Context: an optimization exercise on an open-source flow, tuned for small area and a short achievable clock period. The choices shown serve that exercise and are no tape-out recipe.
RTL that was checked went through simulation tests only; none was proved equivalent to the original.
The series may have gaps, and a smaller design here may also do less where the tests do not look.
Only the layout flow was run in runs 1 to 5, 9, 10 and 12; the RTL was not checked for function there.

==> flow/design.v, too long to show whole: its modules and the start of the top module <==
// module fa: 10 lines
// module FFT64: 3855 lines
module FFT64 #(
    parameter width = 16
) (
    input                           clk,
    input                           rst_n,
    input                           di_en,
    input       signed  [width-1:0] di_re,
    input       signed  [width-1:0] di_img,
    output reg                      do_en,
    output reg  signed  [width-1:0] do_re,
    output reg  signed  [width-1:0] do_img
);
  // ...
==> flow/run.sh <==
#!/bin/bash
# synth_recipe.tcl (not shown) runs the flow's synth.tcl, then flattens the netlist and writes it again
# the make line also repeats each setting of config.mk as NAME=value (left out here)
make -C /OpenROAD-flow-scripts/flow DESIGN_CONFIG=/design/flow/config.mk WORK_HOME=/design/flow/orfs CLKGATE_MAP_FILE= SYNTH_SCRIPT=/design/flow/synth_recipe.tcl finish
==> flow/config.mk <==
export PLATFORM = sky130hd
export DESIGN_NAME = FFT64
export DESIGN_NICKNAME = FFT64
export VERILOG_FILES = /design/flow/design.v
export SDC_FILE = /design/flow/constraint.sdc
export NUM_CORES = 8
export LEC_CHECK = 0
export CAP_MARGIN = 20
export CORE_MARGIN = 2
export CORE_UTILIZATION = 40
export SLEW_MARGIN = 20
export SYNTH_HIERARCHICAL = 1
export SYNTH_MINIMUM_KEEP_SIZE = 0
==> flow/constraint.sdc <==
create_clock -name core_clock -period 11.0 [get_ports {clk}]
set_input_delay 2.2000 -clock core_clock [delete_from_list [all_inputs] [get_ports {clk}]]
set_output_delay 2.2000 -clock core_clock [all_outputs]
set_load 0.01 [all_outputs]
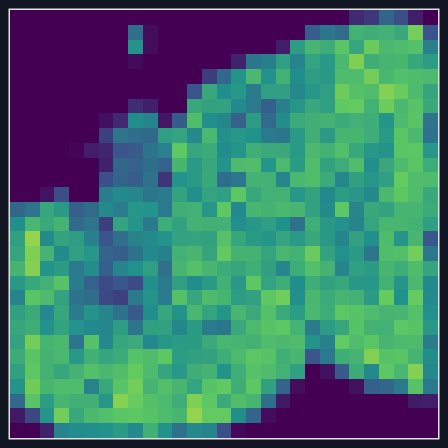
(run_1/util_map.png)
The die is cut into 29 by 29 equal tiles; dark purple is low, yellow is high, 0 to 100% covered.
fullest tile: 83%
mean over tiles: 43%
emptiest ninth of the die: north-west

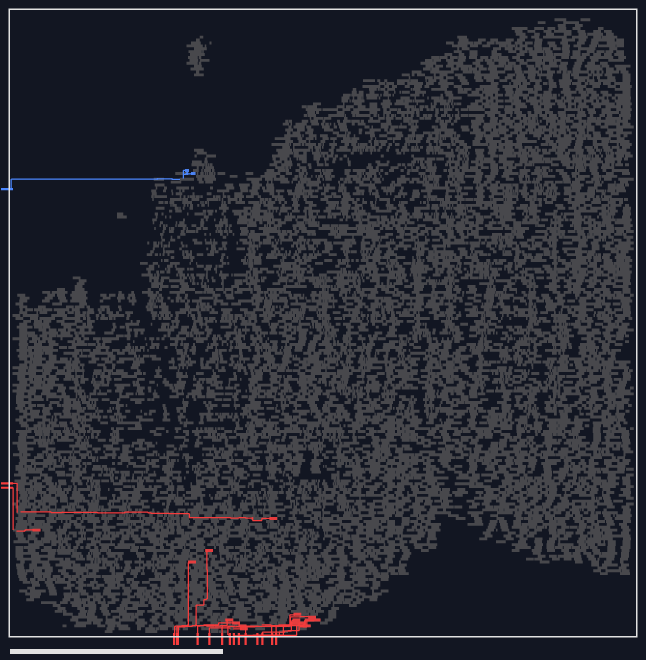
(run_1/port_trees.png)
Scale bar: 200 um.
legend:
  di_re:
    color: red
    bits: 16
    direction: input
    end_cells: 16
    buffers: 16
    wire: 1150 um
  di_en:
    color: blue
    bits: 1
    direction: input
    end_cells: 3
    buffers: 1
    wire: 189 um

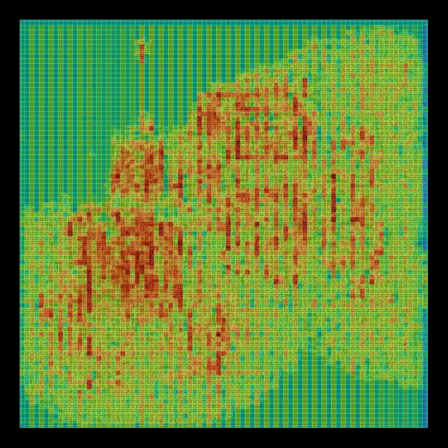
(run_1/congestion_map.png)
GR Util met2: 27.0%
post-DR wirelength/cell: 17.9 um
met3 GRT Util: 2.43%
final core utilization: 45.6%

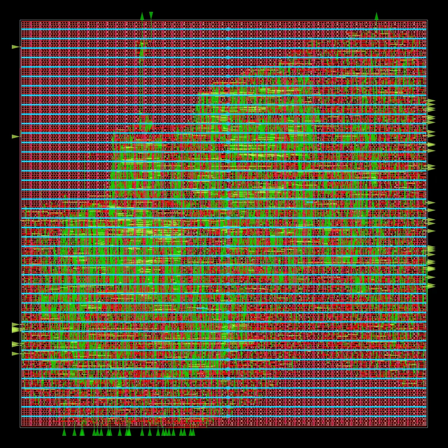
(run_1/top_view.png)
die area: 345000 um2
die height: 587 um
Die X-Extent: 587 um

==> summary.md, run 1 <==
| Metric | Value |
|---|---|
| Final hold violations | `0` |
| RePlAce Congestion | `0.869` |
| Critical Path End Type | `flop` |
| Area leader, netlist | `dfxtp_1` |
| Slowest CP cell | `clkinv_1` |
| Core ar. | `339000 um2` |
| All-layer global routing usage | `16.4%` |
| Number of nets in the layout | `12263` |
| Hold Path Stages | `0` |
| Commonest non-fill, non-tap cells in the layout | `4075 x dfxtp_1, 803 x inv_1, 664 x fa_1, 651 x nand2_1, 615 x ha_1` |
| Routed vias | `74052` |
| Max-slew headroom | `23.2%` |
| CP max FO | `23` |
| Most common cell after layout, fill and taps aside | `dfxtp_1` |
| Crit. path cell count | `8` |
| Top-Level Pins | `68` |
| CTS Buffer Depth | `4` |
| Postcts setup bufs | `0` |
| Max_cap viols | `0` |
| Tightest Pin Transition | `1.15 ns` |
| Synth async-reset ratio | `0.509%` |
| Drt via density | `4.68` |
| Synth warn | `43` |
| Post-synth EDFFs | `0` |
| Vias in the first global route | `77459` |
| Status | `no timing/DRC/antenna violations` |
| Post-Route WL | `284 mm` |
| Post-CTS Hold Buffers | `0` |
| Remaining global-route overflow | `0` |
| Worst-path clk slew | `0.07 ns` |
| Initial antenna violation count | `12` |
| Layout cell share with drive strength beyond 1 | `8.50%` |
| Hpwl dp | `192 mm` |
| Cells after Synth | `10918` |
| Synth area leaders | `dfxtp_1 60%, fa_1 9.8%, ha_1 5.7%` |
| DRT Pass-1 Iters | `8` |
| Post-DRT Antenna Nets | `0` |
| Clk latency of the worst-skew pair | `0.95 ns` |
| Register area share after synthesis | `60.8%` |
| Tmin final | `4.40 ns` |
| Family with the most delay on the worst path | `adder cells` |
| Final Non-Filler Cells | `15818` |
| Post-Syn Area per Cell | `12.5 um2` |
| Total negative slack | `0 ns` |
| Data required, critical path | `11.78 ns` |
| Global-route wire length before repair | `448 mm` |
| Remaining DRCs | `0` |
| WP buf/inv | `2` |
| PortBufs | `67` |
| Most used cell, CP | `fa_1` |
run 1: area by class of cell:
class | instances | area, um2 | share of cell area [%]
multi-input cells | 5477 | 48500 | 31.4
clock inverters | 180 | 2460 | 1.59
clock buffers | 529 | 10900 | 7.03
inverters | 815 | 3060 | 1.98
repair buffers | 148 | 1290 | 0.836
well taps | 4536 | 5680 | 3.67
diodes | 10 | 25.0 | 0.0162
flip-flops and latches | 4123 | 82700 | 53.5
run 1: metrics by stage:
step / area (um2) / hold WS [ns] / setup slack, ns
after global routing: 155000 / 0.254 / 6.41
final: 155000 / 0.272 / 6.60
after detailed placement: 141000 / 0.312 / 6.65
after floorplan: 136000 / 0.310 / 7.15
after global placement: 141000 / 0.310 / 6.26
after CTS: 154000 / 0.257 / 6.63
run 1: routing by layer:
metal	GRT usage, %	wire [um]
met5	0	21
met4	6.13	9930
met3	2.43	13300
met1	21.7	128000
met2	27.0	133000
run 1: synth_stat cells (all sizes together), types with 20 or more instances:
cell type	instances
a211oi	47
a21o	45
a21oi	297
a22oi	318
buf	98
clkbuf	406
dfrtp	20
dfxtp	4102
fa	664
ha	615
inv	812
mux2	153
mux2i	219
nand2	652
nand2b	73
nand3	27
nand3b	34
nand4	22
nor2	439
nor2b	49
nor3	56
o211ai	20
o21a	66
o21ai	460
o21bai	44
o221ai	37
o22ai	53
or2	23
or3	30
xnor2	601
xor2	179
run 1: logic make-up after synthesis:
group | after synthesis | share of synthesized area [%]
buf+inv | 1319 | 3.64
xor+xnor | 782 | 5.06
other cells | 1 | 0.00276
fa+ha+maj | 1281 | 15.4
compound gates | 1559 | 7.38
simple gates | 1477 | 4.77
flops | 4123 | 60.8
mux | 376 | 2.94
run 1: worst register-to-register path: stages (launching register included):
cell	delay, ns
dfxtp_1	0.32
buf_4	0.38
clkinv_1	0.81
xnor2_1	0.50
fa_1	0.46
fa_1	0.47
fa_1	0.40
fa_1	0.51
fa_1	0.42
==> run_1/m2.png <==
Scale bar: 200 um.
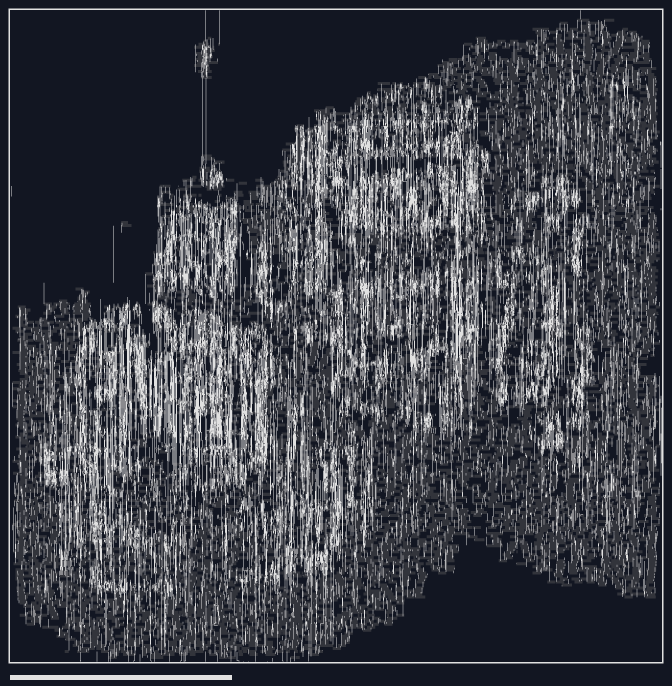

--- run 2 (diff from run 1) ---
--- a/flow/design.v
+++ b/flow/design.v
@@ -52,12 +52,13 @@
         cnt     <= 6'd0;
         f1      <= 1'b0;
-        do_en   <= 1'b0;
     end else begin
         started <= started | di_en;
         if (started) cnt <= cnt + 6'd1;
         if (started && cnt == 6'd63) f1 <= 1'b1;
-        if (f1 && cnt == 6'd54) do_en <= 1'b1;
     end
 end
+always @(posedge clk) begin
+    do_en <= rst_n & (do_en | (f1 && cnt == 6'd54));
+end
 reg [15:0] in_re, in_img;
 always @(posedge clk) begin
==> flow/flow/run.sh (new file) <==
#!/bin/bash
# Standard ORFS flow (standard.sh) with a tighter timing-repair target
# and plain buffers on the ports. Each tool's output is logged in this folder.
bash standard.sh SETUP_SLACK_MARGIN=7.3 "BUFFER_PORTS_ARGS=-buffer_cell sky130_fd_sc_hd__buf_2" finish > standard.log 2>&1
==> flow/standard.sh (new file) <==
#!/bin/bash
# synth_recipe.tcl (not shown) runs the flow's synth.tcl, then flattens the netlist and writes it again
# the make line also repeats each setting of config.mk as NAME=value (left out here)
make -C /OpenROAD-flow-scripts/flow DESIGN_CONFIG=/design/flow/config.mk WORK_HOME=/design/flow/orfs CLKGATE_MAP_FILE= SYNTH_SCRIPT=/design/flow/synth_recipe.tcl "${@:-finish}"
removed: flow/run.sh
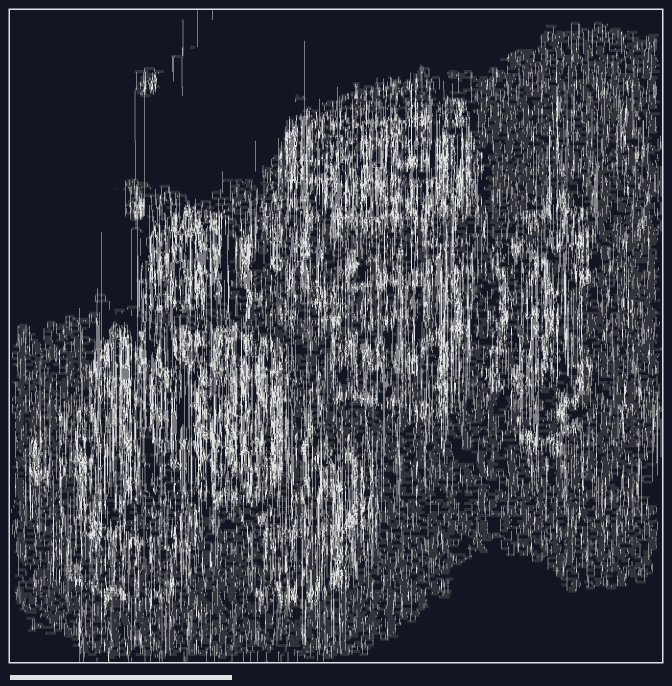
(run_2/m2.png)
Scale bar: 200 um.
nets with wire on the layer: 10381
longest straight run: 170 um
main direction: vertical
share of all routed wire: 47%
wire length on this layer: 134 mm

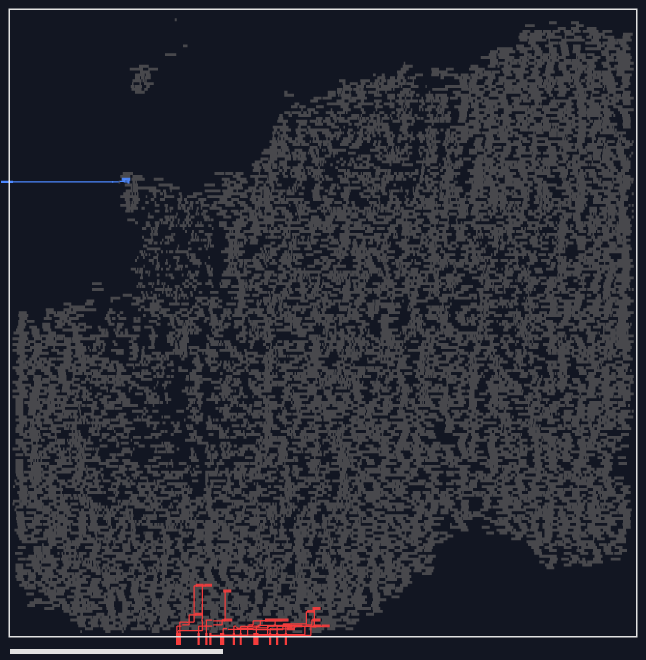
(run_2/port_trees.png)
Scale bar: 200 um.
legend:
  di_en:
    color: blue
    bits: 1
    direction: input
    end_cells: 3
    buffers: 1
    wire: 114 um
  di_re:
    color: red
    bits: 16
    direction: input
    end_cells: 16
    buffers: 16
    wire: 916 um

==> run 2 against run 1 <==
Setup slack better by 0.77 ns. Clock skew down 0.0069 ns. Sequential cell count unchanged. Design area up 0.51%. Core utilization up 0.23 points. Critical path type unchanged.
==> summary.md, run 2 <==
| Metric | Value |
|---|---|
| Status | `no timing/DRC/antenna violations` |
| CTS Buffer Depth | `4 (unchanged)` |
| CP max FO | `18 (-22%)` |
| Max_cap viols | `0 (unchanged)` |
| Initial antenna violation count | `9 (-3)` |
| Adder-cell share of the synthesized area | `15.4% (-0.016 points)` |
| Remaining global-route overflow | `0 (unchanged)` |
| Most Used Layer, Global Route | `met2` |
| Critical Path End Type | `flop` |
| RePlAce Congestion | `0.860 (-1.0%)` |
| Area after detailed placement | `141000 um2 (-0.21%)` |
| Core ar. | `339000 um2 (unchanged)` |
| Synth area leaders | `dfxtp_1 60%, fa_1 9.8%, ha_1 5.7%` |
| Commonest non-fill, non-tap cells in the layout | `4022 x dfxtp_1, 806 x inv_1, 658 x fa_1, 646 x nand2_1, 613 x ha_1` |
| Simple-gate share of the synthesized area | `4.73% (-0.044 points)` |
| Post-Route WL | `287 mm (+1.1%)` |
| Tightest Pin Transition | `1.16 ns (+0.0109 ns)` |
| Vias in the first global route | `77551 (+0.12%)` |
| Drt via density | `4.68 (-0.11%)` |
| Post-synth top cells | `4103 x dfxtp_1, 810 x inv_1, 664 x fa_1` |
| Die X-Extent | `587 um (about the same)` |
| Met1 global-route usage | `21.8% (+0.13 points)` |
| Slowest CP cell | `dfxtp_2` |
| Tmin final | `3.63 ns (-0.771 ns)` |
| Die height | `587 um (about the same)` |
run 2: changes by cell type in the layout (fill, tap and decap cells not counted), sizes merged, moves of 4 or more:
cell / previous run / this run
clkdlybuf4s50: 66 / 0
buf: 81 / 176
clkinv: 100 / 93
nand2: 652 / 647
diode: 10 / 4
a31oi: 19 / 15
clkbuf: 530 / 544
o21ai: 460 / 464
nand3b: 34 / 30
nor2: 439 / 434
run 2: what timing repair did:
action | in CTS | in global routing
setup buffers | 9 | 15
pin swaps | 7 | 28
gates cloned | 2 | 5
endpoints found under the hold margin | 0 | 0
endpoints found under the setup margin | 183 | 87
resized for setup | 100 | 71
run 2: per-stage QoR:
step	hold slack, ns	utilization, %	cells	setup WS, ns
3_5_place_dp	0.312	41.5	15104	6.68
2_1_floorplan	0.310	-	10924	7.26
6_report	0.283	45.8	15848	7.37
5_1_grt	0.282	45.8	15845	7.22
4_1_cts	0.284	45.6	15824	7.28
3_3_place_gp	0.309	41.5	15104	6.42
run 2: cell families (layout without fill, tap and decap cells):
family / Yosys count / in the layout
buf+inv: 1329 / 1713
mux: 375 / 375
flops: 4123 / 4123
simple gates: 1465 / 1465
compound gates: 1568 / 1568
xor+xnor: 783 / 783
other cells: 1 / 6
fa+ha+maj: 1279 / 1279
run 2: worst max-delay path, delay by kind of cell, from the launching register on:
kind	cells	cell delay [ns]
AO/OA/AOI/OAI	1	0.19
XOR/XNOR	1	0.19
adder cells (fa/ha/maj)	5	2.40
flip-flops	1	0.68
run 2: per-layer routing:
metal | part of all wire, % | wire [um]
met2 | 47 | 134000
met4 | 3.1 | 9000
met3 | 4.7 | 13400
met1 | 45 | 130000
met5 | 0 | 0
run 2: final cells by class:
type	count	area, um2
well taps	4536	5680
inverters	820	3100
clock buffers	538	11100
flip-flops and latches	4123	82800
clock inverters	171	2460
fillers	30167	184000
repair inverters	2	12.5
repair buffers	182	1480
multi-input cells	5472	48700
diodes	4	10.0
==> run_2/congestion_map.png <==
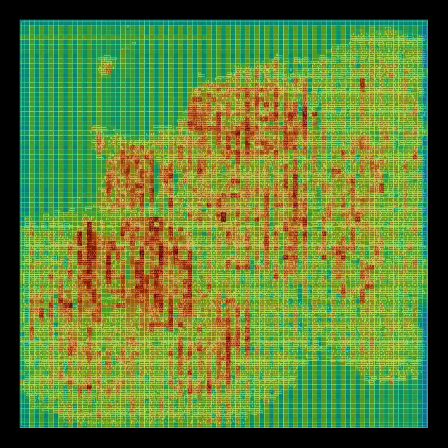

--- run 3 (diff from run 2) ---
==> flow/flow/run.sh (replaced) <==
#!/bin/bash
# Standard ORFS flow (standard.sh) with a tighter timing-repair target,
# plain buffers on the ports and larger clock-tree sink clusters.
bash standard.sh SETUP_SLACK_MARGIN=7.3 "BUFFER_PORTS_ARGS=-buffer_cell sky130_fd_sc_hd__buf_2" CTS_CLUSTER_SIZE=24 CTS_CLUSTER_DIAMETER=100 finish > standard.log 2>&1
--- a/flow/config.mk
+++ b/flow/config.mk
@@ -8,5 +8,5 @@
 export CAP_MARGIN = 20
 export CORE_MARGIN = 2
-export CORE_UTILIZATION = 40
+export CORE_UTILIZATION = 55
 export SLEW_MARGIN = 20
 export SYNTH_HIERARCHICAL = 1
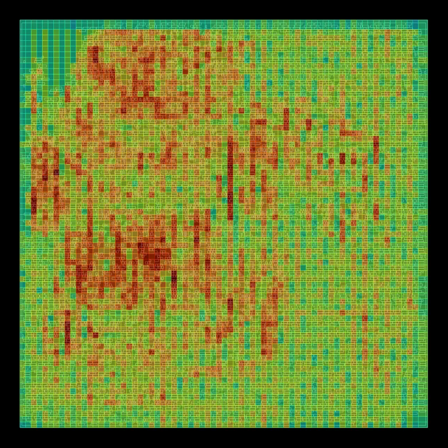
(run_3/congestion_map.png)
met3 GRT Util: 2.60%
post-DR wirelength/cell: 19.6 um
all-layer global routing usage: 21.8%
Most Used Layer, Global Route: met2

==> run 3 against run 2 <==
Critical path depth decreased by 1. Design area decreased by 6.0%. Final cell count fell by 11%. Synthesized area is the same. Sequential share of layout area increased by 3.4 points. Non-clock buffer count up 14. First-iteration DRC count is 0.20% higher. Register-to-register slack about the same. Maximum frequency rose by 0.29%. Setup slack gained 0.010 ns. Critical path type unchanged. Critical endpoint is now mx_re_b9.
==> summary.md, run 3 <==
| Metric | Value |
|---|---|
| CTS Buffer Depth | `3 (-1)` |
| Crit. path cell count | `6 (-1)` |
| Die height | `501 um (-15%)` |
| Top-Level Pins | `68` |
| Drt via density | `5.15 (+10%)` |
| Max-slew violation count | `0` |
| Post-Route WL | `276 mm (-3.8%)` |
| Hold_ws | `0.246 ns (-0.0362 ns)` |
| Status | `no timing/DRC/antenna violations` |
| Max_cap viols | `0 (unchanged)` |
| # H-tree levels | `4` |
| CP max FO | `18 (unchanged)` |
| Tmin final | `3.62 ns (-0.0104 ns)` |
| Post-synth top cells | `4103 x dfxtp_1, 810 x inv_1, 664 x fa_1` |
| Remaining DRCs | `0` |
| Initial antenna violation count | `11 (+2)` |
| Critical Path End Type | `flop` |
| Family with the most delay on the worst path | `adder cells` |
| Core ar. | `246000 um2 (-28%)` |
| CP arrival | `4.32 ns` |
| # setup viols final | `0` |
| Routed vias | `72525` |
| Setup WS pre-CTS | `6.62 ns (-0.0587 ns)` |
| Synth area leaders | `dfxtp_1 60%, fa_1 9.8%, ha_1 5.7%` |
| Commonest non-fill, non-tap cells in the layout | `4029 x dfxtp_1, 808 x inv_1, 657 x fa_1, 645 x nand2_1, 613 x ha_1` |
| Hpwl dp | `190 mm` |
| Final worst slack | `7.38 ns (+0.0104 ns)` |
| Remaining global-route overflow | `0 (unchanged)` |
| WP buf/inv | `0 (unchanged)` |
| Slowest CP cell | `dfxtp_1` |
| Die X-Extent | `501 um (-15%)` |
| RePlAce Congestion | `0.884 (+2.8%)` |
| Tightest Pin Transition | `1.15 ns (-0.0120 ns)` |
| Total negative slack | `0 ns` |
| Crit path cell chain | `a22oi_1, xnor2_1, fa_1, fa_1, fa_1, fa_1` |
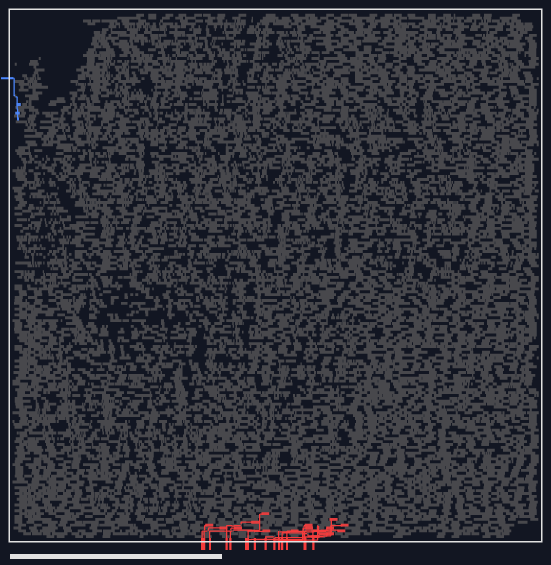
(run_3/port_trees.png)
Scale bar: 200 um.
legend:
  di_en:
    color: blue
    bits: 1
    direction: input
    end_cells: 3
    buffers: 1
    wire: 43.0 um
  di_re:
    color: red
    bits: 16
    direction: input
    end_cells: 16
    buffers: 16
    wire: 689 um

-- run 3: cell count changes in the layout (fill, tap and decap cells not counted), moves of 11 or more --
| cell | delta |
|---|---|
| clkbuf_1 | -63 |
| clkbuf_16 | -190 |
| clkinv_2 | -55 |
| inv_6 | -11 |
| clkinvlp_4 | -24 |
| clkinv_4 | -14 |
| bufinv_16 | -38 |
| clkbuf_8 | -81 |
-- run 3: stage by stage --
stage | cells | util (%) | area (um2)
3_5_place_dp | 13795 | 56.6 | 139000
4_1_cts | 14044 | 59.1 | 145000
3_3_place_gp | 13795 | 56.6 | 139000
2_1_floorplan | 10924 | - | 136000
6_report | 14075 | 59.3 | 146000
5_1_grt | 14071 | 59.3 | 146000
-- run 3: final cells by class --
| cell class | count | area, um2 |
|---|---|---|
| Inverter | 820 | 3100 |
| Fill cell | 19740 | 100000 |
| Antenna cell | 6 | 15.0 |
| Tap cell | 3220 | 4030 |
| Sequential cell | 4123 | 82800 |
| Clock inverter | 34 | 709 |
| Clock buffer | 204 | 4990 |
| Multi-Input combinational cell | 5472 | 48700 |
| Timing Repair Buffer | 196 | 1620 |
-- run 3: kinds of logic after synthesis --
family | Yosys count | synth area share [%]
flops | 4123 | 60.7
compound gates | 1568 | 7.43
simple gates | 1465 | 4.73
buf+inv | 1329 | 3.67
fa+ha+maj | 1279 | 15.4
xor+xnor | 783 | 5.06
mux | 375 | 2.93
other cells | 1 | 0.00276
-- run 3: timing repair --
action,4_1_cts,5_1_grt
pin swaps,4,28
gates cloned,2,5
resized for setup,73,93
buffers inserted,9,20
setup endpoints to repair,152,82
hold buffers,0,0
-- run 3: layer usage --
layer	global-route usage (%)	wire, um	share of wire (%)
met1	30.8	130000	47
met2	35.3	126000	46
met3	2.60	11600	4.2
met4	6.71	8550	3.1
met5	0	13	0.0047
==> run_3/m2.png <==
Scale bar: 200 um.
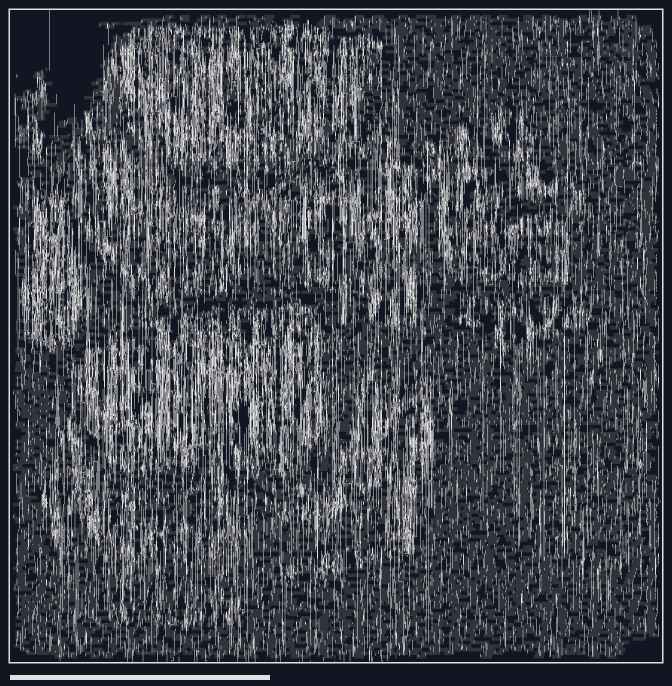

--- run 4 (diff from run 3) ---
==> flow/flow/run.sh (replaced) <==
#!/bin/bash
# Standard ORFS flow (standard.sh) with a tighter timing-repair target,
# plain buffers on the ports and larger clock-tree sink clusters.
bash standard.sh SETUP_SLACK_MARGIN=7.3 "BUFFER_PORTS_ARGS=-buffer_cell sky130_fd_sc_hd__buf_2" CTS_CLUSTER_SIZE=20 CTS_CLUSTER_DIAMETER=80 finish > standard.log 2>&1
--- a/flow/config.mk
+++ b/flow/config.mk
@@ -8,5 +8,5 @@
 export CAP_MARGIN = 20
 export CORE_MARGIN = 2
-export CORE_UTILIZATION = 55
+export CORE_UTILIZATION = 40
 export SLEW_MARGIN = 20
 export SYNTH_HIERARCHICAL = 1
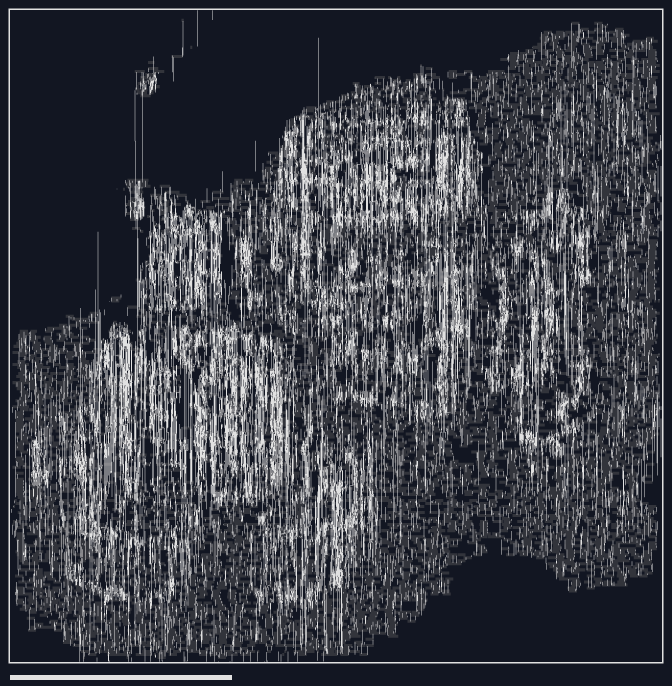
(run_4/m2.png)
Scale bar: 200 um.
main direction: vertical
longest straight run: 156 um
nets with wire on the layer: 10195
share of all routed wire: 47%

==> run 4 against run 3 <==
Synthesized cell count did not move. Non-clock buffer count decreased by 13. Design area is 1.8% higher. Critical endpoint is now mx_re_b3. Sequential share of layout area down 0.99 points. Critical path depth is 1 higher. Still clean.
==> summary.md, run 4 <==
| Metric | Value |
|---|---|
| Status | `no timing/DRC/antenna violations` |
| Drt via density | `4.72 (-8.5%)` |
| Critical Path End Type | `flop` |
| Simple-gate share of the synthesized area | `4.73% (unchanged)` |
| Max_cap viols | `0 (unchanged)` |
| Remaining DRCs | `0 (unchanged)` |
| Mux share of post-synthesis cell area | `2.93% (unchanged)` |
| Remaining global-route overflow | `0 (unchanged)` |
| Routed vias | `72792 (+0.37%)` |
| Met1 Wirelength | `129 mm (-0.41%)` |
| Met3 WL | `12.3 mm (+5.7%)` |
| RePlAce Congestion | `0.860 (-2.7%)` |
| Tmin final | `3.62 ns (-0.00500 ns)` |
| Top sig layer | `met5` |
| Die height | `587 um (+17%)` |
| Crit path cell chain | `a22oi_1, xnor2_1, fa_1, fa_1, fa_1, fa_1, fa_1` |
| Adder-cell share of the synthesized area | `15.4% (unchanged)` |
| Post-Route WL | `282 mm (+2.2%)` |
| Post-synthesis compound-gate area fraction | `7.43% (unchanged)` |
| CP max FO | `18 (unchanged)` |
| Slowest CP cell | `dfxtp_2` |
| Total negative slack | `0 ns (unchanged)` |
| Routed length on met2 | `132 mm (+4.8%)` |
| Hpwl dp | `192 mm (+1.0%)` |
| Top-Level Pins | `68 (unchanged)` |
| # H-tree levels | `4 (unchanged)` |
| Core ar. | `339000 um2 (+38%)` |
| Initial antenna violation count | `11 (unchanged)` |
| Main combinational cell family by area after synthesis | `adder cells` |
| Tightest Pin Transition | `1.15 ns (+0.00189 ns)` |
| CP arrival | `4.38 ns (+0.06 ns)` |
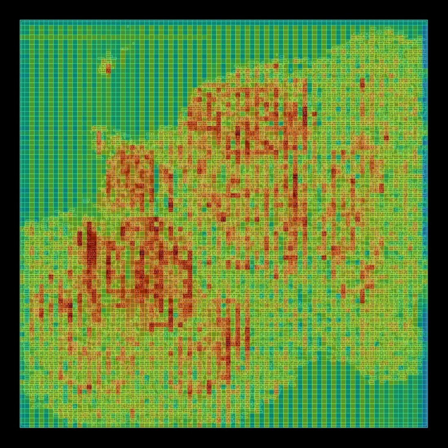
(run_4/congestion_map.png)
all-layer global routing usage: 16.1%
final core utilization: 43.8%
post-DR wirelength/cell: 18.3 um
GR Util met2: 26.9%
met1 global-route usage: 21.7%

run 4: cells by family after synthesis:
family,after synthesis
flip-flops,4123
AO/OA/AOI/OAI,1568
AND/OR/NAND/NOR,1465
buffers and inverters,1329
adder cells (fa/ha/maj),1279
XOR/XNOR,783
multiplexers,375
other,1
run 4: what timing repair did:
item | 4_1_cts | 5_1_grt
cloned | 3 | 4
gates resized for setup | 100 | 67
hold buffers | 0 | 0
buffers inserted | 9 | 16
endpoints found under the setup margin | 186 | 75
pin swaps | 8 | 29
run 4: critical path: cells and delay by family, from the launching register on:
kind                     cells  cell delay, ns
flip-flops                   1            0.71
AO/OA/AOI/OAI                1            0.20
XOR/XNOR                     1            0.19
adder cells (fa/ha/maj)      5            2.33
run 4: cell type report:
class                   count  area, um2
diodes                      4       10.0
clock buffers             258       6160
clock inverters            39        619
fillers                 30824     191000
inverters                 820       3100
multi-input cells        5472      48700
flip-flops and latches   4123      82800
well taps                4536       5680
repair buffers            183       1490
repair inverters            2       12.5
run 4: metrics by stage:
stage / utilization, % / hold WS [ns] / instances / setup WS [ns] / area [um2]
after floorplan: - / 0.310 / 10924 / 7.26 / 136000
after global placement: 41.5 / 0.309 / 15104 / 6.42 / 141000
after detailed placement: 41.5 / 0.312 / 15104 / 6.68 / 141000
after CTS: 43.6 / 0.282 / 15413 / 7.28 / 148000
after global routing: 43.8 / 0.292 / 15434 / 7.25 / 149000
final: 43.8 / 0.275 / 15437 / 7.38 / 149000
run 4: metal layers:
layer  vias to the layer above  track usage [%]
li1                      35018                -
met1                     35807             21.7
met2                      1526             26.9
met3                       439             2.18
met4                         2             5.12
met5                         -                0
==> run_4/ff_map.png <==
Scale bar: 200 um. Other sequential cells in the stronger gray, the rest of the logic in the fainter gray.
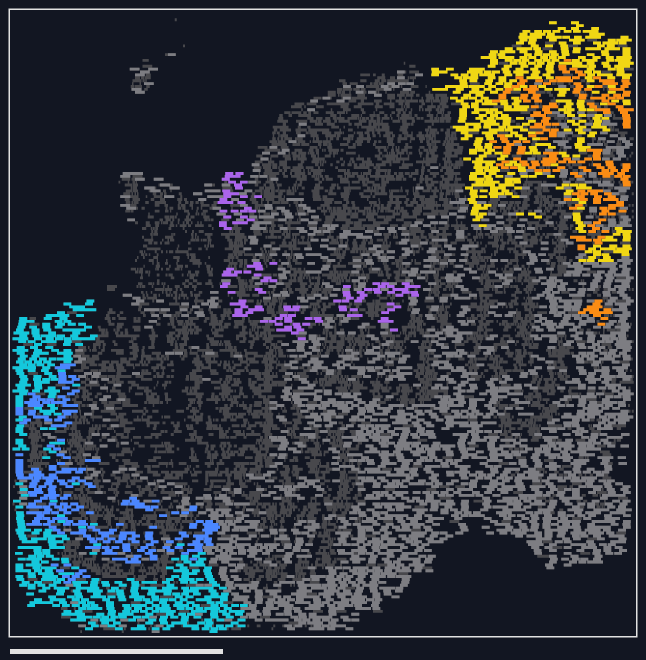

--- run 5 (diff from run 4) ---
==> flow/flow/run.sh (replaced) <==
#!/bin/bash
# Standard ORFS flow (standard.sh) with a tighter timing-repair target,
# plain buffers on the ports and larger clock-tree sink clusters.
bash standard.sh SETUP_SLACK_MARGIN=7.3 "BUFFER_PORTS_ARGS=-buffer_cell sky130_fd_sc_hd__buf_2" CTS_CLUSTER_SIZE=32 CTS_CLUSTER_DIAMETER=60 finish > standard.log 2>&1
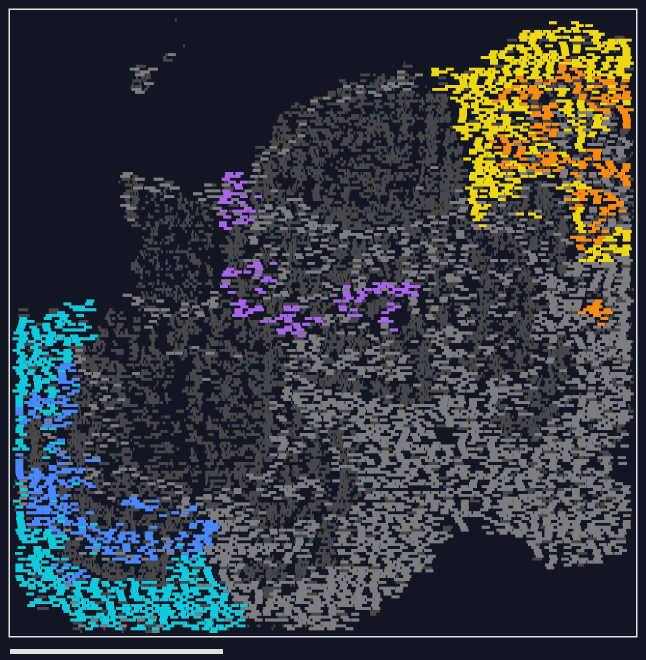
(run_5/ff_map.png)
Scale bar: 200 um. Other sequential cells in the stronger gray, the rest of the logic in the fainter gray.
legend:
  ba_re:
    color: yellow
    flops: 496
    where: north-east
  l1_im:
    color: cyan
    flops: 512
  l2_im:
    color: blue
    flops: 256
    where: south-west
  bb_re:
    color: orange
    flops: 224
    where: north-east
  l3_im:
    color: purple
    flops: 128
    where: center
not colored: 2507

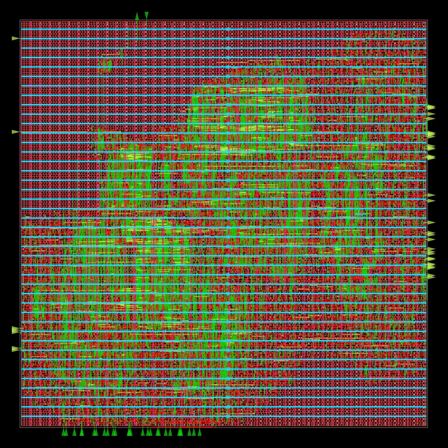
(run_5/top_view.png)
post-route cell area: 152000 um2
die area: 345000 um2
final core utilization: 44.8%
Die X-Extent: 587 um

==> run 5 against run 4 <==
Design area increased by 2.2%. Global-route usage grew 0.066 points. Clock-buffer cell count is 28 higher.
==> summary.md, run 5 <==
| Metric | Value |
|---|---|
| Initial antenna violation count | `10 (-1)` |
| # H-tree levels | `5 (+1)` |
| Post-CTS Hold Buffers | `0 (unchanged)` |
| CP arrival | `4.40 ns (+0.02 ns)` |
| Post-Route WL | `284 mm (+0.70%)` |
| CP max FO | `3 (-15)` |
| Area after detailed placement | `141000 um2 (unchanged)` |
| Post-DR wirelength/cell | `18.2 um (-0.49%)` |
| Max_cap viols | `0 (unchanged)` |
| Number of fillers in the final layout | `30499 (-1.1%)` |
| Hpwl dp | `192 mm (unchanged)` |
| # rows | `214` |
| Tmin final | `3.67 ns (+0.0508 ns)` |
| Drt via density | `4.69 (-0.53%)` |
| Register area | `82800 um2 (about the same)` |
| RePlAce Congestion | `0.860 (unchanged)` |
| Data required, critical path | `11.74 ns` |
| Routed vias | `73273 (+0.66%)` |
| Status | `no timing/DRC/antenna violations` |
| Remaining DRCs | `0 (unchanged)` |
| All-layer global routing usage | `16.2% (+0.066 points)` |
| Critical Path End Type | `flop` |
| Top-Level Pins | `68 (unchanged)` |
| Footprint of the multi-input gates | `48700 um2 (about the same)` |
| Worst-path clk slew | `0.10 ns` |
| Remaining global-route overflow | `0 (unchanged)` |
| Core ar. | `339000 um2 (unchanged)` |
-- run 5: area by class of cell --
class                      count  area share [%]
multi-input combinational   5472            32.1
timing repair buffer         181           0.991
tap                         4536            3.74
clock buffer                 286            4.54
timing repair inverter         2         0.00824
inverter                     820            2.04
sequential                  4123            54.5
clock inverter               192            2.05
antenna                       10          0.0165
-- run 5: layer usage --
layer	GRT usage, %	part of all wire, %
met2	26.8	46
met5	0	0.0046
met1	21.7	46
met4	5.47	3.3
met3	2.43	4.6
-- run 5: timing repair --
action | 4_1_cts | 5_1_grt
gates resized for setup | 105 | 77
cloned | 2 | 6
endpoints found under the hold margin | 0 | 0
pin swaps | 8 | 33
setup buffers | 9 | 13
endpoints found under the setup margin | 188 | 75
-- run 5: worst max-delay path, cell delays in order, from the launching register on --
cell and delay (ns):
dfxtp_2 0.32, inv_1 0.05, fa_1 0.46, ha_2 0.20, fa_2 0.42, buf_4 0.15, a21o_1 0.15, a21o_1 0.18
fa_1 0.41, xnor2_2 0.30, nor2_1 0.15, a21oi_1 0.05, o21ai_0 0.66
-- run 5: stage by stage --
| stage | setup slack, ns | hold WS, ns | utilization [%] | cells |
|---|---|---|---|---|
| 6_report | 7.33 | 0.262 | 44.8 | 15622 |
| 5_1_grt | 7.17 | 0.256 | 44.8 | 15616 |
| 4_1_cts | 7.29 | 0.256 | 44.6 | 15593 |
| 3_5_place_dp | 6.68 | 0.312 | 41.5 | 15104 |
| 3_3_place_gp | 6.42 | 0.309 | 41.5 | 15104 |
| 2_1_floorplan | 7.26 | 0.310 | - | 10924 |
-- run 5: cell families (layout without fill, tap and decap cells) --
family                     Yosys count  count (layout)  share of synthesized area (%)
DFF                               4123            4123                           60.7
AOI/OAI and AO/OA                 1568            1568                           7.43
and+or+nand+nor                   1465            1465                           4.73
buffers and inverters             1329            1481                           3.67
adders and majority gates         1279            1279                           15.4
xor gates and xnor gates           783             783                           5.06
muxes                              375             375                           2.93
other                                1              12                        0.00276
==> run_5/m2.png <==
Scale bar: 200 um.
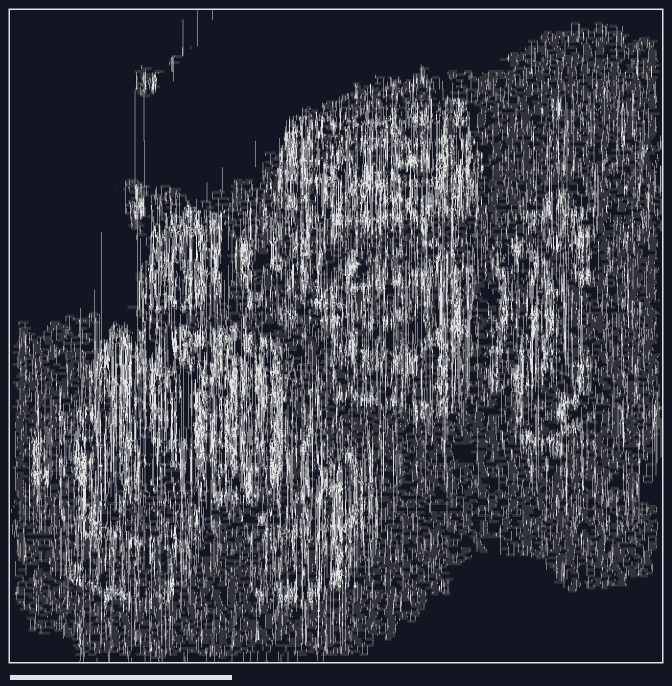

--- run 6: outline of the changes from run 5 ---
flow/design.v: 3866 -> 3846 lines; modules unchanged: 0
  csa_fa: new, 10 lines
  FFT64: edited, 3856 -> 3836 lines
  removed: fa
==> module csa_fa as of run 6 <==
module csa_fa (
    input  a,
    input  b,
    input  ci,
    output s,
    output co
);
assign s  = a ^ b ^ ci;
assign co = (a & b) | (a & ci) | (b & ci);
endmodule
==> flow/flow/run.sh (replaced) <==
#!/bin/bash
bash standard.sh SETUP_SLACK_MARGIN=7.3 "BUFFER_PORTS_ARGS=-buffer_cell sky130_fd_sc_hd__buf_2" CTS_CLUSTER_SIZE=32 CTS_CLUSTER_DIAMETER=60 finish > standard.log 2>&1
--- a/flow/config.mk
+++ b/flow/config.mk
@@ -8,5 +8,5 @@
 export CAP_MARGIN = 20
 export CORE_MARGIN = 2
-export CORE_UTILIZATION = 40
+export CORE_UTILIZATION = 55
 export SLEW_MARGIN = 20
 export SYNTH_HIERARCHICAL = 1
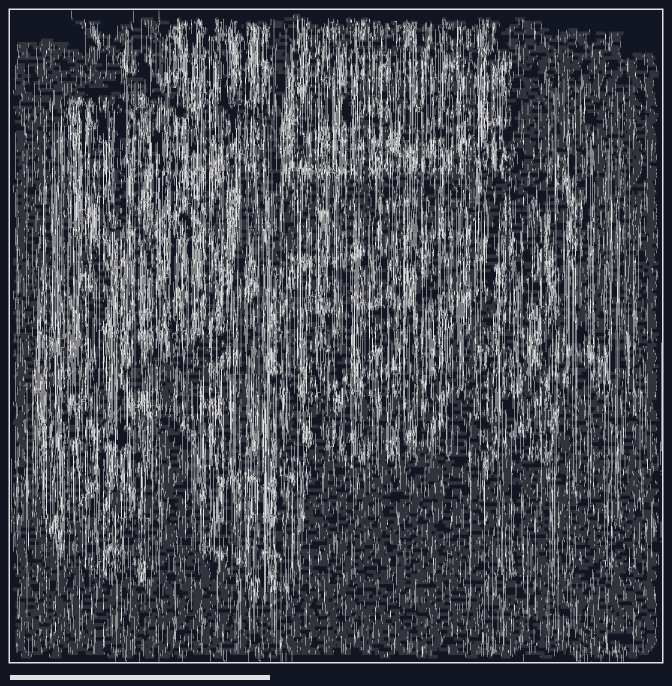
(run_6/m2.png)
Scale bar: 200 um.
share of all routed wire: 49%
wire length on this layer: 140 mm
longest straight run: 225 um

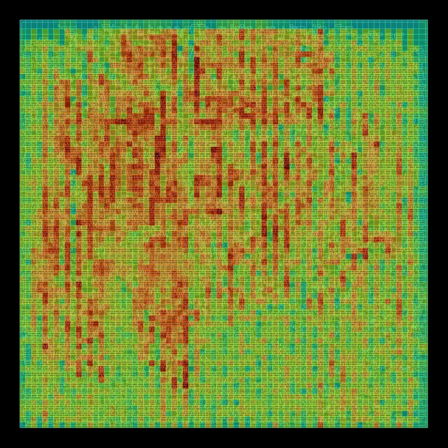
(run_6/congestion_map.png)
met1 global-route usage: 29.0%
all-layer global routing usage: 22.7%
final core utilization: 59.6%
post-DR wirelength/cell: 20.0 um

==> run 6 against run 5 <==
Still clean. Design area is 3.6% lower. Non-clock buffer count is 20 lower. Synthesized area is 0.29% lower. Via count is 0.27% lower. Sequential share of layout area is 2.1 points higher. Largest cell class unchanged. Highest routed layer unchanged.
==> summary.md, run 6 <==
| Metric | Value |
|---|---|
| Crit path cell chain | `a22oi_1, xor2_1, fa_1, fa_1, fa_1, fa_1, fa_1` |
| Worst-path clk slew | `0.11 ns (about the same)` |
| CP arrival | `4.34 ns (-0.06 ns)` |
| WP buf/inv | `0 (-2)` |
| Data required, critical path | `11.71 ns (-0.03 ns)` |
| Initial antenna violation count | `13 (+3)` |
| Remaining global-route overflow | `0 (unchanged)` |
| Max_cap viols | `0 (unchanged)` |
| Routed vias | `73076 (-0.27%)` |
| Post-CTS Hold Buffers | `0 (unchanged)` |
| Post-synthesis compound-gate area fraction | `7.74% (+0.31 points)` |
| Hpwl dp | `198 mm (+3.0%)` |
| Adder-cell share of the synthesized area | `13.6% (-1.9 points)` |
| Family with the most delay on the worst path | `adder cells` |
| Top-Level Pins | `68 (unchanged)` |
| Most used cell, CP | `fa_1` |
| Hold_ws | `0.281 ns (+0.0192 ns)` |
| Remaining DRCs | `0 (unchanged)` |
| Main combinational cell family by area after synthesis | `adder cells` |
| Drt via density | `5.11 (+9.0%)` |
| Crit. path cell count | `7 (-5)` |
| Core ar. | `245000 um2 (-28%)` |
| Critical Path End Type | `flop` |
| Dpl cells | `13952 (-7.6%)` |
| Slowest CP cell | `dfxtp_1` |
| Status | `no timing/DRC/antenna violations` |
| # H-tree levels | `4 (-1)` |
run 6: changes by cell type in the layout (fill, tap and decap cells not counted), moves of 28 or more:
cell	before	now
a21oi_1	293	404
clkbuf_16	275	200
fa_1	657	573
ha_1	613	535
inv_1	806	778
nand2b_1	66	126
nor2_1	429	540
nor2b_1	45	81
o21a_1	66	33
o21bai_1	43	9
o221ai_1	36	8
xnor2_1	597	648
xor2_1	171	203
run 6: what timing repair did:
action / CTS / global route
buffers inserted: 4 / 5
cloned: 2 / 3
setup endpoints to repair: 167 / 111
pin swaps: 2 / 5
gates resized for setup: 88 / 63
run 6: final cells by class:
class | count | area (um2)
clock inverter | 109 | 1820
clock buffer | 215 | 5100
sequential | 4123 | 82800
inverter | 791 | 2990
multi-input combinational | 5672 | 48300
fill | 19858 | 99200
antenna | 5 | 12.5
tap | 3220 | 4030
timing repair buffer | 161 | 1300
run 6: layer usage:
layer | vias up | part of all wire [%] | track usage, %
met1 | 35664 | 43 | 29.0
met4 | 4 | 3.6 | 7.85
met2 | 1413 | 49 | 39.6
li1 | 35548 | - | -
met3 | 447 | 3.9 | 2.96
met5 | - | 0.0091 | 0
run 6: cell families after synthesis:
logic type                 after synthesis
buffers and inverters                 1324
other                                    1
adders and majority gates             1129
DFF                                   4123
muxes                                  370
and+or+nand+nor                       1659
xor gates and xnor gates               866
AOI/OAI and AO/OA                     1646
run 6: through the flow:
stage | worst slack (ns) | utilization [%] | instance area, um2
after floorplan | 7.26 | - | 136000
after global placement | 6.58 | 56.5 | 139000
after detailed placement | 6.63 | 56.5 | 139000
after CTS | 7.26 | 59.4 | 146000
after global routing | 7.29 | 59.6 | 146000
final | 7.38 | 59.6 | 146000
==> run_6/top_view.png <==
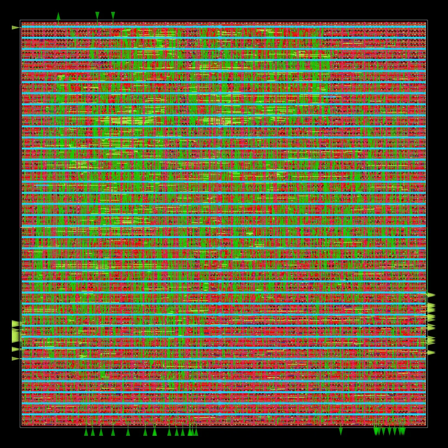

--- run 7 (diff from run 6) ---
==> flow/flow/run.sh (replaced) <==
#!/bin/bash
bash standard.sh SETUP_SLACK_MARGIN=7.3 "BUFFER_PORTS_ARGS=-buffer_cell sky130_fd_sc_hd__buf_2" CTS_CLUSTER_SIZE=36 CTS_CLUSTER_DIAMETER=50 finish > standard.log 2>&1
--- a/flow/config.mk
+++ b/flow/config.mk
@@ -8,5 +8,5 @@
 export CAP_MARGIN = 20
 export CORE_MARGIN = 2
-export CORE_UTILIZATION = 55
+export CORE_UTILIZATION = 60
 export SLEW_MARGIN = 20
 export SYNTH_HIERARCHICAL = 1
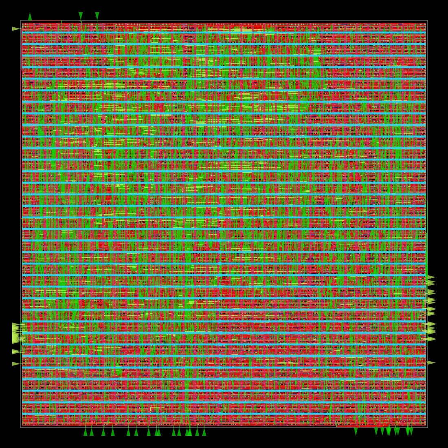
(run_7/top_view.png)
die area: 230000 um2
Final Non-Filler Cells: 14278

==> run 7 against run 6 <==
Worst hold slack lost 0.00062 ns. Wire length is 0.53% higher. Critical path depth grew 2. Still clean. Clock skew is 0.022 ns higher. Setup slack worse by 0.024 ns. Global-route usage up 2.2 points. Design area up 2.5%. Final cell count shrank 0.13%.
==> summary.md, run 7 <==
| Metric | Value |
|---|---|
| Status | `no timing/DRC/antenna violations` |
| Post-DR wirelength/cell | `20.1 um (+0.66%)` |
| Remaining global-route overflow | `0 (unchanged)` |
| Critical Path End Type | `flop` |
| Initial antenna violation count | `10 (-3)` |
| Remaining DRCs | `0 (unchanged)` |
| Hpwl dp | `196 mm (-0.89%)` |
| Data required, critical path | `11.77 ns (+0.06 ns)` |
| Tmin final | `3.64 ns` |
| Area after detailed placement | `138000 um2 (-0.18%)` |
| Met3 WL | `11.9 mm (+7.8%)` |
| All-layer global routing usage | `24.9% (+2.2 points)` |
| Drt via density | `5.22 (+2.0%)` |
| Max-slew headroom | `28.0%` |
| Max_cap viols | `0 (unchanged)` |
| Met1 Wirelength | `123 mm (-0.51%)` |
| CP arrival | `4.41 ns (+0.07 ns)` |
| Post-CTS Hold Buffers | `0 (unchanged)` |
| Cells after Synth | `11118` |
| # H-tree levels | `5 (+1)` |
| Routed vias | `74480 (+1.9%)` |
| Synth warn | `43` |
| Post-route cell area | `150000 um2 (+2.5%)` |
| Core ar. | `225000 um2 (-8.5%)` |
| Tcrit/Tclk final | `33.1%` |
| FMAX | `0.274 GHz` |
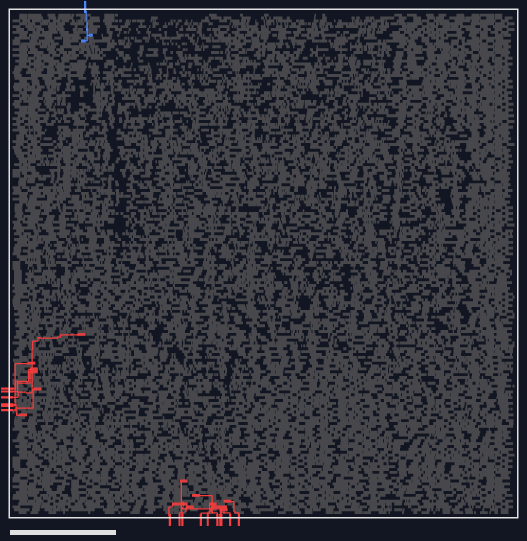
(run_7/port_trees.png)
Scale bar: 100 um.
legend:
  di_re:
    color: red
    bits: 16
    direction: input
    end_cells: 16
    buffers: 16
    wire: 561 um
  di_en:
    color: blue
    bits: 1
    direction: input
    end_cells: 3
    buffers: 1
    wire: 34.1 um

## run 7: what timing repair did
| item | 4_1_cts | 5_1_grt |
|---|---|---|
| setup buffers | 12 | 3 |
| pin swaps | 1 | 5 |
| gates resized for setup | 87 | 65 |
| setup endpoints to repair | 146 | 87 |
| gates cloned | 1 | 2 |
## run 7: worst max-delay path, cell delays in order (launching register included)
cell and delay [ns]:
dfxtp_2 0.33, buf_8 0.21, buf_16 0.25, a22oi_2 0.11, xor2_1 0.21, fa_1 0.59
fa_1 0.43, fa_1 0.42, fa_1 0.52, fa_1 0.43
## run 7: cells by family after synthesis
| group | after synthesis | synth area share [%] |
|---|---|---|
| adder cells (fa/ha/maj) | 1129 | 13.6 |
| XOR/XNOR | 866 | 5.62 |
| AND/OR/NAND/NOR | 1659 | 5.49 |
| AO/OA/AOI/OAI | 1646 | 7.74 |
| buffers and inverters | 1324 | 3.70 |
| other | 1 | 0.00276 |
| multiplexers | 370 | 2.94 |
| flip-flops | 4123 | 60.9 |
## run 7: cell type report
| class | count | area, um2 |
|---|---|---|
| Sequential cell | 4123 | 82800 |
| Timing Repair Buffer | 171 | 1340 |
| Tap cell | 2992 | 3740 |
| Clock inverter | 199 | 3200 |
| Multi-Input combinational cell | 5672 | 48300 |
| Fill cell | 16644 | 74600 |
| Clock buffer | 315 | 7630 |
| Antenna cell | 15 | 37.5 |
| Inverter | 791 | 2990 |
## run 7: per-stage QoR
stage / hold WS, ns / util (%) / setup slack (ns) / instances
finish: 0.281 / 66.8 / 7.36 / 14278
floorplan: 0.310 / - / 7.26 / 11119
global placement: 0.310 / 61.6 / 6.57 / 13730
CTS: 0.279 / 66.6 / 7.27 / 14257
detailed placement: 0.312 / 61.6 / 6.69 / 13730
global route: 0.275 / 66.8 / 7.26 / 14271
## run 7: routing by layer
metal,vias up,track usage (%)
met3,606,2.91
li1,35904,-
met5,-,0
met4,0,10.1
met1,36119,32.3
met2,1851,42.4
==> run_7/ff_map.png <==
Scale bar: 100 um. Other sequential cells in the stronger gray, the rest of the logic in the fainter gray.
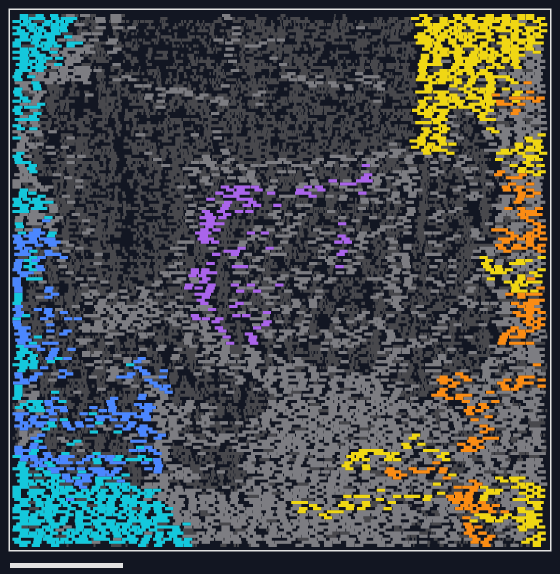

--- run 8 (diff from run 7) ---
==> flow/flow/run.sh (replaced) <==
#!/bin/bash
# Layout flow: the standard ORFS flow (standard.sh, unchanged synthesis)
# with these changes to how the layout is made:
#  - timing repair aims at 7.3 ns of setup slack (the clock stays 11 ns),
#  - the port buffers are plain buf_2 cells,
#  - clock-tree sinks are clustered in groups of up to 24 within 100 um.
# The whole output of the flow goes to standard.log in this folder.
bash standard.sh SETUP_SLACK_MARGIN=7.3 \
  "BUFFER_PORTS_ARGS=-buffer_cell sky130_fd_sc_hd__buf_2" \
  CTS_CLUSTER_SIZE=24 CTS_CLUSTER_DIAMETER=100 \
  finish > standard.log 2>&1
--- a/flow/config.mk
+++ b/flow/config.mk
@@ -8,5 +8,5 @@
 export CAP_MARGIN = 20
 export CORE_MARGIN = 2
-export CORE_UTILIZATION = 60
+export CORE_UTILIZATION = 55
 export SLEW_MARGIN = 20
 export SYNTH_HIERARCHICAL = 1
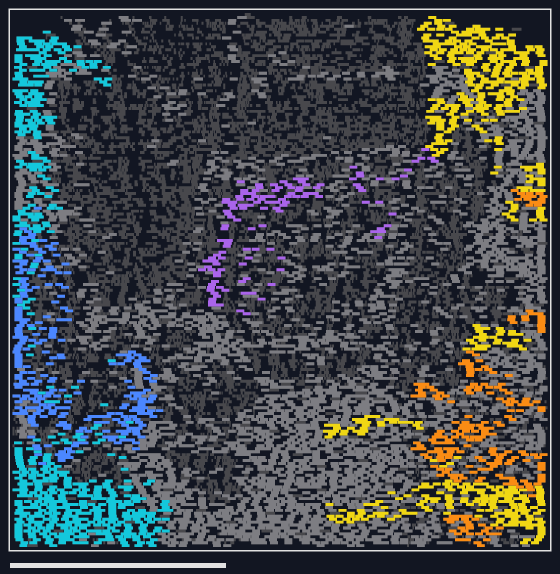
(run_8/ff_map.png)
Scale bar: 200 um. Other sequential cells in the stronger gray, the rest of the logic in the fainter gray.
legend:
  l3_im:
    color: purple
    flops: 128
  ba_re:
    color: yellow
    flops: 496
  l1_im:
    color: cyan
    flops: 512
    where: a column on the left
  l2_im:
    color: blue
    flops: 256
  bb_re:
    color: orange
    flops: 224
    where: south-east
not colored: 2507

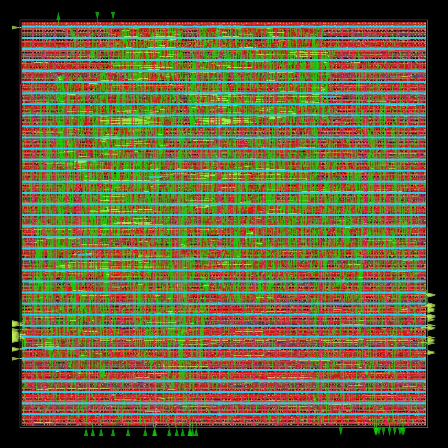
(run_8/top_view.png)
final core utilization: 59.0%
Die X-Extent: 501 um
Post-Route WL: 286 mm
die area: 251000 um2

==> run 8 against run 7 <==
Worst hold slack got worse by 0.0043 ns. Maximum frequency fell by 0.30%. Wire length fell by 0.38%. Register-to-register slack barely moved.
==> summary.md, run 8 <==
| Metric | Value |
|---|---|
| Max_cap viols | `0 (unchanged)` |
| FMAX | `0.274 GHz (-0.30%)` |
| Hold Path Stages | `0` |
| Initial antenna violation count | `11 (+1)` |
| Tmin final | `3.66 ns (+0.0110 ns)` |
| CP arrival | `4.40 ns (about the same)` |
| Status | `no timing/DRC/antenna violations` |
| Max-slew headroom | `21.2% (-6.8 points)` |
| Routed vias | `73086 (-1.9%)` |
| Area after detailed placement | `139000 um2 (+0.18%)` |
| Core ar. | `245000 um2 (+9.3%)` |
| Slowest CP cell | `dfxtp_1` |
| Data required, critical path | `11.74 ns (-0.03 ns)` |
| Worst path max stage delay | `0.80 ns (+0.21 ns)` |
| Final hold violations | `0` |
| PortBufs | `67` |
| All-layer global routing usage | `22.8% (-2.1 points)` |
| Most used cell, CP | `fa_1` |
| Hpwl dp | `198 mm (+0.90%)` |
| Drt via density | `5.14 (-1.4%)` |
| Remaining global-route overflow | `0 (unchanged)` |
| Post-route cell area | `145000 um2 (-3.4%)` |
| Synth warn | `43 (unchanged)` |
| Post-DR wirelength/cell | `20.1 um (+0.10%)` |
==> run 8: cell counts after synthesis <==
Identical to the previous run, type by type.
==> run 8: area by class of cell <==
cell class / count / area [um2]
multi-input combinational: 5672 / 48300
sequential: 4123 / 82800
fill: 19990 / 101000
clock inverter: 28 / 562
inverter: 791 / 2990
antenna: 4 / 10.0
timing repair buffer: 163 / 1290
clock buffer: 208 / 4960
tap: 3220 / 4030
==> run 8: per-layer routing <==
| layer | track usage (%) | part of all wire [%] | vias up |
|---|---|---|---|
| li1 | - | - | 35433 |
| met1 | 29.1 | 43 | 35765 |
| met5 | 0 | 0.014 | - |
| met3 | 2.98 | 4.0 | 420 |
| met2 | 39.7 | 49 | 1462 |
| met4 | 7.83 | 3.6 | 6 |
==> run 8: cell families after synthesis <==
logic type               count (synthesis)  synth area share, %
flip-flops                            4123                 60.9
AND/OR/NAND/NOR                       1659                 5.49
AO/OA/AOI/OAI                         1646                 7.74
buffers and inverters                 1324                 3.70
adder cells (fa/ha/maj)               1129                 13.6
XOR/XNOR                               866                 5.62
multiplexers                           370                 2.94
other                                    1              0.00276
==> run 8: timing repair <==
item,in CTS,in global routing
gates cloned,2,2
gates resized for setup,93,57
setup buffers,4,8
pin swaps,4,15
endpoints found under the setup margin,171,90
==> run 8: critical path, delay by kind of cell, from the launching register on <==
| family | cells | cell delay, ns |
|---|---|---|
| flops | 1 | 0.80 |
| compound gates | 1 | 0.22 |
| fa+ha+maj | 5 | 2.33 |
| xor+xnor | 1 | 0.18 |
==> run 8: stage by stage <==
step / utilization [%] / hold slack [ns] / instances / setup WS (ns)
after global routing: 59.0 / 0.279 / 14207 / 7.26
after floorplan: - / 0.310 / 11119 / 7.26
after global placement: 56.5 / 0.310 / 13952 / 6.58
final: 59.0 / 0.276 / 14209 / 7.34
after CTS: 58.9 / 0.272 / 14194 / 7.28
after detailed placement: 56.5 / 0.312 / 13952 / 6.63
==> run_8/congestion_map.png <==
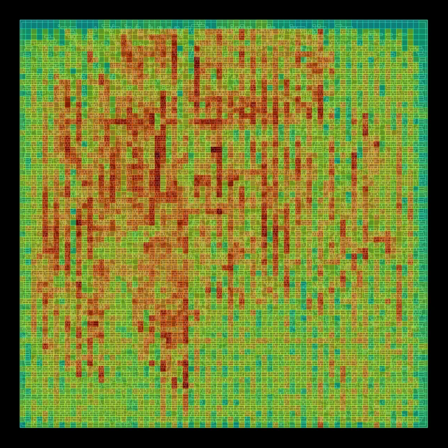

## Run 9: large edit since run 8, in outline
flow/design.v: 3846 -> 4095 lines; modules unchanged: 1
  csa_ha: new, 9 lines
  FFT64: edited, 3836 -> 4076 lines
==> module csa_ha as of run 9 <==
module csa_ha (
    input  a,
    input  b,
    output s,
    output co
);
assign s  = a ^ b;
assign co = a & b;
endmodule
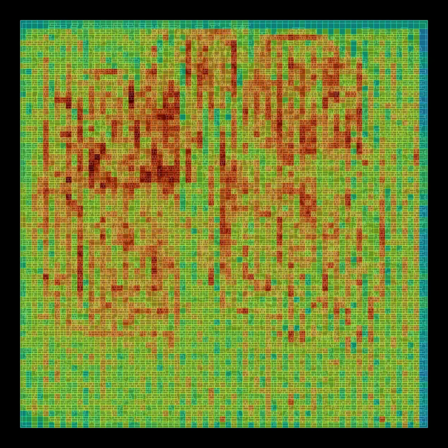
(run_9/congestion_map.png)
met3 GRT Util: 2.57%
final core utilization: 59.4%
post-DR wirelength/cell: 20.7 um
met1 global-route usage: 30.9%

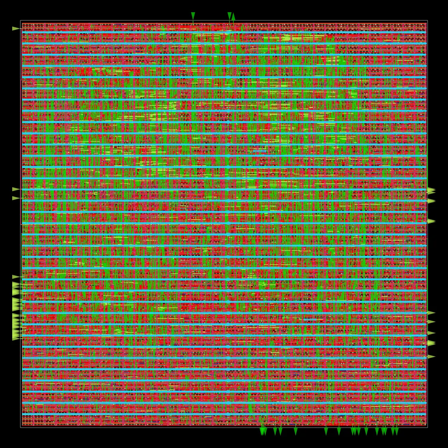
(run_9/top_view.png)
post-route cell area: 141000 um2
die area: 243000 um2
# rows: 179
die height: 493 um

==> run 9 against run 8 <==
Still clean on timing, DRC and antenna. Sequential cell count did not move. Core utilization rose by 0.35 points. Critical path depth rose by 1. Sequential share of layout area rose by 1.5 points. Design area fell by 2.5%. Clock skew fell by 0.018 ns. Global-route usage fell by 0.052 points. Critical endpoint is now mx_im_b3. Largest cell class unchanged.
==> summary.md, run 9 <==
| Metric | Value |
|---|---|
| Status | `no timing/DRC/antenna violations` |
| Synth warn | `61 (+42%)` |
| Slowest CP cell | `dfxtp_2` |
| Post-Route WL | `279 mm (-2.5%)` |
| Mux share of post-synthesis cell area | `3.97% (+1.0 points)` |
| Crit. path cell count | `8 (+1)` |
| Max_cap viols | `0 (unchanged)` |
| Hold Path Stages | `0 (unchanged)` |
| Die X-Extent | `493 um (-1.5%)` |
| Remaining global-route overflow | `0 (unchanged)` |
| Hold_ws | `0.288 ns (+0.0120 ns)` |
| Family with the most delay on the worst path | `adder cells` |
| Hpwl dp | `190 mm (-4.0%)` |
| Worst path max stage delay | `0.54 ns (-0.26 ns)` |
| Adder-cell share of the synthesized area | `12.7% (-0.89 points)` |
| Main combinational cell family by area after synthesis | `adder cells` |
| Most used cell, CP | `fa_1` |
| Drt via density | `5.25 (+2.0%)` |
| Dpl cells | `13207 (-5.3%)` |
| CP arrival | `4.38 ns (-0.02 ns)` |
| FMAX | `0.272 GHz (-0.60%)` |
| Final Non-Filler Cells | `13491 (-5.1%)` |
| Final hold violations | `0 (unchanged)` |
| All-layer global routing usage | `22.7% (-0.052 points)` |
| Post-synthesis compound-gate area fraction | `7.64% (-0.11 points)` |
[run 9: cell count changes after synthesis, moves of 62 or more]
| cell | change |
|---|---|
| mux2_2 | +102 |
| a21oi_1 | -115 |
| inv_1 | -565 |
| fa_1 | -108 |
| xnor2_1 | -62 |
| nand2_1 | +63 |
[run 9: metrics by stage]
step                cell area, um2
floorplan                   132000
global placement            135000
detailed placement          135000
CTS                         141000
global route                141000
finish                      141000
[run 9: cells by family after synthesis]
logic type	after synthesis
flip-flops	4123
AND/OR/NAND/NOR	1661
AO/OA/AOI/OAI	1541
adder cells (fa/ha/maj)	1057
XOR/XNOR	787
buffers and inverters	744
multiplexers	488
other	1
[run 9: final cells by class]
class / instances / area, um2
inverter: 220 / 838
clock buffer: 206 / 5030
antenna: 6 / 15.0
multi-input combinational: 5536 / 46300
fill: 18993 / 96600
clock inverter: 36 / 686
sequential: 4123 / 82800
tap: 3167 / 3960
timing repair buffer: 197 / 1640
[run 9: repair_timing]
action                                  4_1_cts  5_1_grt
pin swaps                                     2        9
setup buffers                                13       14
endpoints found under the setup margin      112       99
cloned                                        1        7
gates resized for setup                      55       83
[run 9: per-layer routing]
layer,wire (um),GRT usage (%),vias up
li1,-,-,34136
met3,10800,2.57,466
met5,26,0,-
met2,131000,37.5,1609
met1,126000,30.9,34570
met4,10800,8.26,4
==> run_9/util_map.png <==
The die is cut into 25 by 25 equal tiles; dark purple is low, yellow is high, 0 to 100% covered.
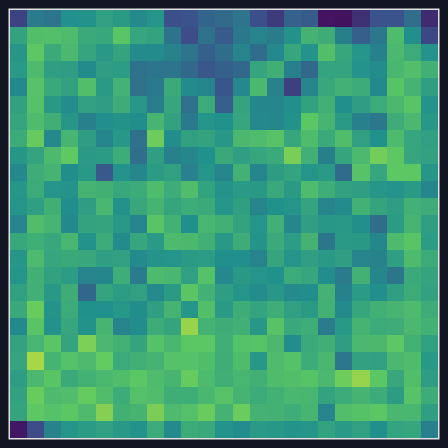

--- run 10 (diff from run 9) ---
--- a/flow/design.v
+++ b/flow/design.v
@@ -47,5 +47,5 @@
 reg  [15:0] l6_re [0:0];
 reg  [15:0] l6_im [0:0];
-reg  [15:0] o6_re, o6_im;
+wire [15:0] o6_re, o6_im;
 reg  [15:0] ba_re [0:30];
 reg  [15:0] ba_im [0:30];
@@ -68,5 +68,5 @@
 end
 always @(posedge clk) begin
-    do_en <= rst_n & (do_en | (f1 && cnt == 6'd54));
+    do_en <= rst_n & (do_en | (f1 && cnt == 6'd53));
 end
 reg [15:0] in_re, in_img;
@@ -4051,11 +4051,11 @@
 always @(posedge clk) begin
     l6_re[0] <= p2_6 ? dif6_re : o5_re;
-    o6_re <= p2_6 ? sum6_re : l6_re[0];
     l6_im[0] <= p2_6 ? dif6_im : o5_im;
-    o6_im <= p2_6 ? sum6_im : l6_im[0];
 end
-wire [5:0] ua = cnx - 6'd5;
-wire [5:0] ub = cnx - 6'd36;
-wire [5:0] uc = cnx - 6'd50;
+assign o6_re = p2_6 ? sum6_re : l6_re[0];
+assign o6_im = p2_6 ? sum6_im : l6_im[0];
+wire [5:0] ua = cnx - 6'd4;
+wire [5:0] ub = cnx - 6'd35;
+wire [5:0] uc = cnx - 6'd49;
 reg sa, sb, sc;
 always @(posedge clk) begin
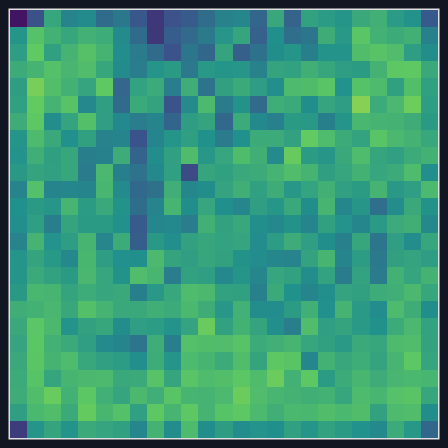
(run_10/util_map.png)
The die is cut into 25 by 25 equal tiles; dark purple is low, yellow is high, 0 to 100% covered.
emptiest ninth of the die: north
fullest tile: 81%
tiles over 75% full: 2.1%

==> run 10 against run 9 <==
Non-clock buffer count is 8 higher. Worst hold slack better by 0.011 ns. Sequential share of layout area is 0.13 points lower. Synthesized cell count is 1.2% lower. Clock skew is 0.012 ns higher. First-iteration DRC count is 3.2% lower. Final cell count is 1.0% lower. Setup slack worse by 0.028 ns. Still clean.
==> summary.md, run 10 <==
| Metric | Value |
|---|---|
| GR Util met2 | `37.9% (+0.34 points)` |
| Post-Syn Area per Cell | `12.7 um2` |
| Remaining global-route overflow | `0 (unchanged)` |
| Synth warn | `61 (unchanged)` |
| Vias in the first global route | `70690` |
| Hpwl dp | `185 mm (-2.6%)` |
| All-layer global routing usage | `22.3% (-0.41 points)` |
| Met3 GRT Util | `2.75% (+0.18 points)` |
| Remaining DRCs | `0` |
| Max_cap viols | `0 (unchanged)` |
| Layout cell share with drive strength beyond 1 | `9.85%` |
| Drt via density | `5.23 (-0.40%)` |
| Final hold violations | `0 (unchanged)` |
| # rows | `179 (unchanged)` |
| Routed vias | `69794` |
| Post-CTS Hold Buffers | `0` |
| CP arrival | `4.38 ns (about the same)` |
| Post-DR wirelength/cell | `20.4 um (-1.3%)` |
| FMAX | `0.270 GHz (-0.75%)` |
| Most Used Layer, Global Route | `met2` |
| R2R depth | `11` |
| Most common cell after layout, fill and taps aside | `dfxtp_1` |
| # setup viols final | `0` |
| Initial DRC Count | `4135` |
| # clock sinks | `4091` |
| Register area share after synthesis | `62.7%` |
| Status | `no timing/DRC/antenna violations` |
| Met1 global-route usage | `29.7% (-1.3 points)` |
| Die area | `242000 um2 (-0.57%)` |
| Hold Path Stages | `0 (unchanged)` |
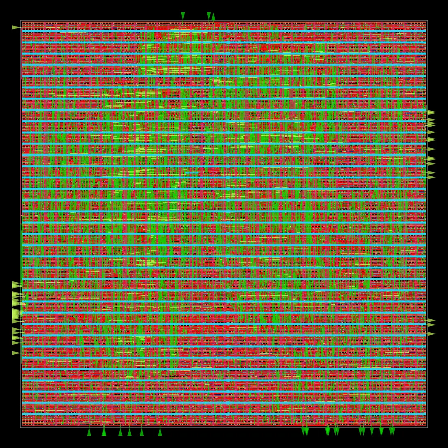
(run_10/top_view.png)
final core utilization: 59.3%
Die X-Extent: 492 um
Post-Route WL: 272 mm
Top-Level Pins: 68
Final Non-Filler Cells: 13356

-- run 10: cell types whose count changed after synthesis, moves of 17 or more --
cell | previous run | this run
nand3_1 | 37 | 67
mux2_2 | 267 | 336
inv_1 | 215 | 180
nor3_1 | 96 | 77
and2_1 | 45 | 27
nor2_1 | 503 | 552
nand2b_1 | 86 | 103
mux2i_1 | 221 | 176
a21oi_1 | 291 | 353
nand2_1 | 720 | 573
o21ai_0 | 429 | 359
dfxtp_1 | 4103 | 4071
-- run 10: per-layer routing --
metal	part of all wire (%)	routed length (um)
met1	45	123000
met2	48	130000
met3	3.8	10300
met4	3.3	8990
met5	0.0048	13
-- run 10: kinds of logic after synthesis --
logic type	count (synthesis)	synth area share, %
mux	515	4.29
flops	4091	62.7
xor+xnor	787	5.27
fa+ha+maj	1040	12.6
buf+inv	719	2.08
compound gates	1531	7.60
other cells	1	0.00287
simple gates	1593	5.44
-- run 10: worst max-delay path, stage by stage (launching register included) --
cell      delay [ns]
dfxtp_2         0.34
fa_2            0.40
ha_4            0.24
ha_2            0.18
o211ai_1        0.25
a21boi_2        0.11
o31a_1          0.33
o41ai_4         0.40
o21bai_1        0.12
ha_1            0.36
mux2i_1         0.09
o21ai_0         0.70
-- run 10: final cells by class --
type	count	area [um2]
tap	3167	3960
fill	18892	96600
inverter	185	704
multi-input combinational	5468	46500
clock buffer	204	4920
antenna	9	22.5
timing repair buffer	205	1680
clock inverter	27	539
sequential	4091	82200
-- run 10: metrics by stage --
stage	setup WS, ns	area (um2)	hold slack (ns)	cells
finish	7.29	141000	0.299	13356
global route	7.23	141000	0.300	13350
detailed placement	6.33	134000	0.312	13064
floorplan	7.30	131000	0.310	10278
global placement	6.25	134000	0.310	13063
CTS	7.20	140000	0.290	13329
-- run 10: timing repair --
item / 4_1_cts / 5_1_grt
gates resized for setup: 102 / 94
pin swaps: 26 / 40
gates cloned: 0 / 6
buffers inserted: 34 / 12
endpoints found under the setup margin: 160 / 68
==> run_10/ff_map.png <==
Scale bar: 100 um. Other sequential cells in the stronger gray, the rest of the logic in the fainter gray.
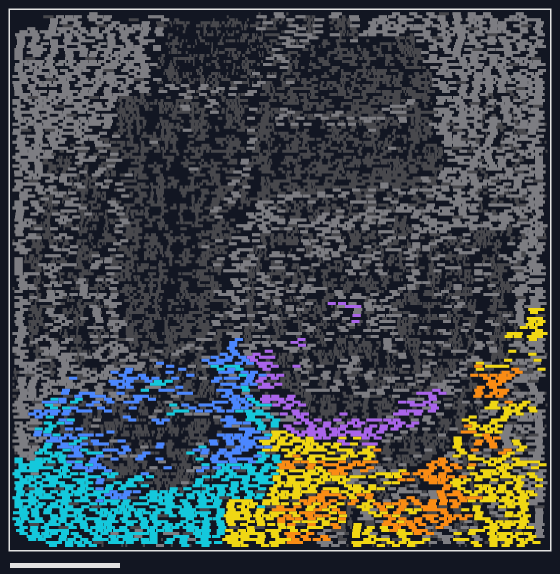

==> run 11: too many edits to list; what changed since run 10 <==
flow/design.v: 4095 -> 4095 lines; modules unchanged: 2
  FFT64: edited, 4076 -> 4076 lines
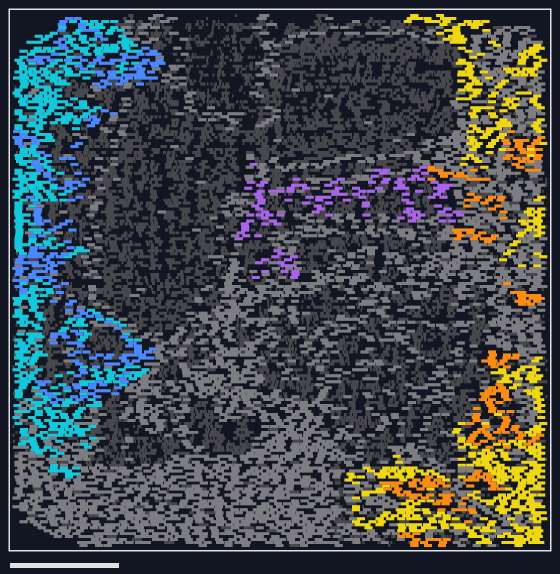
(run_11/ff_map.png)
Scale bar: 100 um. Other sequential cells in the stronger gray, the rest of the logic in the fainter gray.
legend:
  l1_im:
    color: cyan
    flops: 512
    where: a column on the left
  bb_re:
    color: orange
    flops: 224
    where: a column on the right
  l2_im:
    color: blue
    flops: 256
  l3_im:
    color: purple
    flops: 128
  ba_re:
    color: yellow
    flops: 496
    where: a column on the right
not colored: 2507

==> run 11 against run 10 <==
Synthesized cell count increased by 0.28%. Largest cell class unchanged. Die area grew 0.65%.
==> summary.md, run 11 <==
| Metric | Value |
|---|---|
| Post-Route WL | `268 mm (-1.7%)` |
| Most Used Layer, Global Route | `met2` |
| # setup viols final | `0 (unchanged)` |
| Remaining DRCs | `0 (unchanged)` |
| Status | `no timing/DRC/antenna violations` |
| Die X-Extent | `493 um (+0.33%)` |
| Area after detailed placement | `135000 um2 (+0.64%)` |
| R2R depth | `7 (-4)` |
| Top-Level Pins | `68 (unchanged)` |
| FMAX | `0.275 GHz (+1.9%)` |
| Final hold violations | `0 (unchanged)` |
| Setup WS pre-CTS | `6.71 ns (+0.376 ns)` |
| # rows | `179 (unchanged)` |
| Max_cap viols | `0 (unchanged)` |
| Register area share after synthesis | `62.8% (+0.077 points)` |
| Die area | `243000 um2 (+0.65%)` |
| CP arrival | `4.38 ns (about the same)` |
| Post-DR wirelength/cell | `20.1 um (-1.7%)` |
| GR Util met2 | `36.6% (-1.3 points)` |
| Number of fillers in the final layout | `19047 (+0.82%)` |
| Routed vias | `69583 (-0.30%)` |
| Post-route cell area | `141000 um2 (+0.20%)` |
| Most common cell after layout, fill and taps aside | `dfxtp_1` |
| Initial DRC Count | `4558 (+10%)` |
| Final Non-Filler Cells | `13348 (-0.060%)` |
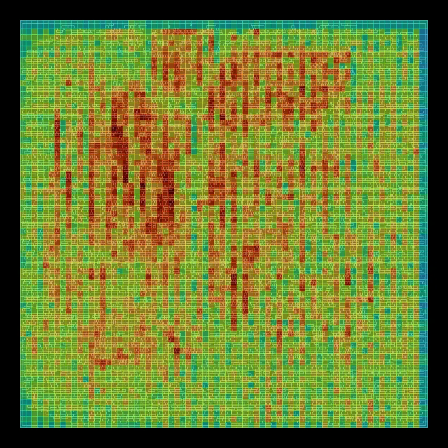
(run_11/congestion_map.png)
all-layer global routing usage: 22.0%
met3 GRT Util: 2.79%

run 11: what timing repair did:
item                       in CTS  in global routing
pin swaps                       9                 14
hold buffers                    0                  0
setup endpoints to repair     152                 71
buffers inserted                9                  1
cloned                          2                  3
resized for setup              78                 47
run 11: cells by family (layout without fill, tap and decap cells):
kind of cell / after synthesis / after routing / synth area share (%)
xor gates and xnor gates: 776 / 776 / 5.16
buffers and inverters: 778 / 648 / 2.24
AOI/OAI and AO/OA: 1503 / 1503 / 7.52
and+or+nand+nor: 1532 / 1532 / 5.21
DFF: 4123 / 4123 / 62.8
adders and majority gates: 1056 / 1056 / 12.7
muxes: 537 / 537 / 4.42
other: 1 / 6 / 0.00285
run 11: layer usage:
layer / share of wire, % / up-vias / wire, um
li1: - / 33687 / -
met1: 45 / 33977 / 121000
met2: 47 / 1455 / 126000
met3: 3.8 / 464 / 10300
met4: 3.8 / 0 / 10200
met5: 0 / - / 0
run 11: worst max-delay path: stages (launching register included):
cell and delay [ns]:
dfxtp_2 0.32, buf_4 0.49, xnor2_1 0.27, fa_1 0.61, fa_1 0.46, fa_1 0.40, fa_1 0.52, fa_1 0.41
run 11: cell type report:
cell class              count  share of cell area [%]
inverters                 250                   0.671
diodes                      4                 0.00711
well taps                3167                    2.81
clock buffers             207                    3.53
flip-flops and latches   4123                    58.8
multi-input cells        5406                    32.9
clock inverters            26                   0.374
repair buffers            165                   0.960
==> run_11/m2.png <==
Scale bar: 100 um.
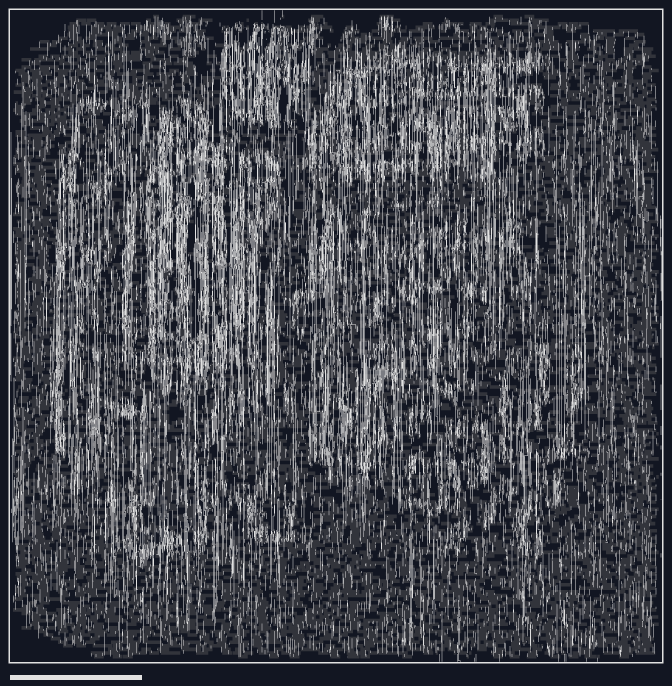

--- run 12 (diff from run 11) ---
--- a/flow/design.v
+++ b/flow/design.v
@@ -47,5 +47,5 @@
 reg  [15:0] l6_re [0:0];
 reg  [15:0] l6_im [0:0];
-reg  [15:0] o6_re, o6_im;
+wire [15:0] o6_re, o6_im;
 reg  [15:0] ba_re [0:30];
 reg  [15:0] ba_im [0:30];
@@ -68,5 +68,5 @@
 end
 always @(posedge clk) begin
-    do_en <= rst_n & (do_en | (f1 && cnt == 6'd54));
+    do_en <= rst_n & (do_en | (f1 && cnt == 6'd53));
 end
 reg [15:0] in_re, in_img;
@@ -4051,11 +4051,11 @@
 always @(posedge clk) begin
     l6_re[0] <= p2_6 ? dif6_re : o5_re;
-    o6_re <= p2_6 ? sum6_re : l6_re[0];
     l6_im[0] <= p2_6 ? dif6_im : o5_im;
-    o6_im <= p2_6 ? sum6_im : l6_im[0];
 end
-wire [5:0] ua = cnx - 6'd5;
-wire [5:0] ub = cnx - 6'd36;
-wire [5:0] uc = cnx - 6'd50;
+assign o6_re = p2_6 ? sum6_re : l6_re[0];
+assign o6_im = p2_6 ? sum6_im : l6_im[0];
+wire [5:0] ua = cnx - 6'd4;
+wire [5:0] ub = cnx - 6'd35;
+wire [5:0] uc = cnx - 6'd49;
 reg sa, sb, sc;
 always @(posedge clk) begin
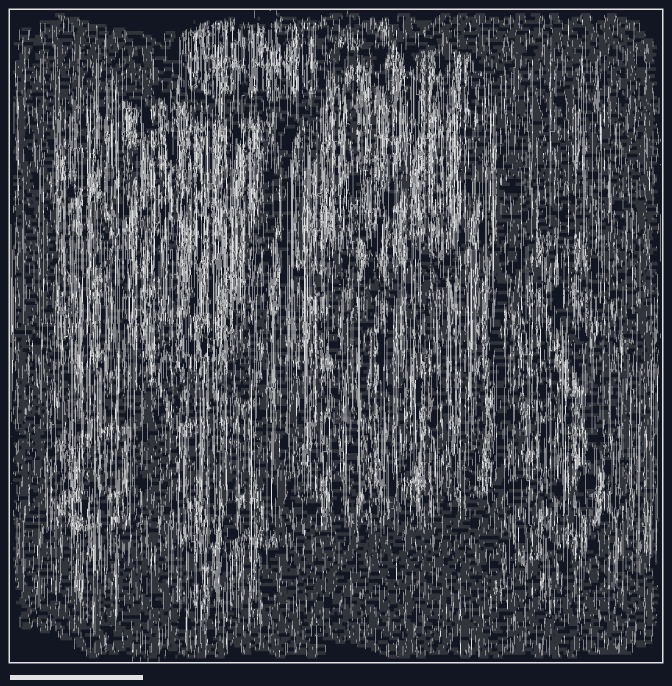
(run_12/m2.png)
Scale bar: 100 um.
wire length on this layer: 131 mm
share of all routed wire: 48%
main direction: vertical

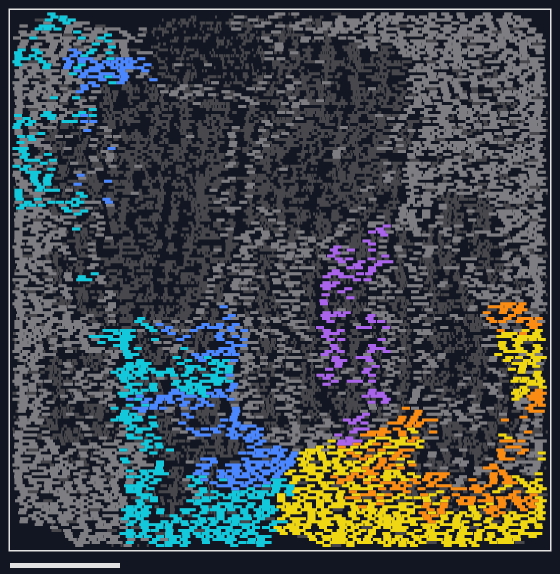
(run_12/ff_map.png)
Scale bar: 100 um. Other sequential cells in the stronger gray, the rest of the logic in the fainter gray.
legend:
  l3_im:
    color: purple
    flops: 128
  bb_re:
    color: orange
    flops: 224
    where: south-east
  l2_im:
    color: blue
    flops: 256
  ba_re:
    color: yellow
    flops: 496
  l1_im:
    color: cyan
    flops: 512

==> run 12 against run 11 <==
Still clean. Non-clock buffer count grew 14. Maximum frequency shrank 0.59%. Largest cell class unchanged. Critical path depth is the same. Synthesized cell count shrank 1.4%. Die area shrank 0.54%. Highest routed layer unchanged. Clock-buffer cell count shrank 6.
==> summary.md, run 12 <==
| Metric | Value |
|---|---|
| Status | `no timing/DRC/antenna violations` |
| Synthesized flop and latch total | `4091` |
| Remaining DRCs | `0 (unchanged)` |
| Initial DRC Count | `3960 (-13%)` |
| Die X-Extent | `492 um (-0.27%)` |
| Slowest CP cell | `buf_4` |
| Crit path cell chain | `buf_4, xnor2_1, fa_1, fa_1, fa_1, fa_1, fa_1` |
| FMAX | `0.273 GHz (-0.59%)` |
| Final hold violations | `0 (unchanged)` |
| Setup WS pre-CTS | `6.72 ns (+0.0189 ns)` |
| Worst path max stage delay | `0.59 ns (-0.02 ns)` |
| Post-DR wirelength/cell | `20.5 um (+2.0%)` |
| # rows | `179 (unchanged)` |
| R2R depth | `7 (unchanged)` |
| Max_cap viols | `0 (unchanged)` |
| Post-Route WL | `270 mm (+1.0%)` |
| Die area | `242000 um2 (-0.54%)` |
| Most common cell after layout, fill and taps aside | `dfxtp_1` |
| Register area share after synthesis | `62.6% (-0.14 points)` |
| Family with the most delay on the worst path | `adder cells` |
| Top-Level Pins | `68 (unchanged)` |
| Crit. path cell count | `7 (unchanged)` |
| Most used cell, CP | `fa_1` |
| Post-route cell area | `140000 um2 (-0.37%)` |
| Routed vias | `69049 (-0.77%)` |
-- run 12: cell count changes after synthesis, moves of 31 or more --
cell | previous run | this run
dfxtp_1 | 4103 | 4071
inv_1 | 246 | 187
mux2_2 | 354 | 424
nand2_1 | 623 | 564
o21ai_0 | 442 | 361
xnor2_1 | 613 | 644
-- run 12: area by class of cell --
cell class | count | area [um2]
fillers | 19023 | 97100
flip-flops and latches | 4091 | 82100
multi-input cells | 5359 | 46500
clock buffers | 201 | 4880
well taps | 3167 | 3960
repair buffers | 179 | 1500
inverters | 193 | 738
clock inverters | 27 | 537
diodes | 5 | 12.5
-- run 12: cell families after synthesis --
group | Yosys count | synth area share, %
XOR/XNOR | 808 | 5.40
flip-flops | 4091 | 62.6
multiplexers | 581 | 4.85
adder cells (fa/ha/maj) | 1041 | 12.6
AND/OR/NAND/NOR | 1470 | 5.09
buffers and inverters | 717 | 2.07
AO/OA/AOI/OAI | 1457 | 7.33
other | 1 | 0.00286
-- run 12: per-layer routing --
metal  vias to the layer above  wire (um)  global-route usage [%]
li1                      33380          -                       -
met1                     33889     121000                    29.3
met2                      1340     131000                    38.0
met3                       440       9330                    2.65
met4                         0       9450                    7.30
met5                         -          0                       0
-- run 12: repair_timing --
action                                 CTS  global route
pin swaps                                5            17
endpoints found under the hold margin    0             0
buffers inserted                        12            13
setup endpoints to repair              148            93
resized for setup                       65            74
gates cloned                             3             5
==> run_12/util_map.png <==
The die is cut into 25 by 25 equal tiles; dark purple is low, yellow is high, 0 to 100% covered.
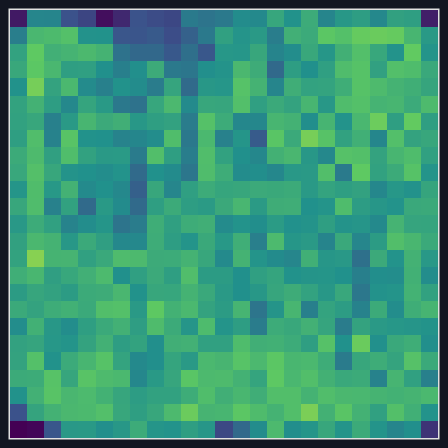

--- run 13 (diff from run 12) ---
--- a/flow/design.v
+++ b/flow/design.v
@@ -47,5 +47,5 @@
 reg  [15:0] l6_re [0:0];
 reg  [15:0] l6_im [0:0];
-wire [15:0] o6_re, o6_im;
+reg  [15:0] o6_re, o6_im;
 reg  [15:0] ba_re [0:30];
 reg  [15:0] ba_im [0:30];
@@ -68,5 +68,5 @@
 end
 always @(posedge clk) begin
-    do_en <= rst_n & (do_en | (f1 && cnt == 6'd53));
+    do_en <= rst_n & (do_en | (f1 && cnt == 6'd54));
 end
 reg [15:0] in_re, in_img;
@@ -4051,11 +4051,11 @@
 always @(posedge clk) begin
     l6_re[0] <= p2_6 ? dif6_re : o5_re;
+    o6_re <= p2_6 ? sum6_re : l6_re[0];
     l6_im[0] <= p2_6 ? dif6_im : o5_im;
+    o6_im <= p2_6 ? sum6_im : l6_im[0];
 end
-assign o6_re = p2_6 ? sum6_re : l6_re[0];
-assign o6_im = p2_6 ? sum6_im : l6_im[0];
-wire [5:0] ua = cnx - 6'd4;
-wire [5:0] ub = cnx - 6'd35;
-wire [5:0] uc = cnx - 6'd49;
+wire [5:0] ua = cnx - 6'd5;
+wire [5:0] ub = cnx - 6'd36;
+wire [5:0] uc = cnx - 6'd50;
 reg sa, sb, sc;
 always @(posedge clk) begin
==> flow/flow/run.sh (replaced) <==
#!/bin/bash
bash standard.sh SETUP_SLACK_MARGIN=7.3 "BUFFER_PORTS_ARGS=-buffer_cell sky130_fd_sc_hd__buf_2" "CTS_BUF_LIST=sky130_fd_sc_hd__clkbuf_8" CTS_CLUSTER_SIZE=16 CTS_CLUSTER_DIAMETER=80 finish > standard.log 2>&1
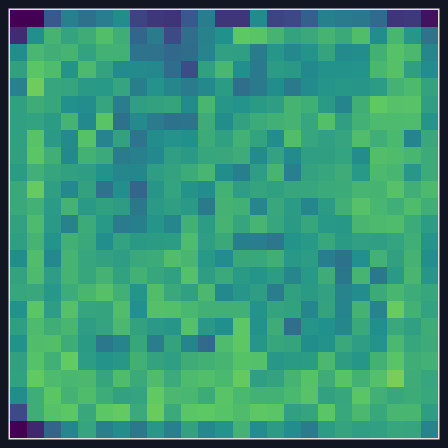
(run_13/util_map.png)
The die is cut into 25 by 25 equal tiles; dark purple is low, yellow is high, 0 to 100% covered.
nearly empty tiles: 0.50%
tiles over 75% full: 1.6%
fullest tile: 80%

==> run 13 against run 12 <==
Critical path depth fell by 6. Highest routed layer is now met5. Clock skew rose by 0.023 ns. Sequential share of layout area rose by 0.49 points.
==> summary.md, run 13 <==
| Metric | Value |
|---|---|
| Status | `no timing/DRC/antenna violations` |
| Post-Route WL | `269 mm (-0.51%)` |
| CTS buffer count | `317` |
| Final hold violations | `0 (unchanged)` |
| Top sig layer | `met5` |
| Most common cell after layout, fill and taps aside | `dfxtp_1` |
| Routed length on met2 | `127 mm (-2.6%)` |
| Tmin final | `3.72 ns` |
| Register area share after synthesis | `62.8% (+0.14 points)` |
| Number of fillers in the final layout | `19153 (+0.68%)` |
| Top-Level Pins | `68 (unchanged)` |
| FMAX | `0.269 GHz (-1.6%)` |
| Crit path cell chain | `buf_6` |
| GR Util met2 | `36.7% (-1.2 points)` |
| Met1 Wirelength | `121 mm (+0.24%)` |
| R2R depth | `9 (+2)` |
| Hold Path Stages | `0` |
| Core ar. | `238000 um2` |
| # rows | `179 (unchanged)` |
| Crit. path cell count | `1 (-6)` |
| Routed vias | `70159 (+1.6%)` |
| # setup viols final | `0` |
| Synth warn | `61` |
| Number of nets in the layout | `11335` |
| Post-route cell area | `140000 um2 (about the same)` |
| Family with the most delay on the worst path | `flip-flops` |
| Worst path max stage delay | `0.34 ns (-0.25 ns)` |
| Yosys cell types | `79` |
| WP buf/inv | `1` |
| Top-area cell type share of the netlist area | `62.4%` |
| All-layer global routing usage | `22.0%` |
| Drt via density | `5.21` |
| Slowest CP cell | `dfxtp_2` |
| Tcrit/Tclk final | `33.8%` |
| Die X-Extent | `493 um (+0.27%)` |
| Die height | `493 um` |
| Initial Utilization | `55.4%` |
| Max_cap viols | `0 (unchanged)` |
| # H-tree levels | `5` |
| Unrepaired setup endpoints after global routing | `yes` |
| Total negative slack | `0 ns` |
| Max-slew headroom | `27.1%` |
| Setup WS pre-CTS | `6.71 ns (-0.0189 ns)` |
| Remaining DRCs | `0 (unchanged)` |
| Layout Skew | `0.0937 ns` |
| Synthesized flop and latch total | `4123 (+0.78%)` |
| Met1 global-route usage | `29.3% (about the same)` |
| Initial DRC Count | `4324 (+9.2%)` |
| Most Used Layer, Global Route | `met2` |
| Die area | `243000 um2 (+0.55%)` |
| Met3 WL | `10.4 mm (+12%)` |
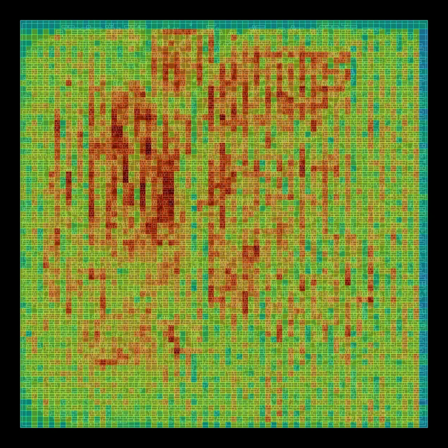
(run_13/congestion_map.png)
post-DR wirelength/cell: 20.0 um
final core utilization: 59.0%
met3 GRT Util: 2.93%

run 13: cell count changes in the layout (fill, tap and decap cells not counted), sizes merged, moves of 31 or more:
cell,before,now
mux2,424,354
nand2,564,623
dfxtp,4071,4103
a21oi,324,293
clkbuf,206,327
xnor2,644,613
o21ai,365,446
inv,194,277
run 13: area by class of cell:
| type | instances | area (um2) | area share [%] |
|---|---|---|---|
| antenna | 5 | 12.5 | 0.00892 |
| clock buffer | 322 | 4430 | 3.16 |
| clock inverter | 41 | 404 | 0.288 |
| inverter | 250 | 945 | 0.674 |
| multi-input combinational | 5406 | 46300 | 33.0 |
| sequential | 4123 | 82800 | 59.0 |
| tap | 3167 | 3960 | 2.83 |
| timing repair buffer | 164 | 1430 | 1.02 |
run 13: worst reg2reg max path, cell delays in order, from the launching register on:
cell and delay, ns:
dfxtp_4 0.41, buf_12 0.18, buf_16 0.19, a22oi_1 0.29, xnor2_1 0.21, fa_1 0.49
fa_1 0.48, fa_1 0.39, fa_1 0.50, fa_1 0.40
run 13: logic make-up (layout without fill, tap and decap cells):
group,after synthesis,after routing,share of synthesized area (%)
multiplexers,537,537,4.42
AO/OA/AOI/OAI,1503,1503,7.52
flip-flops,4123,4123,62.8
other,1,7,0.00285
adder cells (fa/ha/maj),1056,1056,12.7
buffers and inverters,778,777,2.24
XOR/XNOR,776,776,5.16
AND/OR/NAND/NOR,1532,1532,5.21
run 13: stage by stage:
step	util [%]	hold WS (ns)	instances
2_1_floorplan	-	0.310	10307
3_3_place_gp	56.6	0.310	13096
3_5_place_dp	56.6	0.312	13096
4_1_cts	58.8	0.252	13466
5_1_grt	59.0	0.266	13476
6_report	59.0	0.261	13478
run 13: timing repair:
item,4_1_cts,5_1_grt
hold buffers,0,0
hold endpoints to repair,0,0
endpoints found under the setup margin,183,115
setup buffers,7,2
gates resized for setup,96,65
cloned,0,5
pin swaps,8,14
==> run_13/top_view.png <==
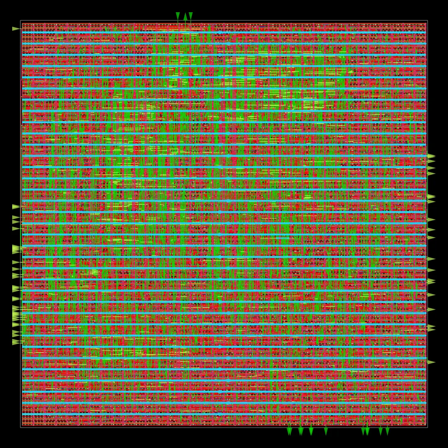

--- run 14 (diff from run 13) ---
==> flow/flow/run.sh (replaced) <==
#!/bin/bash
bash standard.sh SETUP_SLACK_MARGIN=7.3 "BUFFER_PORTS_ARGS=-buffer_cell sky130_fd_sc_hd__buf_2" "CTS_ARGS=-sink_clustering_enable -repair_clock_nets -sink_clustering_size 20 -sink_clustering_max_diameter 80 -sink_clustering_buffer sky130_fd_sc_hd__clkbuf_8" finish > standard.log 2>&1
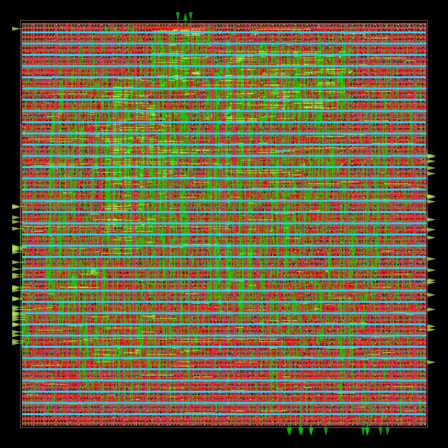
(run_14/top_view.png)
post-route cell area: 139000 um2
Final Non-Filler Cells: 13389
final core utilization: 58.5%
die area: 243000 um2

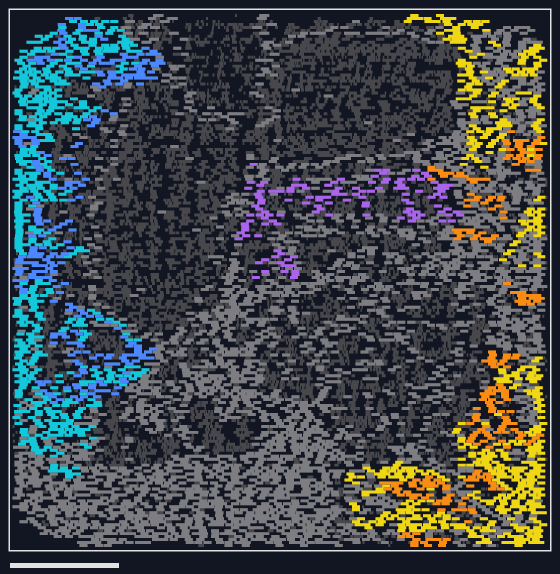
(run_14/ff_map.png)
Scale bar: 100 um. Other sequential cells in the stronger gray, the rest of the logic in the fainter gray.
legend:
  l2_im:
    color: blue
    flops: 256
  l1_im:
    color: cyan
    flops: 512
    where: a column on the left
  l3_im:
    color: purple
    flops: 128
  bb_re:
    color: orange
    flops: 224
    where: a column on the right
  ba_re:
    color: yellow
    flops: 496
    where: a column on the right
not colored: 2507

==> run 14 against run 13 <==
Core utilization fell by 0.43 points. Clock-buffer cell count fell by 77. Maximum frequency rose by 1.6%. Setup slack improved by 0.058 ns. Sequential cell count did not move. Via count fell by 0.68%. Critical path type is now reg -> reg. Critical endpoint is now my_re_b3. Largest cell class unchanged. Highest routed layer unchanged.
==> summary.md, run 14 <==
| Metric | Value |
|---|---|
| CTS buffer count | `231 (-27%)` |
| Final hold violations | `0 (unchanged)` |
| Dpl cells | `13096 (unchanged)` |
| Drt via density | `5.20 (about the same)` |
| Hold Path Stages | `0 (unchanged)` |
| Number of fillers in the final layout | `19242 (+0.46%)` |
| Most common cell after layout, fill and taps aside | `dfxtp_1` |
| Synthesized flop and latch total | `4123 (unchanged)` |
| Post-synthesis compound-gate area fraction | `7.52% (unchanged)` |
| Tcrit/Tclk final | `33.3% (-0.53 points)` |
| Post-Route WL | `268 mm (-0.46%)` |
| Number of nets in the layout | `11253 (-0.72%)` |
| Die height | `493 um (unchanged)` |
| Initial DRC Count | `4416 (+2.1%)` |
| Routed vias | `69683 (-0.68%)` |
| Register area share after synthesis | `62.8% (unchanged)` |
| R2R depth | `9 (unchanged)` |
| FMAX | `0.273 GHz (+1.6%)` |
| Top-area cell type share of the netlist area | `62.4% (unchanged)` |
| # rows | `179 (unchanged)` |
| Status | `no timing/DRC/antenna violations` |
| Max_cap viols | `0 (unchanged)` |
[run 14: critical path, stage by stage (launching register included)]
cell and delay [ns]:
dfxtp_4 0.41, buf_12 0.17, buf_16 0.17, a22oi_1 0.29, xnor2_1 0.21, fa_1 0.49
fa_1 0.48, fa_1 0.40, fa_1 0.50, fa_1 0.40
[run 14: logic make-up (layout without fill, tap and decap cells)]
logic type               Yosys count  in the layout
flip-flops                      4123           4123
AND/OR/NAND/NOR                 1532           1532
AO/OA/AOI/OAI                   1503           1503
adder cells (fa/ha/maj)         1056           1056
buffers and inverters            778            690
XOR/XNOR                         776            776
multiplexers                     537            537
other                              1              5
[run 14: routing by layer]
metal	track usage [%]	wire, um	vias up	part of all wire, %
li1	-	-	33734	-
met1	29.1	121000	33933	45
met2	36.6	126000	1526	47
met3	3.02	10900	488	4.1
met4	7.58	9980	2	3.7
met5	0	14	-	0.0052
[run 14: final cells by class]
type / count / area (um2) / share of cell area [%]
Sequential cell: 4123 / 82800 / 59.5
Inverter: 250 / 945 / 0.679
Multi-Input combinational cell: 5406 / 46300 / 33.2
Clock inverter: 27 / 412 / 0.296
Tap cell: 3167 / 3960 / 2.85
Timing Repair Buffer: 168 / 1350 / 0.972
Clock buffer: 245 / 3490 / 2.50
Antenna cell: 3 / 7.51 / 0.00539
[run 14: through the flow]
| step | hold slack [ns] |
|---|---|
| floorplan | 0.310 |
| global placement | 0.310 |
| detailed placement | 0.312 |
| CTS | 0.312 |
| global route | 0.306 |
| finish | 0.312 |
[run 14: timing repair]
| action | CTS | global route |
|---|---|---|
| cloned | 0 | 6 |
| setup endpoints to repair | 155 | 85 |
| hold buffers | 0 | 0 |
| pin swaps | 8 | 16 |
| gates resized for setup | 73 | 50 |
| buffers inserted | 10 | 2 |
==> run_14/port_trees.png <==
Scale bar: 100 um.
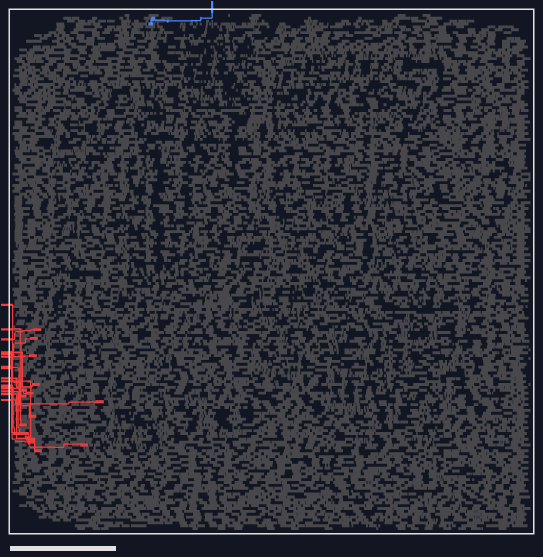

--- run 15 (diff from run 14) ---
==> flow/flow/run.sh (replaced) <==
#!/bin/bash
bash standard.sh SETUP_SLACK_MARGIN=7.3 "BUFFER_PORTS_ARGS=-buffer_cell sky130_fd_sc_hd__buf_2" "CTS_ARGS=-sink_clustering_enable -repair_clock_nets -sink_clustering_size 16 -sink_clustering_max_diameter 70 -sink_clustering_buffer sky130_fd_sc_hd__clkbuf_8" finish > standard.log 2>&1
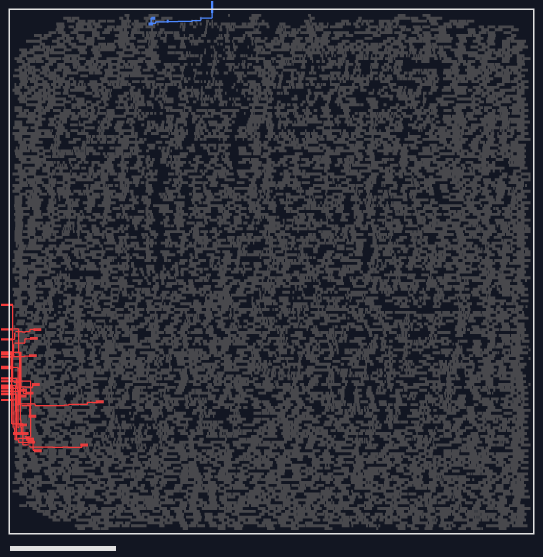
(run_15/port_trees.png)
Scale bar: 100 um.
legend:
  di_re:
    color: red
    bits: 16
    direction: input
    end_cells: 16
    buffers: 16
    wire: 1020 um
  di_en:
    color: blue
    bits: 1
    direction: input
    end_cells: 3
    buffers: 1
    wire: 76.9 um

==> run 15 against run 14 <==
Still clean on timing, DRC and antenna. Largest cell class unchanged. Non-clock buffer count is 3 lower. Setup slack better by 0.050 ns. Highest routed layer unchanged. Critical path depth decreased by 1. Wire length rose by 0.58%.
==> summary.md, run 15 <==
| Metric | Value |
|---|---|
| R2r setup slk | `7.39 ns` |
| Routed vias | `70279 (+0.86%)` |
| Slowest CP cell | `fa_1` |
| Worst path max stage delay | `0.51 ns (about the same)` |
| Final hold violations | `0 (unchanged)` |
| CTS tree | `done` |
| Top-area cell type share of the netlist area | `62.4% (unchanged)` |
| Synthesized flop and latch total | `4123 (unchanged)` |
| Die height | `493 um (unchanged)` |
| Crit path cell chain | `buf_4, a22oi_1, xnor2_1, fa_1, fa_1, fa_1, fa_1, fa_1` |
| Initial antenna violation count | `15` |
| Drt via density | `5.21 (+0.19%)` |
| Tcrit/Tclk final | `32.8% (-0.45 points)` |
| # rows | `179 (unchanged)` |
| Initial DRC Count | `4277 (-3.1%)` |
| Final core utilization | `59.2% (+0.65 points)` |
| Area after detailed placement | `135000 um2` |
| Status | `no timing/DRC/antenna violations` |
| Dpl cells | `13096 (unchanged)` |
| Post-route cell area | `141000 um2 (+1.1%)` |
| Number of nets in the layout | `11336 (+0.74%)` |
| R2R depth | `8 (-1)` |
| Top-Level Pins | `68` |
| Most used cell, CP | `fa_1` |
| # setup viols final | `0` |
| Hold_ws | `0.287 ns (-0.0248 ns)` |
| FMAX | `0.277 GHz (+1.4%)` |
| Hold Path Stages | `0 (unchanged)` |
| CTS buffer count | `317 (+37%)` |
| Max_cap viols | `0 (unchanged)` |
| Layout Area Growth over Synthesis | `6.91%` |
| Area leader, netlist | `dfxtp_1` |
| Number of fillers in the final layout | `19083 (-0.83%)` |
| Die area | `243000 um2 (unchanged)` |
| Register area share after synthesis | `62.8% (unchanged)` |
| Most common cell after layout, fill and taps aside | `dfxtp_1` |
| Final Non-Filler Cells | `13478 (+0.66%)` |
| Post-CTS Hold Buffers | `0 (unchanged)` |
| DRT Pass-1 Iters | `6` |
| Post-Route WL | `269 mm (+0.58%)` |
| Core ar. | `238000 um2` |
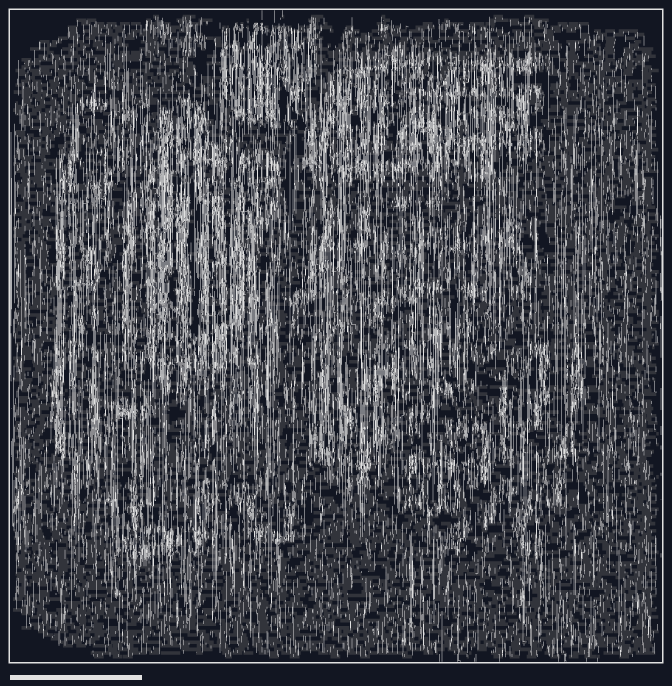
(run_15/m2.png)
Scale bar: 100 um.
wire length on this layer: 127 mm
nets with wire on the layer: 9612
share of all routed wire: 47%
main direction: vertical

## run 15: stage by stage
step	setup slack, ns
finish	7.39
CTS	7.29
global placement	6.65
detailed placement	6.71
floorplan	7.33
global route	7.30
## run 15: area by class of cell
type / instances / area, um2 / share of cell area [%]
tap: 3167 / 3960 / 2.82
clock inverter: 30 / 357 / 0.253
antenna: 5 / 12.5 / 0.00889
multi-input combinational: 5406 / 46300 / 32.9
inverter: 250 / 945 / 0.671
sequential: 4123 / 82800 / 58.8
clock buffer: 332 / 5100 / 3.62
timing repair buffer: 165 / 1340 / 0.955
## run 15: critical path: cells and delay by family, from the launching register on
family	cells	cell delay, ns
flip-flops	1	0.32
buffers and inverters	1	0.39
XOR/XNOR	1	0.27
adder cells (fa/ha/maj)	5	2.29
AO/OA/AOI/OAI	1	0.19
## run 15: logic make-up after synthesis
family	count (synthesis)	share of synthesized area, %
buffers and inverters	778	2.24
adders and majority gates	1056	12.7
other	1	0.00285
muxes	537	4.42
and+or+nand+nor	1532	5.21
AOI/OAI and AO/OA	1503	7.52
xor gates and xnor gates	776	5.16
DFF	4123	62.8
## run 15: what timing repair did
item                                    CTS  global route
resized for setup                        73            48
cloned                                    0             6
buffers inserted                          7             2
pin swaps                                 7            14
endpoints found under the setup margin  151            72
## run 15: metal layers
metal / routed length (um) / vias up / share of wire, % / track usage, %
met4: 10400 / 2 / 3.9 / 8.55
met3: 10900 / 543 / 4.0 / 3.14
li1: - / 33931 / - / -
met2: 127000 / 1537 / 47 / 36.6
met1: 121000 / 34266 / 45 / 29.2
met5: 14 / - / 0.0052 / 0
==> run_15/ff_map.png <==
Scale bar: 100 um. Other sequential cells in the stronger gray, the rest of the logic in the fainter gray.
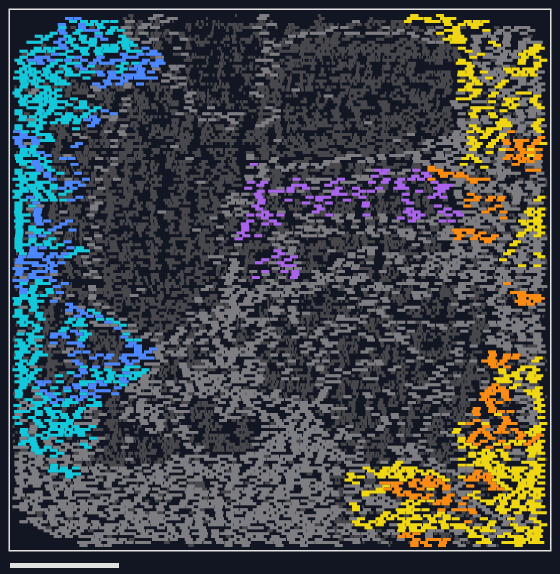

--- run 16 (diff from run 15) ---
==> flow/flow/run.sh (replaced) <==
#!/bin/bash
# Layout flow: the standard ORFS flow (standard.sh, unchanged synthesis)
# with these changes to how the layout is made:
#  - timing repair aims at 7.3 ns of setup slack (the clock stays 11 ns),
#  - the port buffers are plain buf_2 cells,
#  - the clock tree is built from clkbuf_8 cells, sinks clustered in groups
#    of up to 16 within 80 um.
# The whole output of the flow goes to standard.log in this folder.
bash standard.sh SETUP_SLACK_MARGIN=7.45 \
  "BUFFER_PORTS_ARGS=-buffer_cell sky130_fd_sc_hd__buf_2" \
  "CTS_BUF_LIST=sky130_fd_sc_hd__clkbuf_8" \
  CTS_CLUSTER_SIZE=16 CTS_CLUSTER_DIAMETER=80 \
  finish > standard.log 2>&1
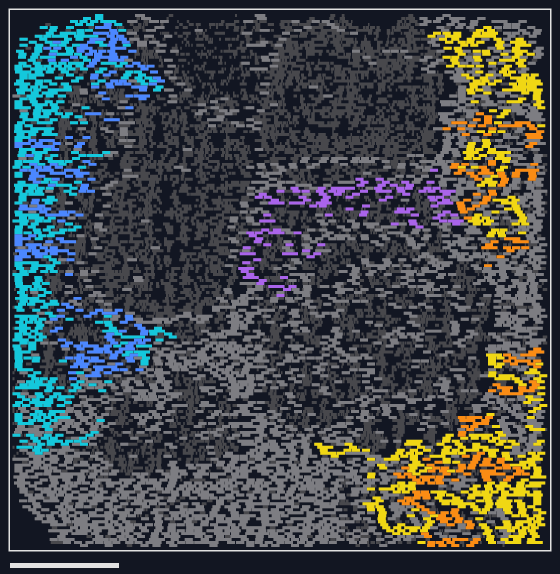
(run_16/ff_map.png)
Scale bar: 100 um. Other sequential cells in the stronger gray, the rest of the logic in the fainter gray.
legend:
  l3_im:
    color: purple
    flops: 128
  l2_im:
    color: blue
    flops: 256
  bb_re:
    color: orange
    flops: 224
    where: a column on the right
  l1_im:
    color: cyan
    flops: 512
    where: a column on the left
  ba_re:
    color: yellow
    flops: 496
    where: a column on the right

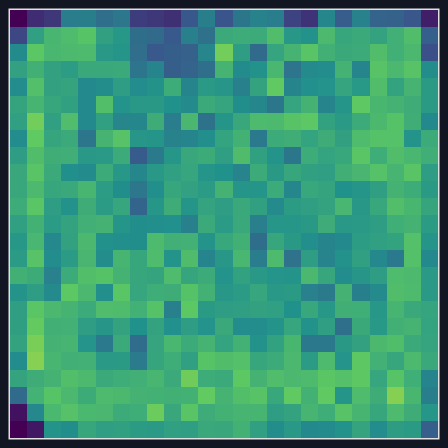
(run_16/util_map.png)
The die is cut into 25 by 25 equal tiles; dark purple is low, yellow is high, 0 to 100% covered.
tiles over 75% full: 2.2%
fullest tile: 81%
mean over tiles: 56%
nearly empty tiles: 0.30%

==> run 16 against run 15 <==
Clock-buffer cell count decreased by 9. Global-route usage rose by 0.098 points.
==> summary.md, run 16 <==
| Metric | Value |
|---|---|
| Number of nets in the layout | `11375 (+0.34%)` |
| Post-CTS Hold Buffers | `0 (unchanged)` |
| Layout Area Growth over Synthesis | `7.21%` |
| Final hold violations | `0 (unchanged)` |
| Number of fillers in the final layout | `19058 (-0.13%)` |
| R2r setup slk | `7.50 ns (+0.11 ns)` |
| Area leader, netlist | `dfxtp_1` |
| Core ar. | `238000 um2 (unchanged)` |
| Max_cap viols | `0 (unchanged)` |
| Post-Route WL | `269 mm (about the same)` |
| Post-route cell area | `141000 um2 (+0.28%)` |
| CTS tree | `done` |
| Status | `no timing/DRC/antenna violations` |
| WP buf/inv | `1 (unchanged)` |
| Worst path max stage delay | `0.33 ns (-0.18 ns)` |
| Hold_ws | `0.280 ns (-0.00693 ns)` |
| Routed vias | `70265 (-0.020%)` |
| Drt via density | `5.20 (-0.34%)` |
| CTS buffer count | `316 (-0.32%)` |
| Hold Path Stages | `0 (unchanged)` |
| Register area share after synthesis | `62.8% (unchanged)` |
| Top-Level Pins | `68 (unchanged)` |
| Die area | `243000 um2 (unchanged)` |
| # rows | `179 (unchanged)` |
| # setup viols final | `0 (unchanged)` |
| Final core utilization | `59.3% (+0.16 points)` |
| Die height | `493 um (unchanged)` |
| Final Non-Filler Cells | `13521 (+0.32%)` |
| Initial antenna violation count | `11 (-4)` |
| Setup WS pre-CTS | `6.54 ns (-0.168 ns)` |
| Initial DRC Count | `3785 (-12%)` |
| Area after detailed placement | `135000 um2 (unchanged)` |
| Tcrit/Tclk final | `33.7% (+0.86 points)` |
| Final worst slack | `7.30 ns (-0.0942 ns)` |
| Crit. path cell count | `1 (-7)` |
| Crit path cell chain | `buf_6` |
| Register area | `82900 um2 (+0.12%)` |
| R2R depth | `7 (-1)` |
run 16: cell types whose count changed in the layout (fill, tap and decap cells not counted), sizes merged:
cell,before,now
buf,159,191
inv,262,274
clkinv,12,6
clkbuf,338,333
bufbuf,0,4
clkinvlp,3,7
diode,5,7
run 16: final cells by class:
type	instances	area share (%)
antenna	7	0.0124
clock buffer	323	3.15
clock inverter	40	0.276
inverter	250	0.676
multi-input combinational	5406	32.9
sequential	4123	58.7
tap	3167	2.81
timing repair buffer	205	1.42
run 16: repair_timing:
item / 4_1_cts / 5_1_grt
pin swaps: 28 / 32
setup buffers: 20 / 25
resized for setup: 169 / 129
gates cloned: 4 / 5
setup endpoints to repair: 204 / 146
hold endpoints to repair: 0 / 0
run 16: per-layer routing:
layer | wire length [um] | track usage [%]
met5 | 0 | 0.0978
met4 | 9650 | 8.04
met3 | 11000 | 3.13
met2 | 128000 | 36.8
met1 | 121000 | 29.5
run 16: logic make-up after synthesis:
| logic type | count (synthesis) | share of synthesized area (%) |
|---|---|---|
| AOI/OAI and AO/OA | 1503 | 7.52 |
| xor gates and xnor gates | 776 | 5.16 |
| other | 1 | 0.00285 |
| buffers and inverters | 778 | 2.24 |
| DFF | 4123 | 62.8 |
| muxes | 537 | 4.42 |
| and+or+nand+nor | 1532 | 5.21 |
| adders and majority gates | 1056 | 12.7 |

==> gallery <==
Routing congestion map.
shot_01.png
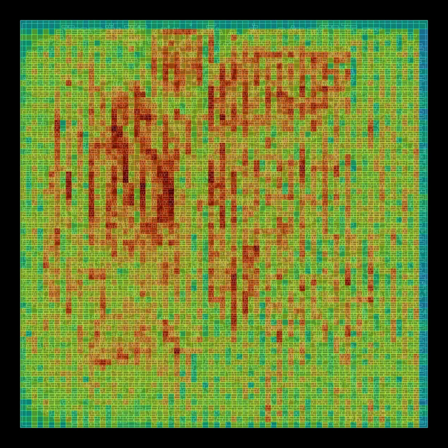
shot_02.png
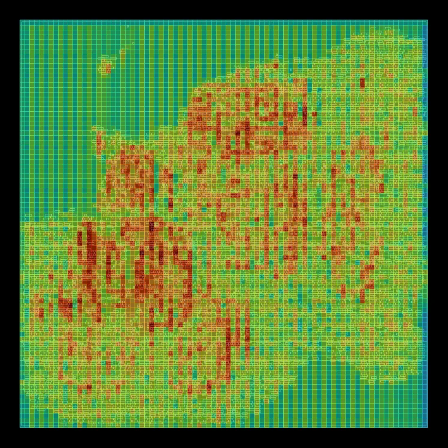
shot_01.png -> run 15
shot_02.png -> run 5
The one with the highest utilization is shot_01.png.
The one with the highest track usage is shot_01.png.


## Gallery

Cell density map.
Plate I
The die is cut into 25 by 25 equal tiles; dark purple is low, yellow is high, 0 to 100% covered.
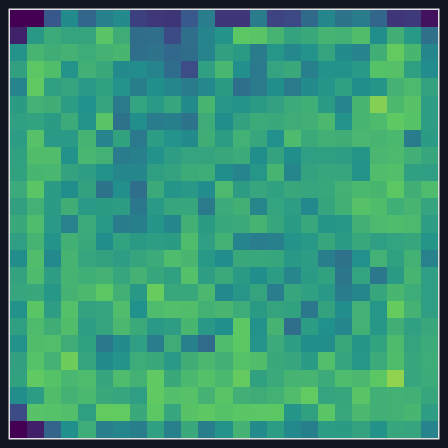
Plate II
The die is cut into 25 by 25 equal tiles; dark purple is low, yellow is high, 0 to 100% covered.
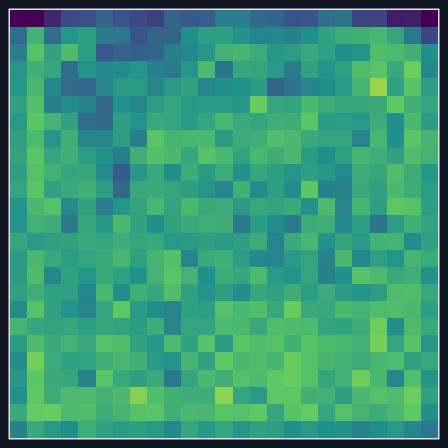
Plate III
The die is cut into 24 by 24 equal tiles; dark purple is low, yellow is high, 0 to 100% covered.
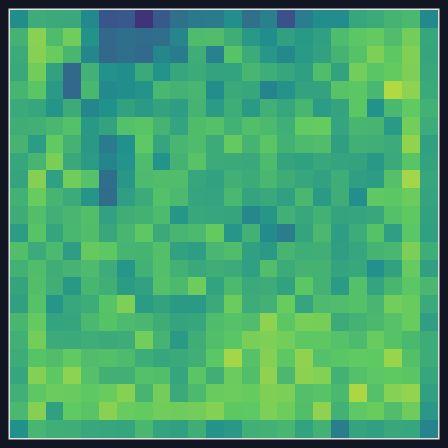
Plate IV
The die is cut into 29 by 29 equal tiles; dark purple is low, yellow is high, 0 to 100% covered.
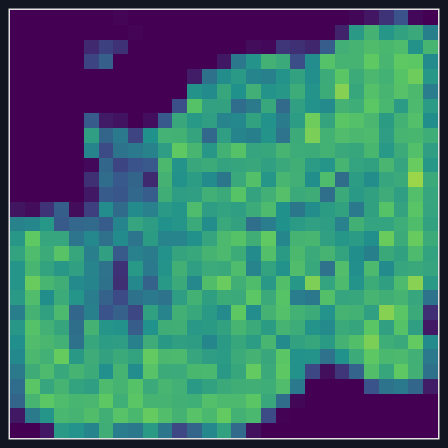
Plate V
The die is cut into 25 by 25 equal tiles; dark purple is low, yellow is high, 0 to 100% covered.
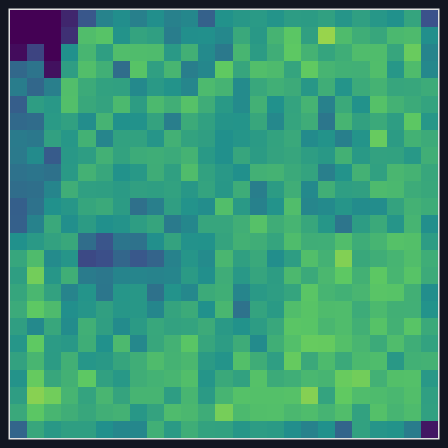
Of these, lowest utilization: Plate IV
run 5 -> Plate IV
run 3 -> Plate V
run 6 -> Plate II
run 7 -> Plate III
run 15 -> Plate I

[afterwards: timing with drivers on the ports]
The flow's constraints put no driver on any port. The routed layouts listed below were extracted and timed again, unchanged, in two steps.
Step 1 sets driving cells, clkbuf_16 on the clock port and buf_2 on the other inputs (assumed; they add their load-dependent delay and slew).
Step 2 times the ports against the registers' clock, not the clock port: input delays grow and output delays shrink by t, the midpoint of the rising clock arrivals with the driver on.
Three values: no drivers, after step 1, after step 2; two values: the first two.
run | t (ns) | slack for setup (ns) | hold slack, ns
run 1 | 1.028 | 6.599 / 6.599 / 6.599 | 0.272 / 0.272 / 0.272
run 2 | 1.022 | 7.369 / 7.288 / 7.369 | 0.283 / 0.283 / 0.283
run 3 | 0.954 | 7.380 / 7.315 / 7.380 | 0.246 / 0.246 / 0.246
run 4 | 1.004 | 7.385 / 7.292 / 7.385 | 0.275 / 0.275 / 0.275
run 5 | 1.004 | 7.334 / 7.272 / 7.334 | 0.262 / 0.262 / 0.262
run 6 | 0.938 | 7.380 / 7.309 / 7.380 | 0.281 / 0.281 / 0.281
run 7 | 1.004 | 7.355 / 7.287 / 7.355 | 0.281 / 0.281 / 0.281
run 8 | 0.940 | 7.345 / 7.311 / 7.345 | 0.276 / 0.276 / 0.276
run 9 | 0.940 | 7.323 / 7.323 / 7.323 | 0.288 / 0.288 / 0.288
run 10 | 0.954 | 7.295 / 7.295 / 7.295 | 0.299 / 0.299 / 0.299
run 11 | 0.960 | 7.362 / 7.323 / 7.362 | 0.289 / 0.289 / 0.289
run 12 | 0.955 | 7.341 / 7.300 / 7.341 | 0.288 / 0.288 / 0.288
run 13 | 1.119 | 7.282 / 7.189 / 7.370 | 0.261 / 0.261 / 0.261
run 14 | 0.925 | 7.340 / 7.340 / 7.340 | 0.312 / 0.312 / 0.312
run 15 | 0.986 | 7.390 / 7.308 / 7.390 | 0.287 / 0.287 / 0.287
run 16 | 1.119 | 7.295 / 7.206 / 7.498 | 0.280 / 0.280 / 0.280
After both steps setup and hold are still met in every run listed.
